Background: an optimization exercise with open tools, aiming at small area and a short achievable clock period. Do not read the settings as production practice.
At most, simulation tests tie the RTL to the original design; equivalence was not proved.
The series may have gaps, and a smaller design here may also do less where the tests do not look.
Only the layout flow was run in runs 2 to 5; the RTL was not checked for function there.

==> flow/design.v <==
module DFF_8bit(out, inp, clk, rstn);
    output reg [8-1:0] out;
    input [8-1:0] inp;
    input clk, rstn;
    always @ (posedge clk) begin
        if(!rstn) begin
            out <= 8'b0;
        end
        else begin
            out <= inp;
        end
    end
endmodule
module DFF_16bit(out, inp, clk, rstn);
    output reg [16-1:0] out;
    input [16-1:0] inp;
    input clk, rstn;
    always @ (posedge clk) begin
        if(!rstn) begin
            out <= 16'b0;
        end
        else begin
            out <= inp;
        end
    end
endmodule
module DFF_19bit(out, inp, clk, rstn);
    output reg [19-1:0] out;
    input [19-1:0] inp;
    input clk, rstn;
    always @ (posedge clk) begin
        if(!rstn) begin
            out <= 19'b0;
        end
        else begin
            out <= inp;
        end
    end
endmodule
module DFF_20bit(out, inp, clk, rstn);
    output reg [20-1:0] out;
    input [20-1:0] inp;
    input clk, rstn;
    always @ (posedge clk) begin
        if(!rstn) begin
            out <= 20'b0;
        end
        else begin
            out <= inp;
        end
    end
endmodule
module DFF_26bit(out, inp, clk, rstn);
    output reg [26-1:0] out;
    input [26-1:0] inp;
    input clk, rstn;
    always @ (posedge clk) begin
        if(!rstn) begin
            out <= 26'b0;
        end
        else begin
            out <= inp;
        end
    end
endmodule
module DFF_30bit(out, inp, clk, rstn);
    output reg [30-1:0] out;
    input [30-1:0] inp;
    input clk, rstn;
    always @ (posedge clk) begin
        if(!rstn) begin
            out <= 30'b0;
        end
        else begin
            out <= inp;
        end
    end
endmodule
module direct_FIR (out, inp, c0, c1, c2, c3, c4, c5, cnt, clk, rstn);
    localparam INP_SIZE = 16;  
    localparam COEFF_SIZE = 14;  
    localparam ADD_SIZE = 24;  
    localparam OUT_SIZE = 26;  
    localparam CNT_SIZE = 10;
    localparam A_SIZE = 20;
    localparam B_SIZE = 19;
    localparam C_SIZE = 20;
    output signed [OUT_SIZE-1:0] out;
    input signed [INP_SIZE-1:0] inp;
    input [CNT_SIZE-1:0] cnt;
    input [COEFF_SIZE-1:0] c0, c1, c2, c3, c4, c5;
    input clk, rstn;
    wire signed [INP_SIZE-1:0] X[0:6];
    assign X[0] = inp;
    DFF_16bit DFF_INP_0 (X[1], X[0], clk, rstn);
    DFF_16bit DFF_INP_1 (X[2], X[1], clk, rstn);
    DFF_16bit DFF_INP_2 (X[3], X[2], clk, rstn);
    DFF_16bit DFF_INP_3 (X[4], X[3], clk, rstn);
    DFF_16bit DFF_INP_4 (X[5], X[4], clk, rstn);
    DFF_16bit DFF_INP_5 (X[6], X[5], clk, rstn);
    wire signed [A_SIZE-1:0] A[0:3];
    wire signed [B_SIZE-1:0] B[0:3];
    wire signed [C_SIZE-1:0] C[0:5];
    assign A[0] = (X[1]<<3) + (X[1]<<2) + (X[1]);
    assign B[0] = (X[1]<<2) + (X[1]);
    assign C[0] = (X[1]<<3) - (X[1]);
    DFF_20bit DFF_A_0 (A[1], A[0], clk, rstn);
    DFF_20bit DFF_A_1 (A[2], A[1], clk, rstn);
    DFF_20bit DFF_A_2 (A[3], A[2], clk, rstn);
    DFF_19bit DFF_B_0 (B[1], B[0], clk, rstn);
    DFF_19bit DFF_B_1 (B[2], B[1], clk, rstn);
    DFF_19bit DFF_B_2 (B[3], B[2], clk, rstn);
    DFF_20bit DFF_C_0 (C[1], C[0], clk, rstn);
    DFF_20bit DFF_C_1 (C[2], C[1], clk, rstn);
    DFF_20bit DFF_C_2 (C[3], C[2], clk, rstn);
    DFF_20bit DFF_C_3 (C[4], C[3], clk, rstn);
    DFF_20bit DFF_C_4 (C[5], C[4], clk, rstn);
    wire signed [30-1:0] after_mul[0:5];
    assign after_mul[0] = -(X[1]<<13) + (A[0]<<9) + (B[0]<<5) + (X[1]<<2);
    assign after_mul[1] = (B[1]<<10) + (C[1]<<3) - (B[1]);
    assign after_mul[2] = (C[2]<<9) + (C[2]<<3) - (X[3]);
    assign after_mul[3] = (A[3]<<9) + (B[3]<<4) + (C[3]);
    assign after_mul[4] = (C[4]<<8) + (X[5]<<9) + (X[5]<<4) + (C[4]);
    assign after_mul[5] = -(C[5]<<10) + (X[6]<<11) + (C[5]<<2) + (X[6]);
    wire signed [ADD_SIZE-1:0] after_mul_round_off[0:5];  
    assign after_mul_round_off[0] = after_mul[0][28:5] + {23'b0, after_mul[0][4]};
    assign after_mul_round_off[1] = after_mul[1][28:5] + {23'b0, after_mul[1][4]};
    assign after_mul_round_off[2] = after_mul[2][28:5] + {23'b0, after_mul[2][4]};
    assign after_mul_round_off[3] = after_mul[3][28:5] + {23'b0, after_mul[3][4]};
    assign after_mul_round_off[4] = after_mul[4][28:5] + {23'b0, after_mul[4][4]};
    assign after_mul_round_off[5] = after_mul[5][28:5] + {23'b0, after_mul[5][4]};
    wire signed [OUT_SIZE-1:0] after_add;
    assign after_add = after_mul_round_off[0] + after_mul_round_off[1] + after_mul_round_off[2] + after_mul_round_off[3] + after_mul_round_off[4] + after_mul_round_off[5]; 
    DFF_26bit DFF_OUT (out, after_add, clk, rstn); 
endmodule
module synthesis_direct_FIR(out, inp, clk, rstn);
    localparam X_SIZE = 16;    
    localparam Y_SIZE = 26;    
    output [Y_SIZE-1:0] out;
    input [X_SIZE-1:0] inp;
    input clk, rstn;
    localparam [13:0] C_TIE = 14'd0;
    localparam [9:0] CNT_TIE = 10'd0;
    wire [X_SIZE-1:0] DIRECT_input;
    DFF_16bit DFFINPUT (DIRECT_input, inp, clk, rstn);
    wire [Y_SIZE-1:0] direct_out;
    direct_FIR DIR_FIR(.out(direct_out), .inp(DIRECT_input), .c0(C_TIE), .c1(C_TIE), .c2(C_TIE), .c3(C_TIE), .c4(C_TIE), .c5(C_TIE), .cnt(CNT_TIE), .clk(clk), .rstn(rstn));
    DFF_26bit DFFOUTPUT(out, direct_out, clk, rstn);
endmodule
==> flow/run.sh <==
#!/bin/bash
# synth_recipe.tcl (not shown) runs the flow's synth.tcl, then flattens the netlist and writes it again
# the make line also repeats each setting of config.mk as NAME=value (left out here)
make -C /OpenROAD-flow-scripts/flow DESIGN_CONFIG=/design/flow/config.mk WORK_HOME=/design/flow/orfs CLKGATE_MAP_FILE= SYNTH_SCRIPT=/design/flow/synth_recipe.tcl finish
==> flow/constraint.sdc <==
create_clock -name core_clock -period 11.5 [get_ports {clk}]
set_input_delay 2.3000 -clock core_clock [delete_from_list [all_inputs] [get_ports {clk}]]
set_output_delay 2.3000 -clock core_clock [all_outputs]
set_load 0.01 [all_outputs]
==> flow/config.mk <==
export PLATFORM = sky130hd
export DESIGN_NAME = synthesis_direct_FIR
export DESIGN_NICKNAME = synthesis_direct_FIR
export VERILOG_FILES = /design/flow/design.v
export SDC_FILE = /design/flow/constraint.sdc
export NUM_CORES = 4
export LEC_CHECK = 0
export CAP_MARGIN = 20
export CORE_MARGIN = 2
export CORE_UTILIZATION = 40
export SLEW_MARGIN = 20
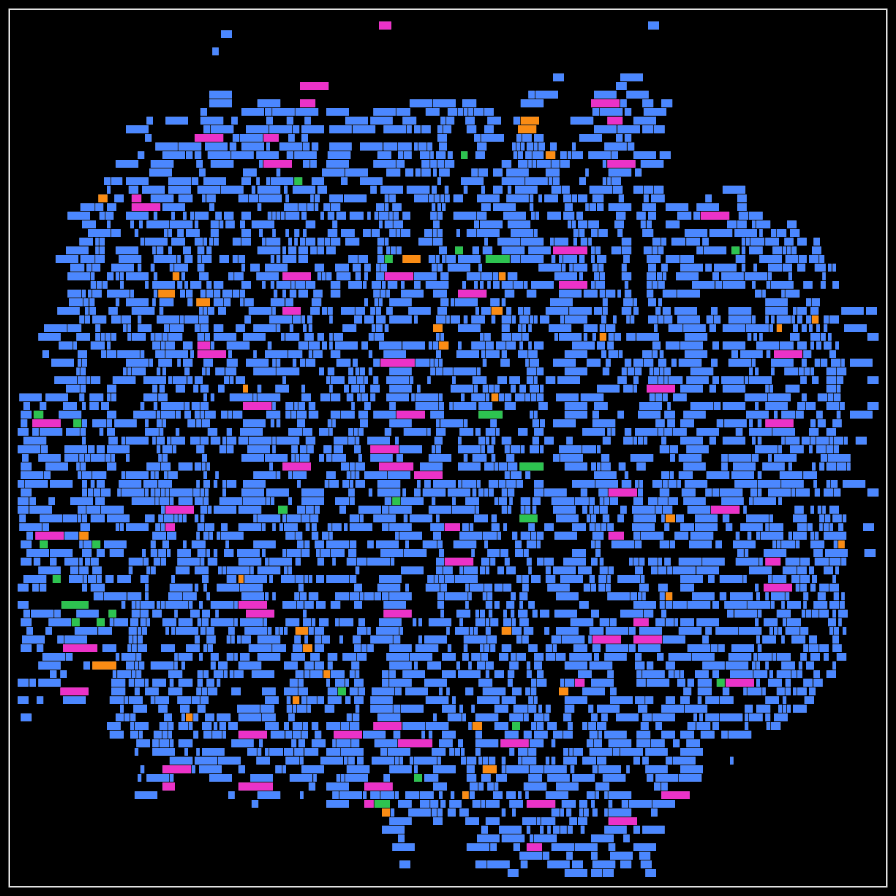
Figure 1: run 1, drive-strength map.
- drive 6 and up: magenta (cells 65; most used clkbuf_16)
- drive 2: orange (cells 34; most used or2_2)
- drive 3 to 4: green (cells 25; most used buf_4)
- drive 1 or less: blue (cells 3170; most used inv_1)

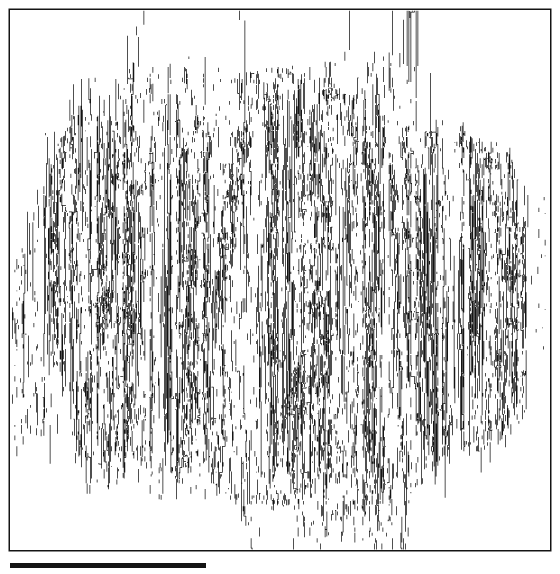
Figure 2: run 1, met2 routing.
Bar = 100 um.
- main direction: vertical
- wire length on this layer: 34.1 mm
- share of all routed wire: 48%
vias post-DR: 21236
met2 Use GR: 0.336
DRT Wirelength: 71400 um

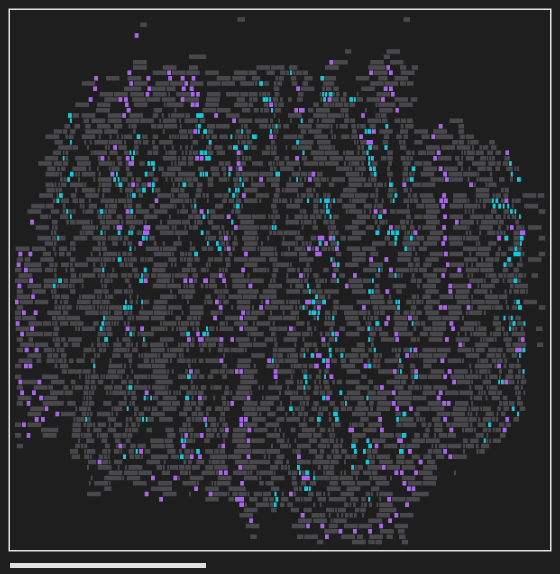
Figure 3: run 1, gate families picked out.
Bar = 100 um.
- AND and OR gates: purple (cells 303; most used and2_1; where spread over the die)
- NAND gates: cyan (cells 276; most used nand2_1)
fin cells: 4254
most common cell after layout, fill and taps aside: inv_1

==> impl_metrics.env, run 1 <==
export IMPL_synth_top_family_by_area="adder cells"
export IMPL_drtIter0Drc=1234
export IMPL_grt_start_max_net_pins=122
export IMPL_min_to="DFFOUTPUT.out[4]"
export IMPL_die_h_um=276
export IMPL_status="finished clean"
export IMPL_syn_instance_count=3224
export IMPL_avgSynthCellArea_sq_um=9.15
export IMPL_ff2ff_path_depth=47
export IMPL_antenna_diode_count=1
export IMPL_met1_length_um=33400
export IMPL_synth_commonest_cells="398 x inv_1, 355 x dfxtp_1, 321 x ha_1, 256 x nor2_1, 248 x fa_1"
export IMPL_ctsHtreeMaxLevel=2
export IMPL_drt_wirelength_per_cell_um=16.8
export IMPL_dr_wl_met2_um=34100
export IMPL_cpPeakStageDelay_ns=0.54
export IMPL_mostFrequentLayoutCells="398 x inv_1, 353 x dfxtp_1, 320 x ha_1, 256 x nor2_1, 248 x fa_1"
export IMPL_cts_root_buffer="clkbuf_16"
export IMPL_antenna_found_initial=2
export IMPL_setup_worst_path_start="DIR_FIR.DFF_INP_0.out[2]"
export IMPL_final_area_sq_um=32500
export IMPL_row_count=99
export IMPL_cap_viol_max_count=0
export IMPL_post_place_ws_ns=0.470
export IMPL_rrSetupSlack_ns=0.75
export IMPL_seq_cells=355
export IMPL_crit_type="reg2reg"
export IMPL_multi_input_cells=2411
export IMPL_seq_share=0.219
export IMPL_holdPathStages=1
Figure 4. Placed cells, one colour a class (run 1).
Bar = 100 um. Fill, decap, tap and diode cells in grey.
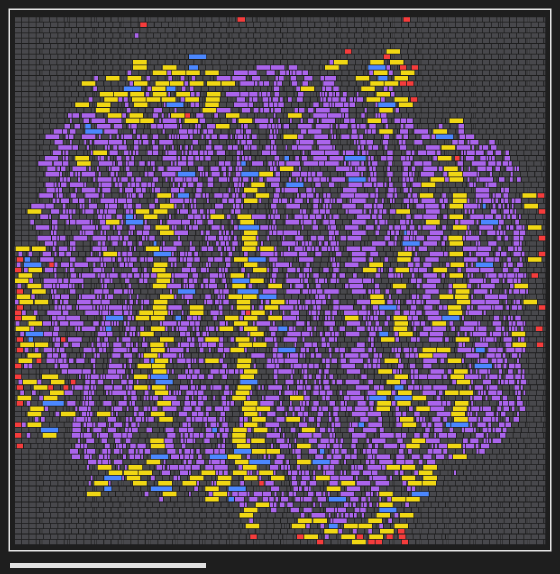

--- run 2 (changed files replaced; the others as in run 1) ---
removed: flow/run.sh
==> flow/design.v <==
module direct_FIR (out, inp, clk, rstn);
    output [25:0] out;
    input [15:0] inp;
    input clk, rstn;
    reg [15:0] x0;
    reg [15:0] x1;
    reg [15:0] x2;
    reg [15:0] x3;
    reg [15:0] x4;
    reg [15:0] x5;
    reg [25:0] out;
    always @(posedge clk) begin
        x0 <= rstn ? inp : 16'd0;
        x1 <= x0;
        x2 <= x1;
        x3 <= x2;
        x4 <= x3;
        x5 <= x4;
    end
    wire [0:0] lc0;
    assign lc0[0] = 32'hf0f0f0f0 >> x0[4:0];
    wire [1:0] lc1;
    assign lc1[0] = 32'h057f57ea >> x1[4:0];
    assign lc1[1] = 32'hfa80a800 >> x1[4:0];
    wire [1:0] lc2;
    assign lc2[0] = 32'h77feeecc >> x2[4:0];
    assign lc2[1] = 32'h00011133 >> x2[4:0];
    wire [1:0] lc3;
    assign lc3[0] = 32'h77feeecc >> x3[4:0];
    assign lc3[1] = 32'h00011133 >> x3[4:0];
    wire [1:0] lc4;
    assign lc4[0] = 32'hee677755 >> x4[4:0];
    assign lc4[1] = 32'h008888aa >> x4[4:0];
    wire [1:0] lc5;
    assign lc5[0] = 32'hf8feff3f >> x5[4:0];
    assign lc5[1] = 32'h07010000 >> x5[4:0];
    reg q0, q1, q2, q3, q4, q5, q6, q7, q8, q9, q10, q11, q12, q13, q14, q15, q16, q17, q18, q19, q20, q21, q22, q23, q24, q25, q26, q27, q28, q29, q30, q31, q32, q33, q34, q35, q36, q37, q38, q39, q40, q41, q42, q43, q44, q45, q46, q47, q48, q49, q50, q51, q52, q53, q54, q55, q56, q57, q58, q59, q60, q61, q62, q63, q64, q65, q66, q67, q68, q69, q70, q71, q72, q73, q74, q75, q76, q77, q78, q79, q80, q81, q82, q83, q84, q85, q86, q87, q88, q89, q90;
    wire s1;
    wire c2;
    wire s3;
    wire c4;
    wire s5;
    wire c6;
    wire s7;
    wire c8;
    wire s9;
    wire c10;
    wire s11;
    wire c12;
    wire s13;
    wire c14;
    wire s15;
    wire c16;
    wire s17;
    wire c18;
    wire s19;
    wire c20;
    wire s21;
    wire c22;
    wire s23;
    wire c24;
    wire s25;
    wire c26;
    wire s27;
    wire c28;
    wire s29;
    wire c30;
    wire s31;
    wire c32;
    wire s33;
    wire c34;
    wire s35;
    wire c36;
    wire s37;
    wire c38;
    wire s39;
    wire c40;
    wire s41;
    wire c42;
    wire s43;
    wire c44;
    wire s45;
    wire c46;
    wire s47;
    wire c48;
    wire s49;
    wire c50;
    wire s51;
    wire c52;
    wire s53;
    wire c54;
    wire s55;
    wire c56;
    wire s57;
    wire c58;
    wire s59;
    wire c60;
    wire s61;
    wire c62;
    wire s63;
    wire c64;
    wire s65;
    wire c66;
    wire s67;
    wire c68;
    wire s69;
    wire c70;
    wire s71;
    wire c72;
    wire s73;
    wire c74;
    wire s75;
    wire c76;
    wire s77;
    wire c78;
    wire s79;
    wire c80;
    wire s81;
    wire c82;
    wire s83;
    wire c84;
    wire s85;
    wire c86;
    wire s87;
    wire c88;
    wire s89;
    wire c90;
    wire s91;
    wire c92;
    wire s93;
    wire c94;
    wire s95;
    wire c96;
    wire s97;
    wire c98;
    wire s99;
    wire c100;
    wire s101;
    wire c102;
    wire s103;
    wire c104;
    wire s105;
    wire c106;
    wire s107;
    wire c108;
    wire s109;
    wire c110;
    wire s111;
    wire c112;
    wire s113;
    wire c114;
    wire s115;
    wire c116;
    wire s117;
    wire c118;
    wire s119;
    wire c120;
    wire s121;
    wire c122;
    wire s123;
    wire c124;
    wire s125;
    wire c126;
    wire s127;
    wire c128;
    wire s129;
    wire c130;
    wire s131;
    wire c132;
    wire s133;
    wire c134;
    wire s135;
    wire c136;
    wire s137;
    wire c138;
    wire s139;
    wire c140;
    wire s141;
    wire c142;
    wire s143;
    wire c144;
    wire s145;
    wire c146;
    wire s147;
    wire c148;
    wire s149;
    wire c150;
    wire s151;
    wire c152;
    wire s153;
    wire c154;
    wire s155;
    wire c156;
    wire s157;
    wire c158;
    wire s159;
    wire c160;
    wire s161;
    wire c162;
    wire s163;
    wire c164;
    wire s165;
    wire c166;
    wire s167;
    wire c168;
    wire s169;
    wire c170;
    wire s171;
    wire c172;
    wire s173;
    wire c174;
    wire s175;
    wire c176;
    wire s177;
    wire c178;
    wire s179;
    wire c180;
    wire s181;
    wire c182;
    wire s183;
    wire c184;
    wire s185;
    wire c186;
    wire s187;
    wire c188;
    wire s189;
    wire c190;
    wire s191;
    wire c192;
    wire s193;
    wire c194;
    wire s195;
    wire c196;
    wire s197;
    wire c198;
    wire s199;
    wire c200;
    wire s201;
    wire c202;
    wire s203;
    wire c204;
    wire s205;
    wire c206;
    wire s207;
    wire c208;
    wire s209;
    wire c210;
    wire s211;
    wire c212;
    wire s213;
    wire c214;
    wire s215;
    wire c216;
    wire s217;
    wire c218;
    wire s219;
    wire c220;
    wire s221;
    wire c222;
    wire s223;
    wire c224;
    wire s225;
    wire c226;
    wire s227;
    wire c228;
    wire s229;
    wire c230;
    wire s231;
    wire c232;
    wire s233;
    wire c234;
    wire s235;
    wire c236;
    wire s237;
    wire c238;
    wire s239;
    wire c240;
    wire s241;
    wire c242;
    wire s243;
    wire c244;
    wire s245;
    wire c246;
    wire s247;
    wire c248;
    wire s249;
    wire c250;
    wire s251;
    wire c252;
    wire s253;
    wire c254;
    wire s255;
    wire c256;
    wire s257;
    wire c258;
    wire s259;
    wire c260;
    wire s261;
    wire c262;
    wire s263;
    wire c264;
    wire s265;
    wire c266;
    wire s267;
    wire c268;
    wire s269;
    wire c270;
    wire s271;
    wire c272;
    wire s273;
    wire c274;
    wire s275;
    wire c276;
    wire s277;
    wire c278;
    wire s279;
    wire c280;
    wire s281;
    wire c282;
    wire s283;
    wire c284;
    wire s285;
    wire c286;
    wire s287;
    wire c288;
    wire s289;
    wire c290;
    wire s291;
    wire c292;
    wire s293;
    wire c294;
    wire s295;
    wire c296;
    wire s297;
    wire c298;
    wire s299;
    wire c300;
    wire s301;
    wire c302;
    wire s303;
    wire c304;
    wire s305;
    wire c306;
    wire s307;
    wire c308;
    wire s309;
    wire c310;
    wire s311;
    wire c312;
    wire s313;
    wire c314;
    wire s315;
    wire c316;
    wire s317;
    wire c318;
    wire s319;
    wire c320;
    wire s321;
    wire c322;
    wire s323;
    wire c324;
    wire s325;
    wire c326;
    wire s327;
    wire c328;
    wire s329;
    wire c330;
    wire s331;
    wire c332;
    wire s333;
    wire c334;
    wire s335;
    wire c336;
    wire s337;
    wire c338;
    wire s339;
    wire c340;
    wire s341;
    wire c342;
    wire s343;
    wire c344;
    wire s345;
    wire c346;
    wire s347;
    wire c348;
    wire s349;
    wire c350;
    wire s351;
    wire c352;
    wire s353;
    wire c354;
    wire s355;
    wire c356;
    wire s357;
    wire c358;
    wire s359;
    wire c360;
    wire s361;
    wire c362;
    wire s363;
    wire c364;
    wire s365;
    wire c366;
    wire s367;
    wire c368;
    wire s369;
    wire c370;
    wire s371;
    wire c372;
    wire s373;
    wire c374;
    wire s375;
    wire c376;
    wire s377;
    wire c378;
    wire s379;
    wire c380;
    wire s381;
    wire c382;
    wire s383;
    wire c384;
    wire s385;
    wire c386;
    wire s387;
    wire c388;
    wire s389;
    wire c390;
    wire s391;
    wire c392;
    wire s393;
    wire c394;
    wire s395;
    wire c396;
    wire s397;
    wire c398;
    wire s399;
    wire c400;
    wire s401;
    wire c402;
    wire s403;
    wire c404;
    wire s405;
    wire c406;
    wire s407;
    wire c408;
    wire s409;
    wire c410;
    wire s411;
    wire c412;
    wire s413;
    wire c414;
    wire s415;
    wire c416;
    wire s417;
    wire c418;
    wire s419;
    wire c420;
    wire s421;
    wire c422;
    wire s423;
    wire c424;
    wire s425;
    wire c426;
    wire s427;
    wire c428;
    wire s429;
    wire c430;
    wire s431;
    wire c432;
    wire s433;
    wire c434;
    wire s435;
    wire c436;
    wire s437;
    wire c438;
    wire s439;
    wire c440;
    wire s441;
    wire c442;
    wire s443;
    wire c444;
    wire s445;
    wire c446;
    wire s447;
    wire c448;
    wire s449;
    wire c450;
    wire s451;
    wire c452;
    wire s453;
    wire c454;
    wire s455;
    wire c456;
    wire s457;
    wire c458;
    wire s459;
    wire c460;
    wire s461;
    wire c462;
    wire s463;
    wire c464;
    wire s465;
    wire c466;
    wire s467;
    wire c468;
    wire s469;
    wire c470;
    wire s471;
    wire c472;
    wire s473;
    wire c474;
    wire s475;
    wire c476;
    wire s477;
    wire c478;
    wire s479;
    wire c480;
    wire s481;
    wire c482;
    wire s483;
    wire c484;
    wire s485;
    wire c486;
    wire s487;
    wire c488;
    wire s489;
    wire c490;
    wire s491;
    wire c492;
    wire s493;
    wire c494;
    wire s495;
    wire c496;
    wire s497;
    wire c498;
    wire s499;
    wire c500;
    wire s501;
    wire c502;
    wire s503;
    wire c504;
    wire s505;
    wire c506;
    wire s507;
    wire c508;
    wire s509;
    wire c510;
    wire s511;
    wire c512;
    wire s513;
    wire c514;
    wire s515;
    wire c516;
    wire s517;
    wire c518;
    wire s519;
    wire c520;
    wire s521;
    wire c522;
    wire s523;
    wire c524;
    wire s525;
    wire c526;
    wire s527;
    wire c528;
    wire s529;
    wire c530;
    wire s531;
    wire c532;
    wire s533;
    wire c534;
    wire s535;
    wire c536;
    wire s537;
    wire c538;
    wire s539;
    wire c540;
    wire s541;
    wire c542;
    wire s543;
    wire c544;
    wire s545;
    wire c546;
    wire s547;
    wire c548;
    wire s549;
    wire c550;
    wire s551;
    wire c552;
    wire s553;
    wire c554;
    wire s555;
    wire c556;
    wire s557;
    wire c558;
    wire s559;
    wire c560;
    wire s561;
    wire c562;
    wire s563;
    wire c564;
    wire s565;
    wire c566;
    wire s567;
    wire c568;
    wire s569;
    wire c570;
    wire s571;
    wire c572;
    wire s573;
    wire c574;
    wire s575;
    wire c576;
    wire s577;
    wire c578;
    wire s579;
    wire c580;
    wire s581;
    wire c582;
    wire s583;
    wire c584;
    wire s585;
    wire c586;
    wire s587;
    wire c588;
    wire s589;
    wire c590;
    wire s591;
    wire c592;
    wire s593;
    wire c594;
    wire s595;
    wire c596;
    wire s597;
    wire c598;
    wire s599;
    wire c600;
    wire s601;
    wire c602;
    wire s603;
    wire c604;
    wire s605;
    wire c606;
    wire s607;
    wire c608;
    wire s609;
    wire c610;
    wire s611;
    wire c612;
    wire s613;
    wire c614;
    wire s615;
    wire c616;
    wire s617;
    wire c618;
    wire s619;
    wire c620;
    wire s621;
    wire c622;
    wire s623;
    wire c624;
    wire s625;
    wire c626;
    wire s627;
    wire c628;
    wire s629;
    wire c630;
    wire s631;
    wire c632;
    wire s633;
    wire c634;
    wire s635;
    wire c636;
    wire s637;
    wire c638;
    wire s639;
    wire c640;
    wire s641;
    wire c642;
    wire s643;
    wire c644;
    wire s645;
    wire c646;
    wire s647;
    wire c648;
    wire s649;
    wire c650;
    wire s651;
    wire c652;
    wire s653;
    wire c654;
    wire s655;
    wire c656;
    wire s657;
    wire c658;
    wire s659;
    wire c660;
    wire s661;
    wire c662;
    wire s663;
    wire c664;
    wire s665;
    wire c666;
    wire s667;
    wire c668;
    wire s669;
    wire c670;
    wire s671;
    wire c672;
    wire s673;
    wire c674;
    wire s675;
    wire c676;
    wire s677;
    wire c678;
    wire s679;
    wire c680;
    wire s681;
    wire c682;
    wire s683;
    wire c684;
    wire s685;
    wire c686;
    wire s687;
    wire c688;
    wire s689;
    wire c690;
    wire s691;
    wire c692;
    wire s693;
    wire c694;
    wire s695;
    wire c696;
    wire s697;
    wire c698;
    wire s699;
    wire c700;
    wire s701;
    wire c702;
    wire s703;
    wire c704;
    wire s705;
    wire c706;
    wire s707;
    wire c708;
    wire s709;
    wire c710;
    wire s711;
    wire c712;
    wire s713;
    wire c714;
    wire s715;
    wire c716;
    wire s717;
    wire c718;
    wire s719;
    wire c720;
    wire s721;
    wire c722;
    wire s723;
    wire c724;
    wire s725;
    wire c726;
    wire s727;
    wire c728;
    wire s729;
    wire c730;
    wire s731;
    wire c732;
    wire s733;
    wire c734;
    wire s735;
    wire c736;
    wire s737;
    wire c738;
    wire s739;
    wire c740;
    wire s741;
    wire c742;
    wire s743;
    wire c744;
    wire s745;
    wire c746;
    wire s747;
    wire c748;
    wire s749;
    wire c750;
    wire s751;
    wire c752;
    wire s753;
    wire c754;
    wire s755;
    wire c756;
    wire s757;
    wire c758;
    wire s759;
    wire c760;
    wire s761;
    wire c762;
    wire s763;
    wire c764;
    wire s765;
    wire c766;
    wire s767;
    wire c768;
    wire s769;
    wire c770;
    wire s771;
    wire c772;
    wire s773;
    wire c774;
    wire s775;
    wire c776;
    wire s777;
    wire c778;
    wire s779;
    wire c780;
    wire s781;
    wire c782;
    wire s783;
    wire c784;
    wire s785;
    wire c786;
    wire s787;
    wire c788;
    wire s789;
    wire c790;
    wire s791;
    wire c792;
    wire s793;
    wire c794;
    wire s795;
    wire c796;
    wire s797;
    wire c798;
    wire s799;
    wire c800;
    wire s801;
    wire c802;
    wire s803;
    wire c804;
    wire s805;
    wire c806;
    wire s807;
    wire c808;
    wire s809;
    wire c810;
    wire s811;
    wire c812;
    wire s813;
    wire c814;
    wire s815;
    wire c816;
    wire s817;
    wire c818;
    wire s819;
    wire c820;
    wire s821;
    wire c822;
    wire s823;
    wire c824;
    wire s825;
    wire c826;
    wire s827;
    wire c828;
    wire s829;
    wire c830;
    wire s831;
    wire c832;
    wire s833;
    wire c834;
    wire s835;
    wire c836;
    wire s837;
    wire c838;
    wire s839;
    wire c840;
    wire s841;
    wire c842;
    wire s843;
    wire c844;
    fa3 us1 (.a(x4[2]), .b(x1[1]), .c(x3[0]), .s(s1), .co(c2));
    fa3 us3 (.a(x4[3]), .b(x1[2]), .c(x3[1]), .s(s3), .co(c4));
    fa3 us5 (.a(x4[4]), .b(x1[3]), .c(x3[2]), .s(s5), .co(c6));
    fa3 us7 (.a(x4[5]), .b(x1[4]), .c(x3[3]), .s(s7), .co(c8));
    fa3 us9 (.a(x4[6]), .b(x1[5]), .c(x3[4]), .s(s9), .co(c10));
    fa3 us11 (.a(x4[7]), .b(x1[6]), .c(x3[5]), .s(s11), .co(c12));
    fa3 us13 (.a(x4[8]), .b(x1[7]), .c(x3[6]), .s(s13), .co(c14));
    fa3 us15 (.a(x4[9]), .b(x1[8]), .c(x3[7]), .s(s15), .co(c16));
    fa3 us17 (.a(x4[10]), .b(x1[9]), .c(x3[8]), .s(s17), .co(c18));
    fa3 us19 (.a(x4[11]), .b(x1[10]), .c(x3[9]), .s(s19), .co(c20));
    fa3 us21 (.a(x4[12]), .b(x1[11]), .c(x3[10]), .s(s21), .co(c22));
    fa3 us23 (.a(x4[13]), .b(x1[12]), .c(x3[11]), .s(s23), .co(c24));
    fa3 us25 (.a(x4[14]), .b(x1[13]), .c(x3[12]), .s(s25), .co(c26));
    fa3 us27 (.a(~x4[15]), .b(x1[14]), .c(x3[13]), .s(s27), .co(c28));
    fa3 us29 (.a(x0[3]), .b(x0[0]), .c(x5[0]), .s(s29), .co(c30));
    fa3 us31 (.a(x0[4]), .b(x0[1]), .c(x5[1]), .s(s31), .co(c32));
    fa3 us33 (.a(x0[5]), .b(x0[2]), .c(x5[2]), .s(s33), .co(c34));
    fa3 us35 (.a(x0[6]), .b(x0[3]), .c(x5[3]), .s(s35), .co(c36));
    fa3 us37 (.a(x0[7]), .b(x0[4]), .c(x5[4]), .s(s37), .co(c38));
    fa3 us39 (.a(x0[8]), .b(x0[5]), .c(x5[5]), .s(s39), .co(c40));
    fa3 us41 (.a(x0[9]), .b(x0[6]), .c(x5[6]), .s(s41), .co(c42));
    fa3 us43 (.a(x0[10]), .b(x0[7]), .c(x5[7]), .s(s43), .co(c44));
    fa3 us45 (.a(x0[11]), .b(x0[8]), .c(x5[8]), .s(s45), .co(c46));
    fa3 us47 (.a(x0[12]), .b(x0[9]), .c(x5[9]), .s(s47), .co(c48));
    fa3 us49 (.a(x0[13]), .b(x0[10]), .c(x5[10]), .s(s49), .co(c50));
    fa3 us51 (.a(x0[14]), .b(x0[11]), .c(x5[11]), .s(s51), .co(c52));
    fa3 us53 (.a(~x0[15]), .b(x0[12]), .c(x5[12]), .s(s53), .co(c54));
    fa3 us55 (.a(x2[3]), .b(x3[3]), .c(~x2[0]), .s(s55), .co(c56));
    fa3 us57 (.a(x2[4]), .b(x3[4]), .c(~x2[1]), .s(s57), .co(c58));
    fa3 us59 (.a(x2[5]), .b(x3[5]), .c(~x2[2]), .s(s59), .co(c60));
    fa3 us61 (.a(x2[6]), .b(x3[6]), .c(~x2[3]), .s(s61), .co(c62));
    fa3 us63 (.a(x2[7]), .b(x3[7]), .c(~x2[4]), .s(s63), .co(c64));
    fa3 us65 (.a(x2[8]), .b(x3[8]), .c(~x2[5]), .s(s65), .co(c66));
    fa3 us67 (.a(x2[9]), .b(x3[9]), .c(~x2[6]), .s(s67), .co(c68));
    fa3 us69 (.a(x2[10]), .b(x3[10]), .c(~x2[7]), .s(s69), .co(c70));
    fa3 us71 (.a(x2[11]), .b(x3[11]), .c(~x2[8]), .s(s71), .co(c72));
    fa3 us73 (.a(x2[12]), .b(x3[12]), .c(~x2[9]), .s(s73), .co(c74));
    fa3 us75 (.a(x2[13]), .b(x3[13]), .c(~x2[10]), .s(s75), .co(c76));
    fa3 us77 (.a(x2[14]), .b(x3[14]), .c(~x2[11]), .s(s77), .co(c78));
    fa3 us79 (.a(x2[15]), .b(x3[15]), .c(x2[12]), .s(s79), .co(c80));
    fa3 us81 (.a(~x1[5]), .b(x3[5]), .c(x5[3]), .s(s81), .co(c82));
    fa3 us83 (.a(~x1[6]), .b(x3[6]), .c(x5[4]), .s(s83), .co(c84));
    fa3 us85 (.a(~x1[7]), .b(x3[7]), .c(x5[5]), .s(s85), .co(c86));
    fa3 us87 (.a(~x1[8]), .b(x3[8]), .c(x5[6]), .s(s87), .co(c88));
    fa3 us89 (.a(~x1[9]), .b(x3[9]), .c(x5[7]), .s(s89), .co(c90));
    fa3 us91 (.a(~x1[10]), .b(x3[10]), .c(x5[8]), .s(s91), .co(c92));
    fa3 us93 (.a(~x1[11]), .b(x3[11]), .c(x5[9]), .s(s93), .co(c94));
    fa3 us95 (.a(~x1[12]), .b(x3[12]), .c(x5[10]), .s(s95), .co(c96));
    fa3 us97 (.a(~x1[13]), .b(x3[13]), .c(x5[11]), .s(s97), .co(c98));
    fa3 us99 (.a(~x1[14]), .b(x3[14]), .c(x5[12]), .s(s99), .co(c100));
    fa3 us101 (.a(x1[15]), .b(~x3[15]), .c(x5[13]), .s(s101), .co(c102));
    fa3 us103 (.a(x1[9]), .b(x1[0]), .c(x4[2]), .s(s103), .co(c104));
    fa3 us105 (.a(x1[10]), .b(x1[1]), .c(x4[3]), .s(s105), .co(c106));
    fa3 us107 (.a(x0[3]), .b(x2[11]), .c(x2[2]), .s(s107), .co(c108));
    assign s109 = ~x3[2] ^ ~x3[1];
    assign c110 = ~x3[2] & ~x3[1];
    fa3 us111 (.a(x1[11]), .b(x1[2]), .c(x1[0]), .s(s111), .co(c112));
    fa3 us113 (.a(x4[4]), .b(x4[1]), .c(x5[12]), .s(s113), .co(c114));
    fa3 us115 (.a(x0[4]), .b(x2[12]), .c(x3[2]), .s(s115), .co(c116));
    fa3 us117 (.a(c12), .b(c14), .c(c42), .s(s117), .co(c118));
    fa3 us119 (.a(x1[12]), .b(x1[3]), .c(x4[5]), .s(s119), .co(c120));
    fa3 us121 (.a(x0[5]), .b(x2[13]), .c(x3[3]), .s(s121), .co(c122));
    assign s123 = x4[13] ^ x5[1] ^ 1'b0;
    assign c124 = (x4[13] & x5[1]) | (x4[13] & 1'b0) | (x5[1] & 1'b0);
    fa3 us125 (.a(x5[13]), .b(c14), .c(c16), .s(s125), .co(c126));
    fa3 us127 (.a(c44), .b(s1), .c(s15), .s(s127), .co(c128));
    fa3 us129 (.a(x1[13]), .b(x1[4]), .c(x4[6]), .s(s129), .co(c130));
    fa3 us131 (.a(x0[6]), .b(x2[14]), .c(x3[4]), .s(s131), .co(c132));
    fa3 us133 (.a(x4[14]), .b(~x5[14]), .c(x5[2]), .s(s133), .co(c134));
    fa3 us135 (.a(c2), .b(c16), .c(c18), .s(s135), .co(c136));
    fa3 us137 (.a(c46), .b(s3), .c(s17), .s(s137), .co(c138));
    assign s139 = ~c36 ^ s19;
    assign c140 = ~c36 & s19;
    fa3 us141 (.a(x1[14]), .b(x2[15]), .c(x4[15]), .s(s141), .co(c142));
    assign s143 = x0[7] ^ x5[15] ^ 1'b0;
    assign c144 = (x0[7] & x5[15]) | (x0[7] & 1'b0) | (x5[15] & 1'b0);
    fa3 us145 (.a(x4[7]), .b(c4), .c(c18), .s(s145), .co(c146));
    fa3 us147 (.a(c20), .b(c48), .c(s5), .s(s147), .co(c148));
    fa3 us149 (.a(s19), .b(s21), .c(s49), .s(s149), .co(c150));
    assign s151 = ~c38 ^ ~s39;
    assign c152 = ~c38 & ~s39;
    fa3 us153 (.a(x0[8]), .b(x1[15]), .c(x5[14]), .s(s153), .co(c154));
    fa3 us155 (.a(x4[8]), .b(c6), .c(c20), .s(s155), .co(c156));
    fa3 us157 (.a(c22), .b(c50), .c(s7), .s(s157), .co(c158));
    fa3 us159 (.a(s21), .b(s23), .c(s51), .s(s159), .co(c160));
    fa3 us161 (.a(~x0[9]), .b(x4[9]), .c(x5[15]), .s(s161), .co(c162));
    fa3 us163 (.a(c8), .b(c22), .c(c24), .s(s163), .co(c164));
    fa3 us165 (.a(x0[13]), .b(x4[10]), .c(x5[13]), .s(s165), .co(c166));
    assign s167 = ~x0[10] ^ ~1'b0;
    assign c168 = ~x0[10] & ~1'b0;
    fa3 us169 (.a(x0[14]), .b(x2[13]), .c(x3[14]), .s(s169), .co(c170));
    assign s171 = ~x0[11] ^ ~x1[15];
    assign c172 = ~x0[11] & ~x1[15];
    assign s173 = ~x0[15] ^ ~x0[12];
    assign c174 = ~x0[15] & ~x0[12];
    fa3 us175 (.a(x1[4]), .b(x1[0]), .c(x4[1]), .s(s175), .co(c176));
    fa3 us177 (.a(x2[5]), .b(x2[2]), .c(x3[2]), .s(s177), .co(c178));
    fa3 us179 (.a(~x1[5]), .b(x2[6]), .c(x4[6]), .s(s179), .co(c180));
    fa3 us181 (.a(x5[6]), .b(c2), .c(c30), .s(s181), .co(c182));
    fa3 us183 (.a(s1), .b(s3), .c(s31), .s(s183), .co(c184));
    fa3 us185 (.a(x0[0]), .b(x2[7]), .c(x4[7]), .s(s185), .co(c186));
    assign s187 = x1[6] ^ x5[7] ^ ~1'b0;
    assign c188 = (x1[6] & x5[7]) | (x1[6] & ~1'b0) | (x5[7] & ~1'b0);
    fa3 us189 (.a(c2), .b(c4), .c(c32), .s(s189), .co(c190));
    fa3 us191 (.a(x1[7]), .b(x4[0]), .c(x5[8]), .s(s191), .co(c192));
    fa3 us193 (.a(x0[1]), .b(x0[0]), .c(x2[8]), .s(s193), .co(c194));
    fa3 us195 (.a(c4), .b(c6), .c(c34), .s(s195), .co(c196));
    fa3 us197 (.a(s5), .b(s7), .c(s35), .s(s197), .co(c198));
    fa3 us199 (.a(x1[8]), .b(x4[1]), .c(x5[9]), .s(s199), .co(c200));
    fa3 us201 (.a(x0[2]), .b(x0[1]), .c(x2[9]), .s(s201), .co(c202));
    fa3 us203 (.a(x2[0]), .b(x3[0]), .c(x4[9]), .s(s203), .co(c204));
    fa3 us205 (.a(c6), .b(c8), .c(c36), .s(s205), .co(c206));
    fa3 us207 (.a(s7), .b(s9), .c(s37), .s(s207), .co(c208));
    fa3 us209 (.a(x0[2]), .b(x2[10]), .c(x2[1]), .s(s209), .co(c210));
    fa3 us211 (.a(x3[1]), .b(x3[0]), .c(x4[10]), .s(s211), .co(c212));
    fa3 us213 (.a(x5[10]), .b(c8), .c(c10), .s(s213), .co(c214));
    fa3 us215 (.a(c38), .b(s103), .c(s9), .s(s215), .co(c216));
    fa3 us217 (.a(s29), .b(c62), .c(c90), .s(s217), .co(c218));
    assign s219 = s11 ^ s39;
    assign c220 = s11 & s39;
    fa3 us221 (.a(~x4[11]), .b(x4[0]), .c(x5[11]), .s(s221), .co(c222));
    fa3 us223 (.a(s109), .b(c104), .c(c10), .s(s223), .co(c224));
    fa3 us225 (.a(c12), .b(c40), .c(s105), .s(s225), .co(c226));
    fa3 us227 (.a(s11), .b(s13), .c(s41), .s(s227), .co(c228));
    fa3 us229 (.a(c30), .b(s107), .c(s31), .s(s229), .co(c230));
    fa3 us231 (.a(c64), .b(c92), .c(s65), .s(s231), .co(c232));
    fa3 us233 (.a(x4[12]), .b(x5[0]), .c(~c110), .s(s233), .co(c234));
    fa3 us235 (.a(c106), .b(s111), .c(s113), .s(s235), .co(c236));
    fa3 us237 (.a(s13), .b(s15), .c(s43), .s(s237), .co(c238));
    fa3 us239 (.a(c108), .b(c32), .c(s115), .s(s239), .co(c240));
    fa3 us241 (.a(s33), .b(c66), .c(c94), .s(s241), .co(c242));
    fa3 us243 (.a(s55), .b(s67), .c(s95), .s(s243), .co(c244));
    fa3 us245 (.a(c112), .b(c114), .c(s119), .s(s245), .co(c246));
    fa3 us247 (.a(c116), .b(c34), .c(s121), .s(s247), .co(c248));
    fa3 us249 (.a(s123), .b(s35), .c(c56), .s(s249), .co(c250));
    fa3 us251 (.a(c68), .b(c96), .c(s57), .s(s251), .co(c252));
    fa3 us253 (.a(s17), .b(s45), .c(~s69), .s(s253), .co(c254));
    fa3 us255 (.a(c118), .b(s125), .c(s127), .s(s255), .co(c256));
    fa3 us257 (.a(c120), .b(s129), .c(s47), .s(s257), .co(c258));
    fa3 us259 (.a(c122), .b(c124), .c(s131), .s(s259), .co(c260));
    fa3 us261 (.a(s37), .b(c58), .c(c70), .s(s261), .co(c262));
    fa3 us263 (.a(c98), .b(s133), .c(s59), .s(s263), .co(c264));
    fa3 us265 (.a(s71), .b(s99), .c(~s139), .s(s265), .co(c266));
    fa3 us267 (.a(c126), .b(c128), .c(s135), .s(s267), .co(c268));
    fa3 us269 (.a(c132), .b(s143), .c(c134), .s(s269), .co(c270));
    fa3 us271 (.a(c60), .b(c72), .c(c100), .s(s271), .co(c272));
    fa3 us273 (.a(s61), .b(s73), .c(s81), .s(s273), .co(c274));
    fa3 us275 (.a(c130), .b(s141), .c(~s101), .s(s275), .co(c276));
    fa3 us277 (.a(c140), .b(s151), .c(c136), .s(s277), .co(c278));
    fa3 us279 (.a(c138), .b(s145), .c(s147), .s(s279), .co(c280));
    fa3 us281 (.a(c144), .b(c40), .c(s153), .s(s281), .co(c282));
    fa3 us283 (.a(s41), .b(c62), .c(c74), .s(s283), .co(c284));
    fa3 us285 (.a(c82), .b(c102), .c(s63), .s(s285), .co(c286));
    fa3 us287 (.a(~c142), .b(s75), .c(s83), .s(s287), .co(c288));
    fa3 us289 (.a(c152), .b(c146), .c(c148), .s(s289), .co(c290));
    fa3 us291 (.a(c150), .b(s155), .c(s157), .s(s291), .co(c292));
    fa3 us293 (.a(c52), .b(s9), .c(s23), .s(s293), .co(c294));
    fa3 us295 (.a(c154), .b(c42), .c(s43), .s(s295), .co(c296));
    fa3 us297 (.a(c64), .b(c76), .c(c84), .s(s297), .co(c298));
    fa3 us299 (.a(s25), .b(s161), .c(s53), .s(s299), .co(c300));
    fa3 us301 (.a(s65), .b(s77), .c(s85), .s(s301), .co(c302));
    fa3 us303 (.a(c156), .b(c158), .c(c160), .s(s303), .co(c304));
    fa3 us305 (.a(s167), .b(c10), .c(c24), .s(s305), .co(c306));
    fa3 us307 (.a(c26), .b(s165), .c(s11), .s(s307), .co(c308));
    fa3 us309 (.a(s25), .b(s79), .c(c162), .s(s309), .co(c310));
    fa3 us311 (.a(c44), .b(s45), .c(c66), .s(s311), .co(c312));
    fa3 us313 (.a(c78), .b(c86), .c(s67), .s(s313), .co(c314));
    fa3 us315 (.a(c54), .b(s27), .c(~s87), .s(s315), .co(c316));
    assign s317 = x4[11] ^ x5[14] ^ ~1'b0;
    assign c318 = (x4[11] & x5[14]) | (x4[11] & ~1'b0) | (x5[14] & ~1'b0);
    fa3 us319 (.a(c168), .b(s171), .c(c166), .s(s319), .co(c320));
    fa3 us321 (.a(c12), .b(c26), .c(c80), .s(s321), .co(c322));
    fa3 us323 (.a(s169), .b(s13), .c(c28), .s(s323), .co(c324));
    fa3 us325 (.a(c46), .b(s47), .c(c68), .s(s325), .co(c326));
    fa3 us327 (.a(c88), .b(s69), .c(s89), .s(s327), .co(c328));
    fa3 us329 (.a(x2[14]), .b(x3[14]), .c(x4[12]), .s(s329), .co(c330));
    fa3 us331 (.a(x1[15]), .b(x3[15]), .c(x5[15]), .s(s331), .co(c332));
    assign s333 = ~1'b0 ^ c172 ^ s173;
    assign c334 = (~1'b0 & c172) | (~1'b0 & s173) | (c172 & s173);
    fa3 us335 (.a(c170), .b(c14), .c(s15), .s(s335), .co(c336));
    fa3 us337 (.a(c48), .b(s49), .c(c70), .s(s337), .co(c338));
    fa3 us339 (.a(c90), .b(s71), .c(s91), .s(s339), .co(c340));
    fa3 us341 (.a(x0[13]), .b(x2[15]), .c(x3[15]), .s(s341), .co(c342));
    fa3 us343 (.a(x4[13]), .b(c174), .c(c16), .s(s343), .co(c344));
    fa3 us345 (.a(c50), .b(s51), .c(c72), .s(s345), .co(c346));
    fa3 us347 (.a(x5[5]), .b(s175), .c(s1), .s(s347), .co(c348));
    fa3 us349 (.a(s29), .b(lc0[0]), .c(lc1[0]), .s(s349), .co(c350));
    fa3 us351 (.a(c176), .b(lc1[1]), .c(lc2[1]), .s(s351), .co(c352));
    fa3 us353 (.a(lc3[1]), .b(lc4[1]), .c(lc5[1]), .s(s353), .co(c354));
    fa3 us355 (.a(c178), .b(c82), .c(s179), .s(s355), .co(c356));
    fa3 us357 (.a(s3), .b(s5), .c(s33), .s(s357), .co(c358));
    fa3 us359 (.a(s185), .b(c180), .c(c56), .s(s359), .co(c360));
    fa3 us361 (.a(c84), .b(s57), .c(s85), .s(s361), .co(c362));
    assign s363 = s187 ^ c182;
    assign c364 = s187 & c182;
    assign s365 = x4[8] ^ 1'b0 ^ c186;
    assign c366 = (x4[8] & 1'b0) | (x4[8] & c186) | (1'b0 & c186);
    fa3 us367 (.a(s193), .b(c58), .c(c86), .s(s367), .co(c368));
    fa3 us369 (.a(s191), .b(c188), .c(~s59), .s(s369), .co(c370));
    fa3 us371 (.a(c190), .b(s195), .c(s197), .s(s371), .co(c372));
    fa3 us373 (.a(c194), .b(s201), .c(s203), .s(s373), .co(c374));
    fa3 us375 (.a(c60), .b(c88), .c(s61), .s(s375), .co(c376));
    fa3 us377 (.a(c192), .b(s199), .c(~s89), .s(s377), .co(c378));
    fa3 us379 (.a(c196), .b(c198), .c(s205), .s(s379), .co(c380));
    fa3 us381 (.a(c202), .b(c204), .c(s209), .s(s381), .co(c382));
    fa3 us383 (.a(s211), .b(s63), .c(s91), .s(s383), .co(c384));
    fa3 us385 (.a(c200), .b(s219), .c(c206), .s(s385), .co(c386));
    fa3 us387 (.a(c208), .b(s213), .c(s215), .s(s387), .co(c388));
    fa3 us389 (.a(c210), .b(c212), .c(s93), .s(s389), .co(c390));
    fa3 us391 (.a(s221), .b(c220), .c(c214), .s(s391), .co(c392));
    fa3 us393 (.a(c216), .b(s223), .c(s225), .s(s393), .co(c394));
    fa3 us395 (.a(c218), .b(s229), .c(s231), .s(s395), .co(c396));
    fa3 us397 (.a(c222), .b(c224), .c(c226), .s(s397), .co(c398));
    fa3 us399 (.a(c228), .b(s117), .c(s235), .s(s399), .co(c400));
    fa3 us401 (.a(s233), .b(c230), .c(s239), .s(s401), .co(c402));
    fa3 us403 (.a(c232), .b(s241), .c(s243), .s(s403), .co(c404));
    fa3 us405 (.a(s97), .b(c234), .c(c240), .s(s405), .co(c406));
    fa3 us407 (.a(c236), .b(c238), .c(s245), .s(s407), .co(c408));
    fa3 us409 (.a(c242), .b(s247), .c(c244), .s(s409), .co(c410));
    fa3 us411 (.a(s249), .b(s251), .c(~s253), .s(s411), .co(c412));
    fa3 us413 (.a(c246), .b(s257), .c(s137), .s(s413), .co(c414));
    fa3 us415 (.a(c248), .b(c250), .c(s259), .s(s415), .co(c416));
    fa3 us417 (.a(c252), .b(s261), .c(s263), .s(s417), .co(c418));
    fa3 us419 (.a(c254), .b(c256), .c(s267), .s(s419), .co(c420));
    fa3 us421 (.a(c260), .b(c262), .c(c264), .s(s421), .co(c422));
    fa3 us423 (.a(s269), .b(s271), .c(s273), .s(s423), .co(c424));
    fa3 us425 (.a(c258), .b(s149), .c(s275), .s(s425), .co(c426));
    fa3 us427 (.a(~c266), .b(c268), .c(s277), .s(s427), .co(c428));
    fa3 us429 (.a(c270), .b(c272), .c(s281), .s(s429), .co(c430));
    fa3 us431 (.a(c274), .b(s283), .c(s285), .s(s431), .co(c432));
    fa3 us433 (.a(s159), .b(c276), .c(c278), .s(s433), .co(c434));
    fa3 us435 (.a(c280), .b(s289), .c(s291), .s(s435), .co(c436));
    fa3 us437 (.a(c282), .b(c284), .c(s295), .s(s437), .co(c438));
    fa3 us439 (.a(s163), .b(s293), .c(s299), .s(s439), .co(c440));
    fa3 us441 (.a(c286), .b(s297), .c(s301), .s(s441), .co(c442));
    fa3 us443 (.a(c290), .b(c292), .c(s303), .s(s443), .co(c444));
    fa3 us445 (.a(c164), .b(c294), .c(s305), .s(s445), .co(c446));
    fa3 us447 (.a(s307), .b(c300), .c(s309), .s(s447), .co(c448));
    fa3 us449 (.a(c296), .b(c298), .c(c302), .s(s449), .co(c450));
    fa3 us451 (.a(s311), .b(s313), .c(~s315), .s(s451), .co(c452));
    fa3 us453 (.a(s317), .b(s27), .c(c306), .s(s453), .co(c454));
    fa3 us455 (.a(c308), .b(s319), .c(s321), .s(s455), .co(c456));
    fa3 us457 (.a(c312), .b(c314), .c(s325), .s(s457), .co(c458));
    fa3 us459 (.a(c310), .b(s323), .c(c316), .s(s459), .co(c460));
    fa3 us461 (.a(s329), .b(c318), .c(c28), .s(s461), .co(c462));
    fa3 us463 (.a(c320), .b(c322), .c(s333), .s(s463), .co(c464));
    fa3 us465 (.a(s331), .b(c326), .c(c328), .s(s465), .co(c466));
    fa3 us467 (.a(c324), .b(s335), .c(~s337), .s(s467), .co(c468));
    fa3 us469 (.a(c332), .b(s341), .c(c92), .s(s469), .co(c470));
    fa3 us471 (.a(c330), .b(s17), .c(~s73), .s(s471), .co(c472));
    fa3 us473 (.a(c334), .b(c336), .c(s343), .s(s473), .co(c474));
    fa3 us475 (.a(s93), .b(c338), .c(c340), .s(s475), .co(c476));
    fa3 us477 (.a(x0[14]), .b(c342), .c(c52), .s(s477), .co(c478));
    fa3 us479 (.a(x4[14]), .b(c18), .c(s19), .s(s479), .co(c480));
    fa3 us481 (.a(c74), .b(c94), .c(s53), .s(s481), .co(c482));
    fa3 us483 (.a(s75), .b(s95), .c(c346), .s(s483), .co(c484));
    fa3 us485 (.a(x0[13]), .b(x4[15]), .c(x5[13]), .s(s485), .co(c486));
    fa3 us487 (.a(x0[15]), .b(c20), .c(s21), .s(s487), .co(c488));
    fa3 us489 (.a(c54), .b(c76), .c(c96), .s(s489), .co(c490));
    fa3 us491 (.a(c22), .b(s23), .c(s79), .s(s491), .co(c492));
    fa3 us493 (.a(lc2[0]), .b(lc3[0]), .c(lc4[0]), .s(s493), .co(c494));
    assign s495 = ~x4[5] ^ ~s177;
    assign c496 = ~x4[5] & ~s177;
    fa3 us497 (.a(c348), .b(s181), .c(s183), .s(s497), .co(c498));
    fa3 us499 (.a(c350), .b(s351), .c(s353), .s(s499), .co(c500));
    assign s501 = ~s55 ^ ~s83;
    assign c502 = ~s55 & ~s83;
    fa3 us503 (.a(c184), .b(s189), .c(s357), .s(s503), .co(c504));
    fa3 us505 (.a(c356), .b(s359), .c(s361), .s(s505), .co(c506));
    fa3 us507 (.a(c352), .b(c354), .c(s363), .s(s507), .co(c508));
    fa3 us509 (.a(s87), .b(s365), .c(c360), .s(s509), .co(c510));
    fa3 us511 (.a(~c358), .b(c362), .c(s367), .s(s511), .co(c512));
    fa3 us513 (.a(c364), .b(s369), .c(s371), .s(s513), .co(c514));
    fa3 us515 (.a(c366), .b(c368), .c(s373), .s(s515), .co(c516));
    fa3 us517 (.a(s207), .b(c370), .c(s377), .s(s517), .co(c518));
    fa3 us519 (.a(~s375), .b(c372), .c(s379), .s(s519), .co(c520));
    fa3 us521 (.a(c374), .b(s381), .c(c376), .s(s521), .co(c522));
    fa3 us523 (.a(s217), .b(s383), .c(~c378), .s(s523), .co(c524));
    fa3 us525 (.a(c380), .b(s385), .c(s387), .s(s525), .co(c526));
    fa3 us527 (.a(c382), .b(c384), .c(s389), .s(s527), .co(c528));
    fa3 us529 (.a(s227), .b(c386), .c(s391), .s(s529), .co(c530));
    fa3 us531 (.a(c388), .b(s393), .c(~s395), .s(s531), .co(c532));
    fa3 us533 (.a(s237), .b(~c390), .c(c392), .s(s533), .co(c534));
    fa3 us535 (.a(c394), .b(s397), .c(s399), .s(s535), .co(c536));
    fa3 us537 (.a(s401), .b(c396), .c(s403), .s(s537), .co(c538));
    fa3 us539 (.a(c398), .b(c400), .c(s407), .s(s539), .co(c540));
    fa3 us541 (.a(c402), .b(s405), .c(c404), .s(s541), .co(c542));
    fa3 us543 (.a(~s255), .b(s409), .c(s411), .s(s543), .co(c544));
    fa3 us545 (.a(c406), .b(s265), .c(c410), .s(s545), .co(c546));
    fa3 us547 (.a(c408), .b(s413), .c(~s415), .s(s547), .co(c548));
    fa3 us549 (.a(s417), .b(c412), .c(~s419), .s(s549), .co(c550));
    fa3 us551 (.a(c416), .b(c418), .c(s421), .s(s551), .co(c552));
    fa3 us553 (.a(c414), .b(s279), .c(s425), .s(s553), .co(c554));
    fa3 us555 (.a(~s423), .b(c420), .c(s427), .s(s555), .co(c556));
    fa3 us557 (.a(s287), .b(c422), .c(s429), .s(s557), .co(c558));
    fa3 us559 (.a(c424), .b(s431), .c(~c426), .s(s559), .co(c560));
    fa3 us561 (.a(s433), .b(c428), .c(s435), .s(s561), .co(c562));
    fa3 us563 (.a(c288), .b(c430), .c(s437), .s(s563), .co(c564));
    fa3 us565 (.a(c432), .b(~s439), .c(s441), .s(s565), .co(c566));
    fa3 us567 (.a(c434), .b(c436), .c(s443), .s(s567), .co(c568));
    fa3 us569 (.a(c304), .b(s445), .c(c440), .s(s569), .co(c570));
    fa3 us571 (.a(c438), .b(c442), .c(s449), .s(s571), .co(c572));
    fa3 us573 (.a(s447), .b(~s451), .c(c444), .s(s573), .co(c574));
    fa3 us575 (.a(c446), .b(s453), .c(s455), .s(s575), .co(c576));
    fa3 us577 (.a(s327), .b(c450), .c(s457), .s(s577), .co(c578));
    fa3 us579 (.a(c448), .b(s459), .c(~c452), .s(s579), .co(c580));
    fa3 us581 (.a(s461), .b(c454), .c(c456), .s(s581), .co(c582));
    fa3 us583 (.a(s339), .b(c458), .c(s465), .s(s583), .co(c584));
    fa3 us585 (.a(s463), .b(c460), .c(s467), .s(s585), .co(c586));
    fa3 us587 (.a(~c462), .b(s469), .c(s345), .s(s587), .co(c588));
    fa3 us589 (.a(s471), .b(c464), .c(s473), .s(s589), .co(c590));
    fa3 us591 (.a(c466), .b(s475), .c(~c468), .s(s591), .co(c592));
    fa3 us593 (.a(~c344), .b(s477), .c(c470), .s(s593), .co(c594));
    fa3 us595 (.a(s479), .b(~s481), .c(c472), .s(s595), .co(c596));
    fa3 us597 (.a(~c474), .b(c476), .c(s483), .s(s597), .co(c598));
    fa3 us599 (.a(s485), .b(s77), .c(s97), .s(s599), .co(c600));
    fa3 us601 (.a(c478), .b(c482), .c(s489), .s(s601), .co(c602));
    fa3 us603 (.a(c480), .b(s487), .c(~c484), .s(s603), .co(c604));
    fa3 us605 (.a(x0[14]), .b(x5[14]), .c(c486), .s(s605), .co(c606));
    fa3 us607 (.a(c78), .b(c98), .c(s99), .s(s607), .co(c608));
    fa3 us609 (.a(c488), .b(~c490), .c(s491), .s(s609), .co(c610));
    fa3 us611 (.a(x0[15]), .b(x2[13]), .c(x5[15]), .s(s611), .co(c612));
    fa3 us613 (.a(c24), .b(c80), .c(s25), .s(s613), .co(c614));
    fa3 us615 (.a(c100), .b(s101), .c(~c492), .s(s615), .co(c616));
    fa3 us617 (.a(x2[14]), .b(~x5[14]), .c(c26), .s(s617), .co(c618));
    assign s619 = ~x1[15] ^ ~x2[15];
    assign c620 = ~x1[15] & ~x2[15];
    fa3 us621 (.a(lc5[0]), .b(~s81), .c(s495), .s(s621), .co(c622));
    fa3 us623 (.a(s347), .b(s493), .c(s349), .s(s623), .co(c624));
    fa3 us625 (.a(c496), .b(s501), .c(c494), .s(s625), .co(c626));
    fa3 us627 (.a(c622), .b(s497), .c(c624), .s(s627), .co(c628));
    fa3 us629 (.a(~s355), .b(s625), .c(s499), .s(s629), .co(c630));
    fa3 us631 (.a(c502), .b(c498), .c(c626), .s(s631), .co(c632));
    fa3 us633 (.a(s503), .b(c500), .c(s507), .s(s633), .co(c634));
    fa3 us635 (.a(~s505), .b(c628), .c(s631), .s(s635), .co(c636));
    fa3 us637 (.a(s509), .b(c506), .c(s511), .s(s637), .co(c638));
    fa3 us639 (.a(c504), .b(c508), .c(c632), .s(s639), .co(c640));
    fa3 us641 (.a(s513), .b(c634), .c(~s637), .s(s641), .co(c642));
    fa3 us643 (.a(c510), .b(s515), .c(c512), .s(s643), .co(c644));
    fa3 us645 (.a(s517), .b(c514), .c(s519), .s(s645), .co(c646));
    fa3 us647 (.a(c516), .b(s521), .c(s523), .s(s647), .co(c648));
    fa3 us649 (.a(c518), .b(c520), .c(s525), .s(s649), .co(c650));
    fa3 us651 (.a(c522), .b(s527), .c(c524), .s(s651), .co(c652));
    fa3 us653 (.a(s529), .b(c526), .c(s531), .s(s653), .co(c654));
    fa3 us655 (.a(~c528), .b(c530), .c(s533), .s(s655), .co(c656));
    fa3 us657 (.a(~s535), .b(c652), .c(s537), .s(s657), .co(c658));
    fa3 us659 (.a(c534), .b(c536), .c(s539), .s(s659), .co(c660));
    fa3 us661 (.a(~c540), .b(c542), .c(s545), .s(s661), .co(c662));
    fa3 us663 (.a(c546), .b(~c548), .c(s551), .s(s663), .co(c664));
    fa3 us665 (.a(c552), .b(s557), .c(s559), .s(s665), .co(c666));
    fa3 us667 (.a(c558), .b(s563), .c(c560), .s(s667), .co(c668));
    fa3 us669 (.a(c564), .b(s571), .c(c566), .s(s669), .co(c670));
    fa3 us671 (.a(s575), .b(c570), .c(~c572), .s(s671), .co(c672));
    fa3 us673 (.a(c576), .b(s581), .c(~c578), .s(s673), .co(c674));
    fa3 us675 (.a(~s583), .b(s585), .c(c580), .s(s675), .co(c676));
    fa3 us677 (.a(~s587), .b(c582), .c(s589), .s(s677), .co(c678));
    fa3 us679 (.a(c584), .b(~c586), .c(s591), .s(s679), .co(c680));
    fa3 us681 (.a(c588), .b(s593), .c(~s595), .s(s681), .co(c682));
    fa3 us683 (.a(~c590), .b(s597), .c(c592), .s(s683), .co(c684));
    fa3 us685 (.a(s599), .b(c594), .c(s601), .s(s685), .co(c686));
    fa3 us687 (.a(c596), .b(~c598), .c(s603), .s(s687), .co(c688));
    fa3 us689 (.a(s605), .b(c600), .c(s607), .s(s689), .co(c690));
    fa3 us691 (.a(c602), .b(~s609), .c(s689), .s(s691), .co(c692));
    fa3 us693 (.a(~c604), .b(c686), .c(s691), .s(s693), .co(c694));
    fa3 us695 (.a(s611), .b(~c606), .c(s613), .s(s695), .co(c696));
    fa3 us697 (.a(c608), .b(s615), .c(c690), .s(s697), .co(c698));
    fa3 us699 (.a(c610), .b(s695), .c(~s697), .s(s699), .co(c700));
    fa3 us701 (.a(c612), .b(~c102), .c(s27), .s(s701), .co(c702));
    fa3 us703 (.a(c614), .b(s617), .c(s701), .s(s703), .co(c704));
    fa3 us705 (.a(~c616), .b(c696), .c(s703), .s(s705), .co(c706));
    assign s707 = x3[14] ^ x5[15] ^ ~1'b0;
    assign c708 = (x3[14] & x5[15]) | (x3[14] & ~1'b0) | (x5[15] & ~1'b0);
    fa3 us709 (.a(s619), .b(c28), .c(s707), .s(s709), .co(c710));
    fa3 us711 (.a(c618), .b(s709), .c(c702), .s(s711), .co(c712));
    fa3 us713 (.a(c704), .b(s711), .c(c706), .s(s713), .co(c714));
    fa3 us715 (.a(~x3[15]), .b(c620), .c(c708), .s(s715), .co(c716));
    fa3 us717 (.a(c710), .b(s715), .c(c712), .s(s717), .co(c718));
    assign s719 = ~q10 ^ ~q11;
    assign c720 = ~q10 & ~q11;
    assign s721 = ~q15 ^ ~q16;
    assign c722 = ~q15 & ~q16;
    assign s723 = ~q19 ^ ~q20;
    assign c724 = ~q19 & ~q20;
    assign s725 = q23 ^ q24;
    assign c726 = q23 & q24;
    fa3 us727 (.a(q27), .b(q28), .c(q29), .s(s727), .co(c728));
    assign s729 = q30 ^ q31;
    assign c730 = q30 & q31;
    fa3 us731 (.a(q34), .b(q36), .c(q37), .s(s731), .co(c732));
    assign s733 = q33 ^ q35;
    assign c734 = q33 & q35;
    fa3 us735 (.a(q39), .b(q40), .c(q42), .s(s735), .co(c736));
    assign s737 = q38 ^ q41;
    assign c738 = q38 & q41;
    fa3 us739 (.a(q43), .b(q44), .c(q45), .s(s739), .co(c740));
    assign s741 = ~q46 ^ ~q47;
    assign c742 = ~q46 & ~q47;
    fa3 us743 (.a(q48), .b(q51), .c(q52), .s(s743), .co(c744));
    assign s745 = q49 ^ q50;
    assign c746 = q49 & q50;
    fa3 us747 (.a(q53), .b(q54), .c(q55), .s(s747), .co(c748));
    assign s749 = ~q56 ^ ~q57;
    assign c750 = ~q56 & ~q57;
    fa3 us751 (.a(q59), .b(q60), .c(q61), .s(s751), .co(c752));
    assign s753 = ~q58 ^ ~q62;
    assign c754 = ~q58 & ~q62;
    assign s755 = q63 ^ q64;
    assign c756 = q63 & q64;
    assign s757 = q66 ^ q67;
    assign c758 = q66 & q67;
    assign s759 = ~q70 ^ q71;
    assign c760 = ~q70 & q71;
    assign s761 = ~q74 ^ ~q75;
    assign c762 = ~q74 & ~q75;
    assign s763 = q12 ^ q13;
    assign c764 = q12 & q13;
    fa3 us765 (.a(q17), .b(q18), .c(c720), .s(s765), .co(c766));
    fa3 us767 (.a(q21), .b(q22), .c(c722), .s(s767), .co(c768));
    fa3 us769 (.a(q25), .b(c724), .c(s725), .s(s769), .co(c770));
    fa3 us771 (.a(~q32), .b(c726), .c(s729), .s(s771), .co(c772));
    fa3 us773 (.a(c730), .b(s733), .c(~c728), .s(s773), .co(c774));
    fa3 us775 (.a(c734), .b(s737), .c(~c732), .s(s775), .co(c776));
    fa3 us777 (.a(c738), .b(s741), .c(s739), .s(s777), .co(c778));
    fa3 us779 (.a(c742), .b(s745), .c(c740), .s(s779), .co(c780));
    fa3 us781 (.a(c746), .b(s749), .c(s747), .s(s781), .co(c782));
    fa3 us783 (.a(c750), .b(s753), .c(c748), .s(s783), .co(c784));
    fa3 us785 (.a(q65), .b(c754), .c(s755), .s(s785), .co(c786));
    fa3 us787 (.a(q69), .b(c756), .c(s757), .s(s787), .co(c788));
    fa3 us789 (.a(q72), .b(q73), .c(~c758), .s(s789), .co(c790));
    fa3 us791 (.a(q76), .b(c760), .c(s761), .s(s791), .co(c792));
    assign s793 = q78 ^ ~q79;
    assign c794 = q78 & ~q79;
    assign s795 = ~q80 ^ q81;
    assign c796 = ~q80 & q81;
    assign s797 = ~q83 ^ q84;
    assign c798 = ~q83 & q84;
    assign s799 = q4 ^ q5;
    assign c800 = q4 & q5;
    fa3 us801 (.a(q7), .b(q8), .c(q9), .s(s801), .co(c802));
    fa3 us803 (.a(q14), .b(s763), .c(s719), .s(s803), .co(c804));
    fa3 us805 (.a(c764), .b(s721), .c(s765), .s(s805), .co(c806));
    fa3 us807 (.a(s723), .b(c766), .c(s767), .s(s807), .co(c808));
    fa3 us809 (.a(~q26), .b(c768), .c(s769), .s(s809), .co(c810));
    fa3 us811 (.a(~s727), .b(c770), .c(s771), .s(s811), .co(c812));
    fa3 us813 (.a(~s731), .b(c772), .c(s773), .s(s813), .co(c814));
    fa3 us815 (.a(~s735), .b(c774), .c(s775), .s(s815), .co(c816));
    fa3 us817 (.a(~c736), .b(c776), .c(s777), .s(s817), .co(c818));
    fa3 us819 (.a(~s743), .b(c778), .c(s779), .s(s819), .co(c820));
    fa3 us821 (.a(~c744), .b(c780), .c(s781), .s(s821), .co(c822));
    fa3 us823 (.a(s751), .b(c782), .c(s783), .s(s823), .co(c824));
    fa3 us825 (.a(c752), .b(s785), .c(c784), .s(s825), .co(c826));
    fa3 us827 (.a(~q68), .b(c786), .c(s787), .s(s827), .co(c828));
    fa3 us829 (.a(s759), .b(c788), .c(~s789), .s(s829), .co(c830));
    fa3 us831 (.a(q77), .b(c790), .c(~s791), .s(s831), .co(c832));
    fa3 us833 (.a(c762), .b(s793), .c(c792), .s(s833), .co(c834));
    fa3 us835 (.a(~q82), .b(c794), .c(s795), .s(s835), .co(c836));
    fa3 us837 (.a(q85), .b(c796), .c(s797), .s(s837), .co(c838));
    assign s839 = q86 ^ c798;
    assign c840 = q86 & c798;
    assign s841 = q87 ^ q88;
    assign c842 = q87 & q88;
    assign s843 = q89 ^ q90;
    assign c844 = q89 & q90;
    wire [25:0] ra = {c844, c842, c840, c838, c836, c834, ~c832, c830, c828, c826, c824, c822, c820, c818, c816, c814, c812, c810, c808, c806, c804, c802, c800, s799, q2, q0};
    wire [25:0] rb = {~1'b0, s843, s841, s839, s837, s835, s833, ~s831, s829, s827, s825, s823, s821, s819, s817, s815, s813, s811, s809, s807, s805, s803, s801, q6, q3, q1};
    always @(posedge clk) begin
        q0 <= s621;
        q1 <= s623;
        q2 <= s627;
        q3 <= s629;
        q4 <= c630;
        q5 <= s633;
        q6 <= s635;
        q7 <= s639;
        q8 <= c636;
        q9 <= s641;
        q10 <= c638;
        q11 <= s643;
        q12 <= c640;
        q13 <= s645;
        q14 <= c642;
        q15 <= c644;
        q16 <= s647;
        q17 <= c646;
        q18 <= s649;
        q19 <= c648;
        q20 <= s651;
        q21 <= c650;
        q22 <= s653;
        q23 <= c532;
        q24 <= s655;
        q25 <= c654;
        q26 <= s657;
        q27 <= c538;
        q28 <= s541;
        q29 <= s543;
        q30 <= c656;
        q31 <= s659;
        q32 <= c658;
        q33 <= s547;
        q34 <= c544;
        q35 <= c660;
        q36 <= s549;
        q37 <= s661;
        q38 <= s553;
        q39 <= c550;
        q40 <= c662;
        q41 <= s555;
        q42 <= s663;
        q43 <= c554;
        q44 <= c556;
        q45 <= s561;
        q46 <= c664;
        q47 <= s665;
        q48 <= s565;
        q49 <= s567;
        q50 <= c562;
        q51 <= c666;
        q52 <= s667;
        q53 <= s569;
        q54 <= c568;
        q55 <= s573;
        q56 <= c668;
        q57 <= s669;
        q58 <= s577;
        q59 <= s579;
        q60 <= c574;
        q61 <= s671;
        q62 <= c670;
        q63 <= c672;
        q64 <= s673;
        q65 <= s675;
        q66 <= c674;
        q67 <= s677;
        q68 <= s679;
        q69 <= c676;
        q70 <= s681;
        q71 <= c678;
        q72 <= c680;
        q73 <= s683;
        q74 <= s685;
        q75 <= c682;
        q76 <= s687;
        q77 <= c684;
        q78 <= c688;
        q79 <= s693;
        q80 <= c692;
        q81 <= s699;
        q82 <= c694;
        q83 <= c698;
        q84 <= s705;
        q85 <= c700;
        q86 <= s713;
        q87 <= c714;
        q88 <= s717;
        q89 <= c716;
        q90 <= c718;
    end
    wire [25:0] sum = ra + rb;
    always @(posedge clk) out <= sum;
endmodule
module fa3 (a, b, c, s, co);
    input a, b, c;
    output s, co;
    assign s = a ^ b ^ c;
    assign co = (a & b) | (a & c) | (b & c);
endmodule
module synthesis_direct_FIR(out, inp, clk, rstn);
    localparam X_SIZE = 16;    
    localparam Y_SIZE = 26;    
    output [Y_SIZE-1:0] out;
    input [X_SIZE-1:0] inp;
    input clk, rstn;
    direct_FIR DIR_FIR(.out(out), .inp(inp), .clk(clk), .rstn(rstn));
endmodule
==> flow/flow/run.sh <==
#!/bin/bash
# Own layout flow: the standard ORFS flow, with the port buffers built
# from regular buffers instead of delay buffers, and setup repair asked to
# leave a margin (SETUP_MARGIN ns) so that it also works on paths that
# already meet the design's clock period.
set -euo pipefail
cd "$(dirname "$0")/.."
export BUFFER_PORTS_ARGS="-buffer_cell sky130_fd_sc_hd__buf_2"
export SETUP_SLACK_MARGIN=${SETUP_MARGIN:-8.1}
bash standard.sh > standard_make.log 2>&1
==> flow/standard.sh <==
#!/bin/bash
# synth_recipe.tcl (not shown) runs the flow's synth.tcl, then flattens the netlist and writes it again
# the make line also repeats each setting of config.mk as NAME=value (left out here)
make -C /OpenROAD-flow-scripts/flow DESIGN_CONFIG=/design/flow/config.mk WORK_HOME=/design/flow/orfs CLKGATE_MAP_FILE= SYNTH_SCRIPT=/design/flow/synth_recipe.tcl "${@:-finish}"
==> flow/config.mk <==
export PLATFORM = sky130hd
export DESIGN_NAME = synthesis_direct_FIR
export DESIGN_NICKNAME = synthesis_direct_FIR
export VERILOG_FILES = /design/flow/design.v
export SDC_FILE = /design/flow/constraint.sdc
export NUM_CORES = 4
export LEC_CHECK = 0
export CAP_MARGIN = 20
export CORE_MARGIN = 2
export CORE_UTILIZATION = 65
export CTS_BUF_LIST = sky130_fd_sc_hd__clkbuf_16
export CTS_CLUSTER_DIAMETER = 80
export CTS_CLUSTER_SIZE = 25
export SLEW_MARGIN = 20
export SYNTH_HIERARCHICAL = 1
export SYNTH_MINIMUM_KEEP_SIZE = 0
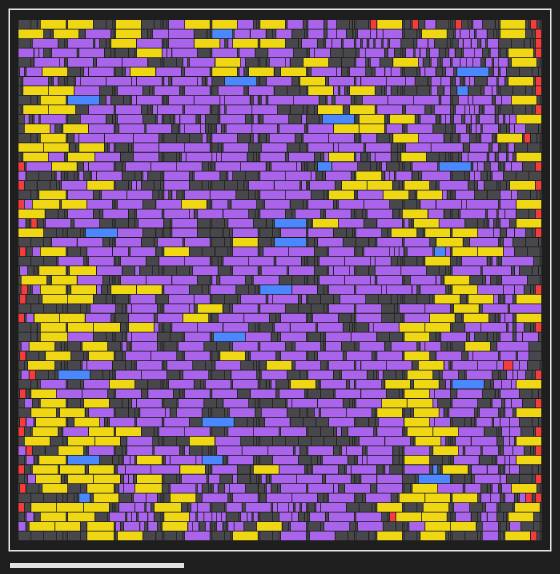
Figure 5: run 2, placed cells, one colour a class.
Bar = 50 um. Fill, decap, tap and diode cells in grey.
- clock drivers and dummy loads: blue (cells 22)
- other buffers and delay cells: red (cells 44)
- all other logic: purple (cells 836)
- flip-flops: yellow (cells 213)
Core Box Area: 22500 sq um
Finished Cell Area: 16000 sq um
Seq/total area: 0.268
final core occ: 0.711
Row Count: 55

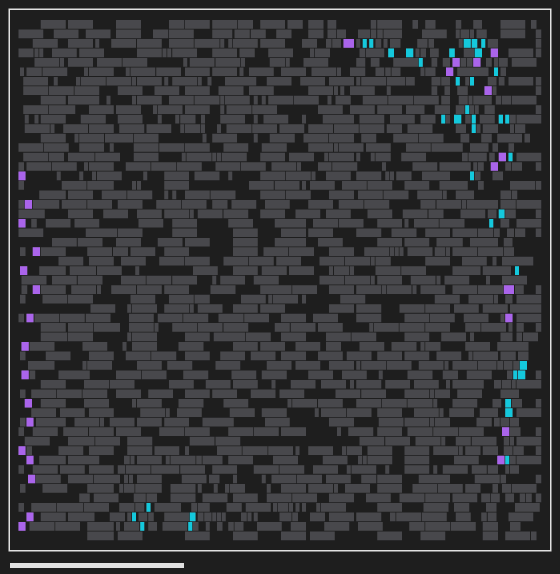
Figure 6: run 2, gate families picked out.
Bar = 50 um.
fraction of area in multi-input gates: 0.630
most common cell after layout, fill and taps aside: fa_1
fin cells: 1400

==> impl_metrics.env, run 2 <==
export IMPL_slew_headroom=0.647
export IMPL_antenna_diode_count=0
export IMPL_syn_instance_count=1060
export IMPL_multi_input_area_sq_um=10100
export IMPL_avgSynthCellArea_sq_um=14.0
export IMPL_r2r_end="DIR_FIR.q9"
export IMPL_min_to="DIR_FIR.x5[11]"
export IMPL_endpoint="DIR_FIR.q9"
export IMPL_dr_total_vias=8336
export IMPL_rrSetupSlack_ns=8.13
export IMPL_multi_input_cells=678
export IMPL_setup_worst_path_start="DIR_FIR.x0[0]"
export IMPL_holdPathStages=0
export IMPL_synth_async_reset_ratio=0
export IMPL_gr_max_usage_layer="met2"
export IMPL_antenna_found_initial=0
export IMPL_period_minus_slack_ns=3.37
export IMPL_drt_wirelength_per_cell_um=27.6
export IMPL_post_place_ws_ns=7.92
export IMPL_clockBufferDepth=3
export IMPL_yosys_area_top_type="fa_1"
export IMPL_path_depth=6
export IMPL_met1_length_um=15900
export IMPL_rsz0062_at_grt="true"
export IMPL_cap_viol_max_count=0
export IMPL_mostFrequentLayoutCells="375 x fa_1, 190 x dfxtp_1, 159 x inv_1, 59 x ha_1, 43 x buf_2"
export IMPL_synth_commonest_cells="382 x fa_1, 213 x dfxtp_1, 158 x inv_1, 69 x ha_1, 26 x a21oi_1"
export IMPL_ctsHtreeMaxLevel=1
export IMPL_min_from="DIR_FIR.x4[11]"
export IMPL_cpPeakStageDelay_ns=0.61
export IMPL_drtIter0Drc=888
export IMPL_synth_top_family_by_area="adder cells"
export IMPL_status="finished clean"
export IMPL_grtUsageMet1=0.494
export IMPL_ff2ff_path_depth=6
export IMPL_cts_root_buffer="clkbuf_16"
export IMPL_use_met2=0.501
export IMPL_max_freq_ghz=0.297
export IMPL_seq_cells=213
export IMPL_grt_start_max_net_pins=26
export IMPL_dr_wl_met2_um=16600
export IMPL_cp_max_fo=4
export IMPL_die_h_um=155
export IMPL_crit_type="reg2reg"
Figure 7. Clock wiring as the flow saved it (run 2).
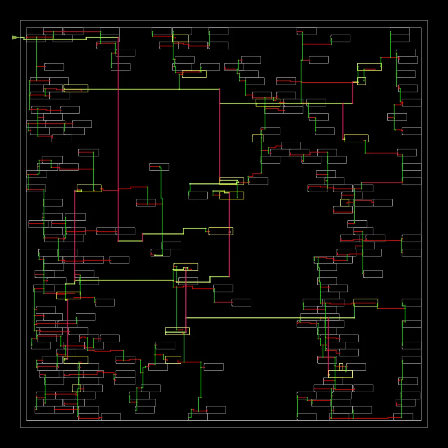

## Run 3: large edit since run 2, in outline
flow/design.v: 1456 -> 1456 lines; modules unchanged: 2
  direct_FIR: edited, 1442 -> 1442 lines
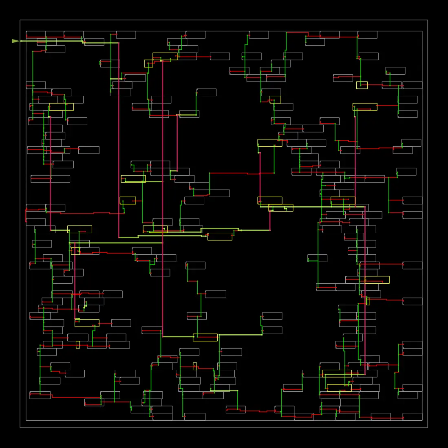
Figure 8: run 3, clock wiring as the flow saved it.
later-pin clock latency in the skew report: 0.51 ns
Seq cells: 213

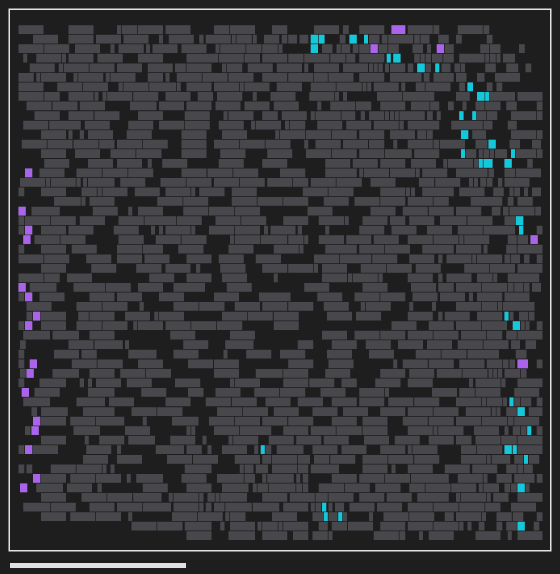
Figure 9: run 3, gate families picked out.
Bar = 50 um.
- AND and OR gates: purple (cells 21; most used and2_1; where spread over the die)
- NAND gates: cyan (cells 37; most used nand2_1)
fin cells: 1369
fraction of area in multi-input gates: 0.623

==> impl_metrics.env, run 3 <==
export IMPL_status="finished clean"
export IMPL_yosys_area_top_type="fa_1"
export IMPL_holdPathStages=0
export IMPL_min_to="DIR_FIR.x3[2]"
export IMPL_row_count=54
export IMPL_final_common_cell="fa_1"
export IMPL_multi_input_cells=645
export IMPL_synth_commonest_cells="382 x fa_1, 213 x dfxtp_1, 153 x inv_1, 68 x ha_1, 30 x a21oi_1"
export IMPL_grtUsageMet1=0.481
export IMPL_synth_top_family_by_area="adder cells"
export IMPL_cts_root_buffer="clkbuf_16"
export IMPL_rsz0062_at_grt="true"
export IMPL_cp_max_fo=7
export IMPL_antenna_found_initial=0
export IMPL_r2r_end="DIR_FIR.out[25]"
export IMPL_drtIter0Drc=771
export IMPL_path_depth=10
export IMPL_clockBufferDepth=3
export IMPL_dr_total_vias=8090
export IMPL_avgSynthCellArea_sq_um=14.4
export IMPL_die_h_um=154
export IMPL_post_place_ws_ns=7.73
export IMPL_min_from="DIR_FIR.x2[2]"
export IMPL_period_minus_slack_ns=3.42
export IMPL_slew_headroom=0.664
export IMPL_antenna_diode_count=0
export IMPL_multi_input_area_sq_um=9940
export IMPL_mostFrequentLayoutCells="372 x fa_1, 180 x dfxtp_1, 155 x inv_1, 57 x ha_1, 43 x buf_2"
export IMPL_met1_length_um=15100
export IMPL_setup_worst_path_start="DIR_FIR.q38"
export IMPL_syn_instance_count=1016
export IMPL_endpoint="DIR_FIR.out[25]"
export IMPL_cpPeakStageDelay_ns=0.55
export IMPL_dr_wl_met2_um=18200
export IMPL_final_area_sq_um=15900
export IMPL_grt_start_max_net_pins=26
export IMPL_max_freq_ghz=0.292
Figure 10. Met2 routing (run 3).
Bar = 50 um.
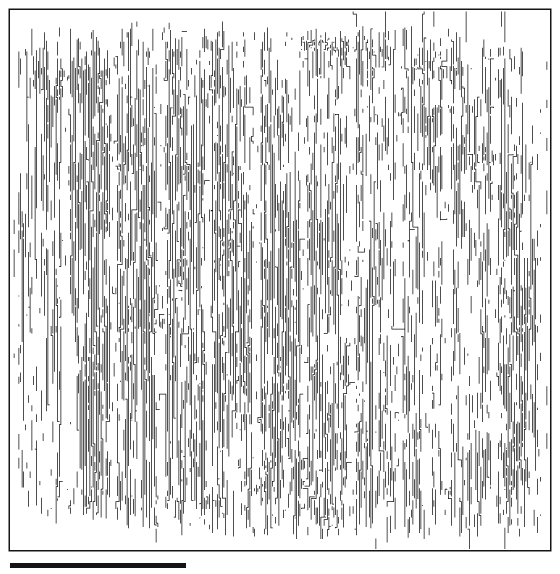

==> run 3 -> run 4 <==
--- a/flow/config.mk
+++ b/flow/config.mk
@@ -11,4 +11,4 @@
 export CTS_BUF_LIST = sky130_fd_sc_hd__clkbuf_16
-export CTS_CLUSTER_DIAMETER = 80
-export CTS_CLUSTER_SIZE = 25
+export CTS_CLUSTER_DIAMETER = 90
+export CTS_CLUSTER_SIZE = 30
 export SLEW_MARGIN = 20
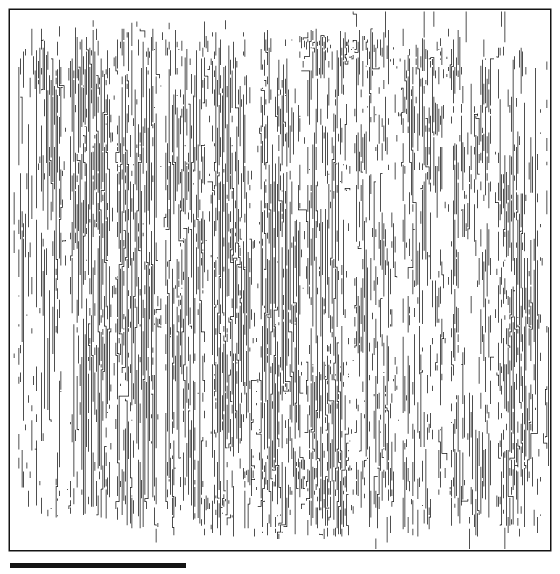
Figure 11: run 4, met2 routing.
Bar = 50 um.
met2 Use GR: 0.557
vias post-DR: 8027
DRT Wirelength: 39700 um

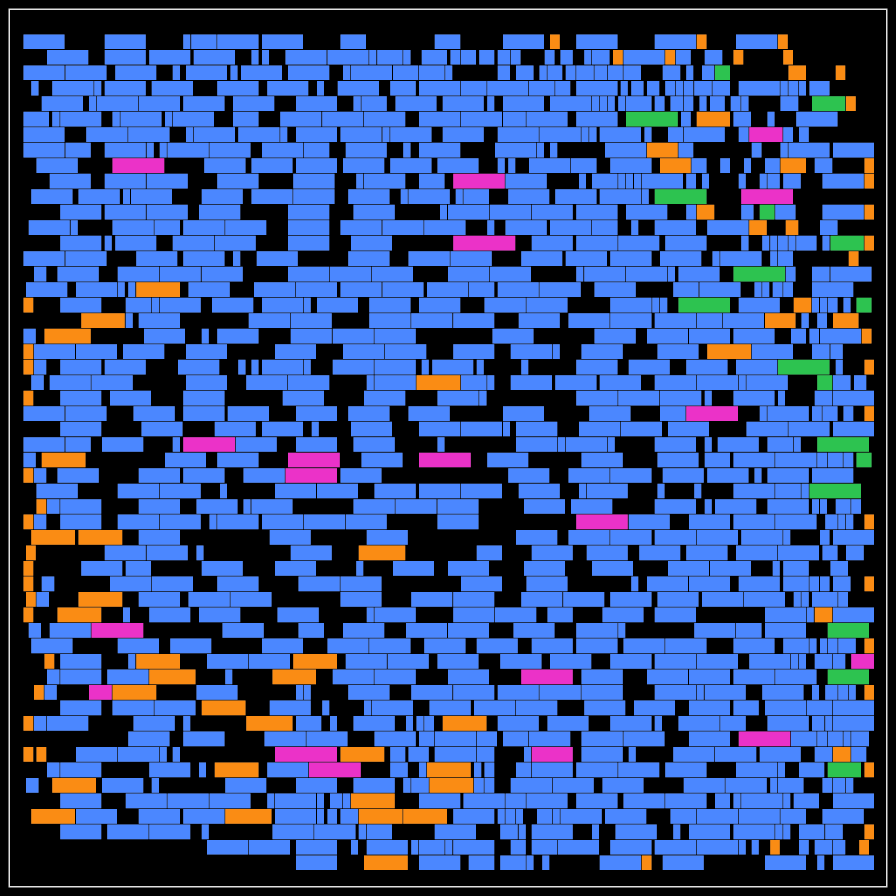
Figure 12: run 4, drive-strength map.
- drive 2: orange (cells 86; most used buf_2)
- drive 6 and up: magenta (cells 19; most used clkbuf_16)
- drive 1 or less: blue (cells 957; most used fa_1)
- drive 3 to 4: green (cells 17; most used ha_4)
Finished Cell Area: 15800 sq um
Buffers excl. clock: 49
final worst setup slack: 8.07 ns
Area growth, synth to finish: 8.50%

==> impl_metrics.env, run 4 <==
export IMPL_die_h_um=154
export IMPL_slew_headroom=0.660
export IMPL_clock_latency_ns=0.50
export IMPL_row_count=54
export IMPL_holdPathStages=0
export IMPL_antenna_found_initial=0
export IMPL_max_freq_ghz=0.292
export IMPL_cp_max_fo=7
export IMPL_met1_length_um=15200
export IMPL_status="finished clean"
export IMPL_mostFrequentLayoutCells="377 x fa_1, 188 x dfxtp_1, 154 x inv_1, 58 x ha_1, 43 x buf_2"
export IMPL_avgSynthCellArea_sq_um=14.4
export IMPL_period_minus_slack_ns=3.43
export IMPL_antenna_diode_count=0
export IMPL_grt_start_max_net_pins=31
export IMPL_final_common_cell="fa_1"
export IMPL_post_place_ws_ns=7.73
export IMPL_rsz0062_at_grt="true"
export IMPL_path_depth=10
export IMPL_multi_input_area_share=0.626
export IMPL_synth_top_family_by_area="adder cells"
export IMPL_min_to="DIR_FIR.x3[8]"
export IMPL_stdcell_count=1359
export IMPL_setup_worst_path_start="DIR_FIR.q38"
export IMPL_grtUsageMet1=0.477
export IMPL_synth_commonest_cells="382 x fa_1, 213 x dfxtp_1, 153 x inv_1, 68 x ha_1, 30 x a21oi_1"
export IMPL_cpPeakStageDelay_ns=0.55
export IMPL_endpoint="DIR_FIR.out[25]"
export IMPL_multi_input_area_sq_um=9910
export IMPL_drtIter0Drc=628
Figure 13. Clock wiring as the flow saved it (run 4).
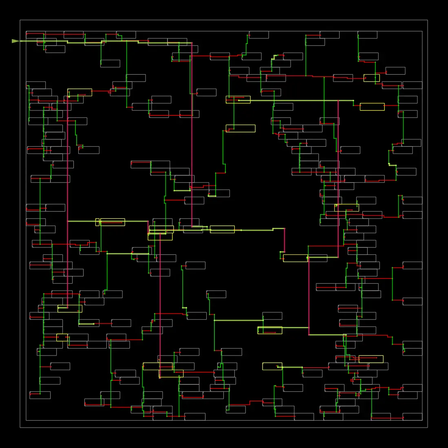

## Run 5: large edit since run 4, in outline
flow/design.v: 1456 -> 1710 lines; modules unchanged: 2
  direct_FIR: edited, 1442 -> 1696 lines
--- a/flow/flow/run.sh
+++ b/flow/flow/run.sh
@@ -7,4 +7,4 @@
 cd "$(dirname "$0")/.."
 export BUFFER_PORTS_ARGS="-buffer_cell sky130_fd_sc_hd__buf_2"
-export SETUP_SLACK_MARGIN=${SETUP_MARGIN:-8.1}
+export SETUP_SLACK_MARGIN=${SETUP_MARGIN:-8.25}
 bash standard.sh > standard_make.log 2>&1
--- a/flow/config.mk
+++ b/flow/config.mk
@@ -10,6 +10,6 @@
 export CORE_UTILIZATION = 65
 export CTS_BUF_LIST = sky130_fd_sc_hd__clkbuf_16
-export CTS_CLUSTER_DIAMETER = 90
-export CTS_CLUSTER_SIZE = 30
+export CTS_CLUSTER_DIAMETER = 80
+export CTS_CLUSTER_SIZE = 25
 export SLEW_MARGIN = 20
 export SYNTH_HIERARCHICAL = 1
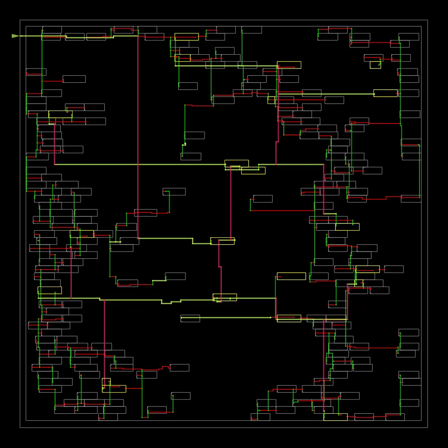
Figure 14: run 5, clock wiring as the flow saved it.
Final Skew: 0.0255 ns
Sink Count: 215
Seq cells: 215
# clk buffers: 15

==> impl_metrics.env, run 5 <==
export IMPL_status="finished clean"
export IMPL_use_met2=0.469
export IMPL_row_count=56
export IMPL_clk_pin_slew_worst_paths_ns=0.10
export IMPL_slew_headroom=0.662
export IMPL_die_h_um=157
export IMPL_mostFrequentLayoutCells="402 x fa_1, 150 x inv_1, 119 x dfxtp_1, 72 x ha_1, 67 x dfxtp_2"
export IMPL_cp_max_fo=3
export IMPL_timing_rr_start="DIR_FIR.q27"
export IMPL_max_freq_ghz=0.281
export IMPL_path_depth=13
export IMPL_yosysSeqAreaShare=0.281
export IMPL_post_place_ws_ns=7.88
export IMPL_finalSetupTns_ns=0
export IMPL_synth_top_family_by_area="adder cells"
export IMPL_setup_worst_path_start="DIR_FIR.q27"
export IMPL_period_minus_slack_ns=3.56
export IMPL_wirelength_um=37600
export IMPL_met1_length_um=16000
export IMPL_cts_hold_fix_buffers=0
export IMPL_min_from="DIR_FIR.x2[15]"
export IMPL_synth_commonest_cells="417 x fa_1, 215 x dfxtp_1, 152 x inv_1, 88 x ha_1, 20 x a21oi_1"
export IMPL_endpoint="DIR_FIR.out[22]"
export IMPL_holdPathStages=0
export IMPL_netlist_area_sq_um=15300
export IMPL_grt_start_max_net_pins=26
export IMPL_final_common_cell="fa_1"
export IMPL_multi_input_area_share=0.628
export IMPL_cpPeakStageDelay_ns=0.55
export IMPL_multi_input_area_sq_um=10700
export IMPL_rsz0062_at_grt="true"
export IMPL_stdcell_count=1423
export IMPL_min_to="DIR_FIR.x3[15]"
export IMPL_grtUsageMet1=0.478
export IMPL_clock_latency_ns=0.51
export IMPL_dr_total_vias=8008
export IMPL_avgSynthCellArea_sq_um=14.9
export IMPL_cp_slowest_cell="fa_1"
export IMPL_ioPinCount=44
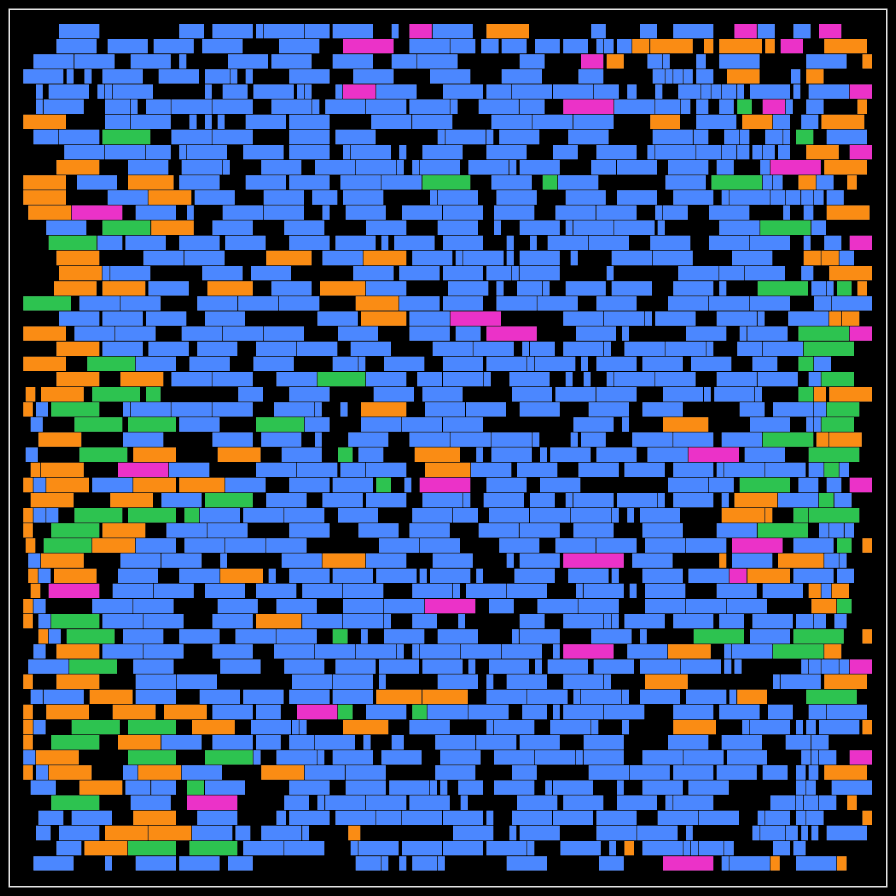
Figure 15: run 5, drive-strength map.
Area growth, synth to finish: 11.6%
Finished Cell Area: 17100 sq um
Buffers excl. clock: 60
final worst setup slack: 7.94 ns

==> separate check: timing with driven ports <==
The results above use ideal ports. As a check the final layouts listed here were re-extracted and re-timed, cells and wires unchanged.
Step 1 (the two cells are an assumption about what drives the block):
set clk [get_ports {clk}]
set_driving_cell -lib_cell sky130_fd_sc_hd__clkbuf_16 $clk
set_driving_cell -lib_cell sky130_fd_sc_hd__buf_2 [delete_from_list [all_inputs] $clk]
Step 2 also shifts input and output timing later by t, the mid clock arrival at the registers, as if the neighbouring blocks saw the same clock.
a / b / c = ideal / step 1 / step 2; a / b = the first two.
run	t (ns)	setup slack, ns	worst data-port slew with drivers (ns)	cell pins on the clock port's net
run 1	0.649	0.749 / 0.749 / 0.749	0.04	1
run 2	0.538	8.134 / 8.134 / 8.134	0.03	1
run 3	0.540	8.076 / 8.076 / 8.076	0.03	1
run 4	0.532	8.074 / 8.074 / 8.074	0.03	1
run 5	0.547	7.936 / 7.936 / 7.936	0.03	1
After both steps setup and hold are still met in every run listed.
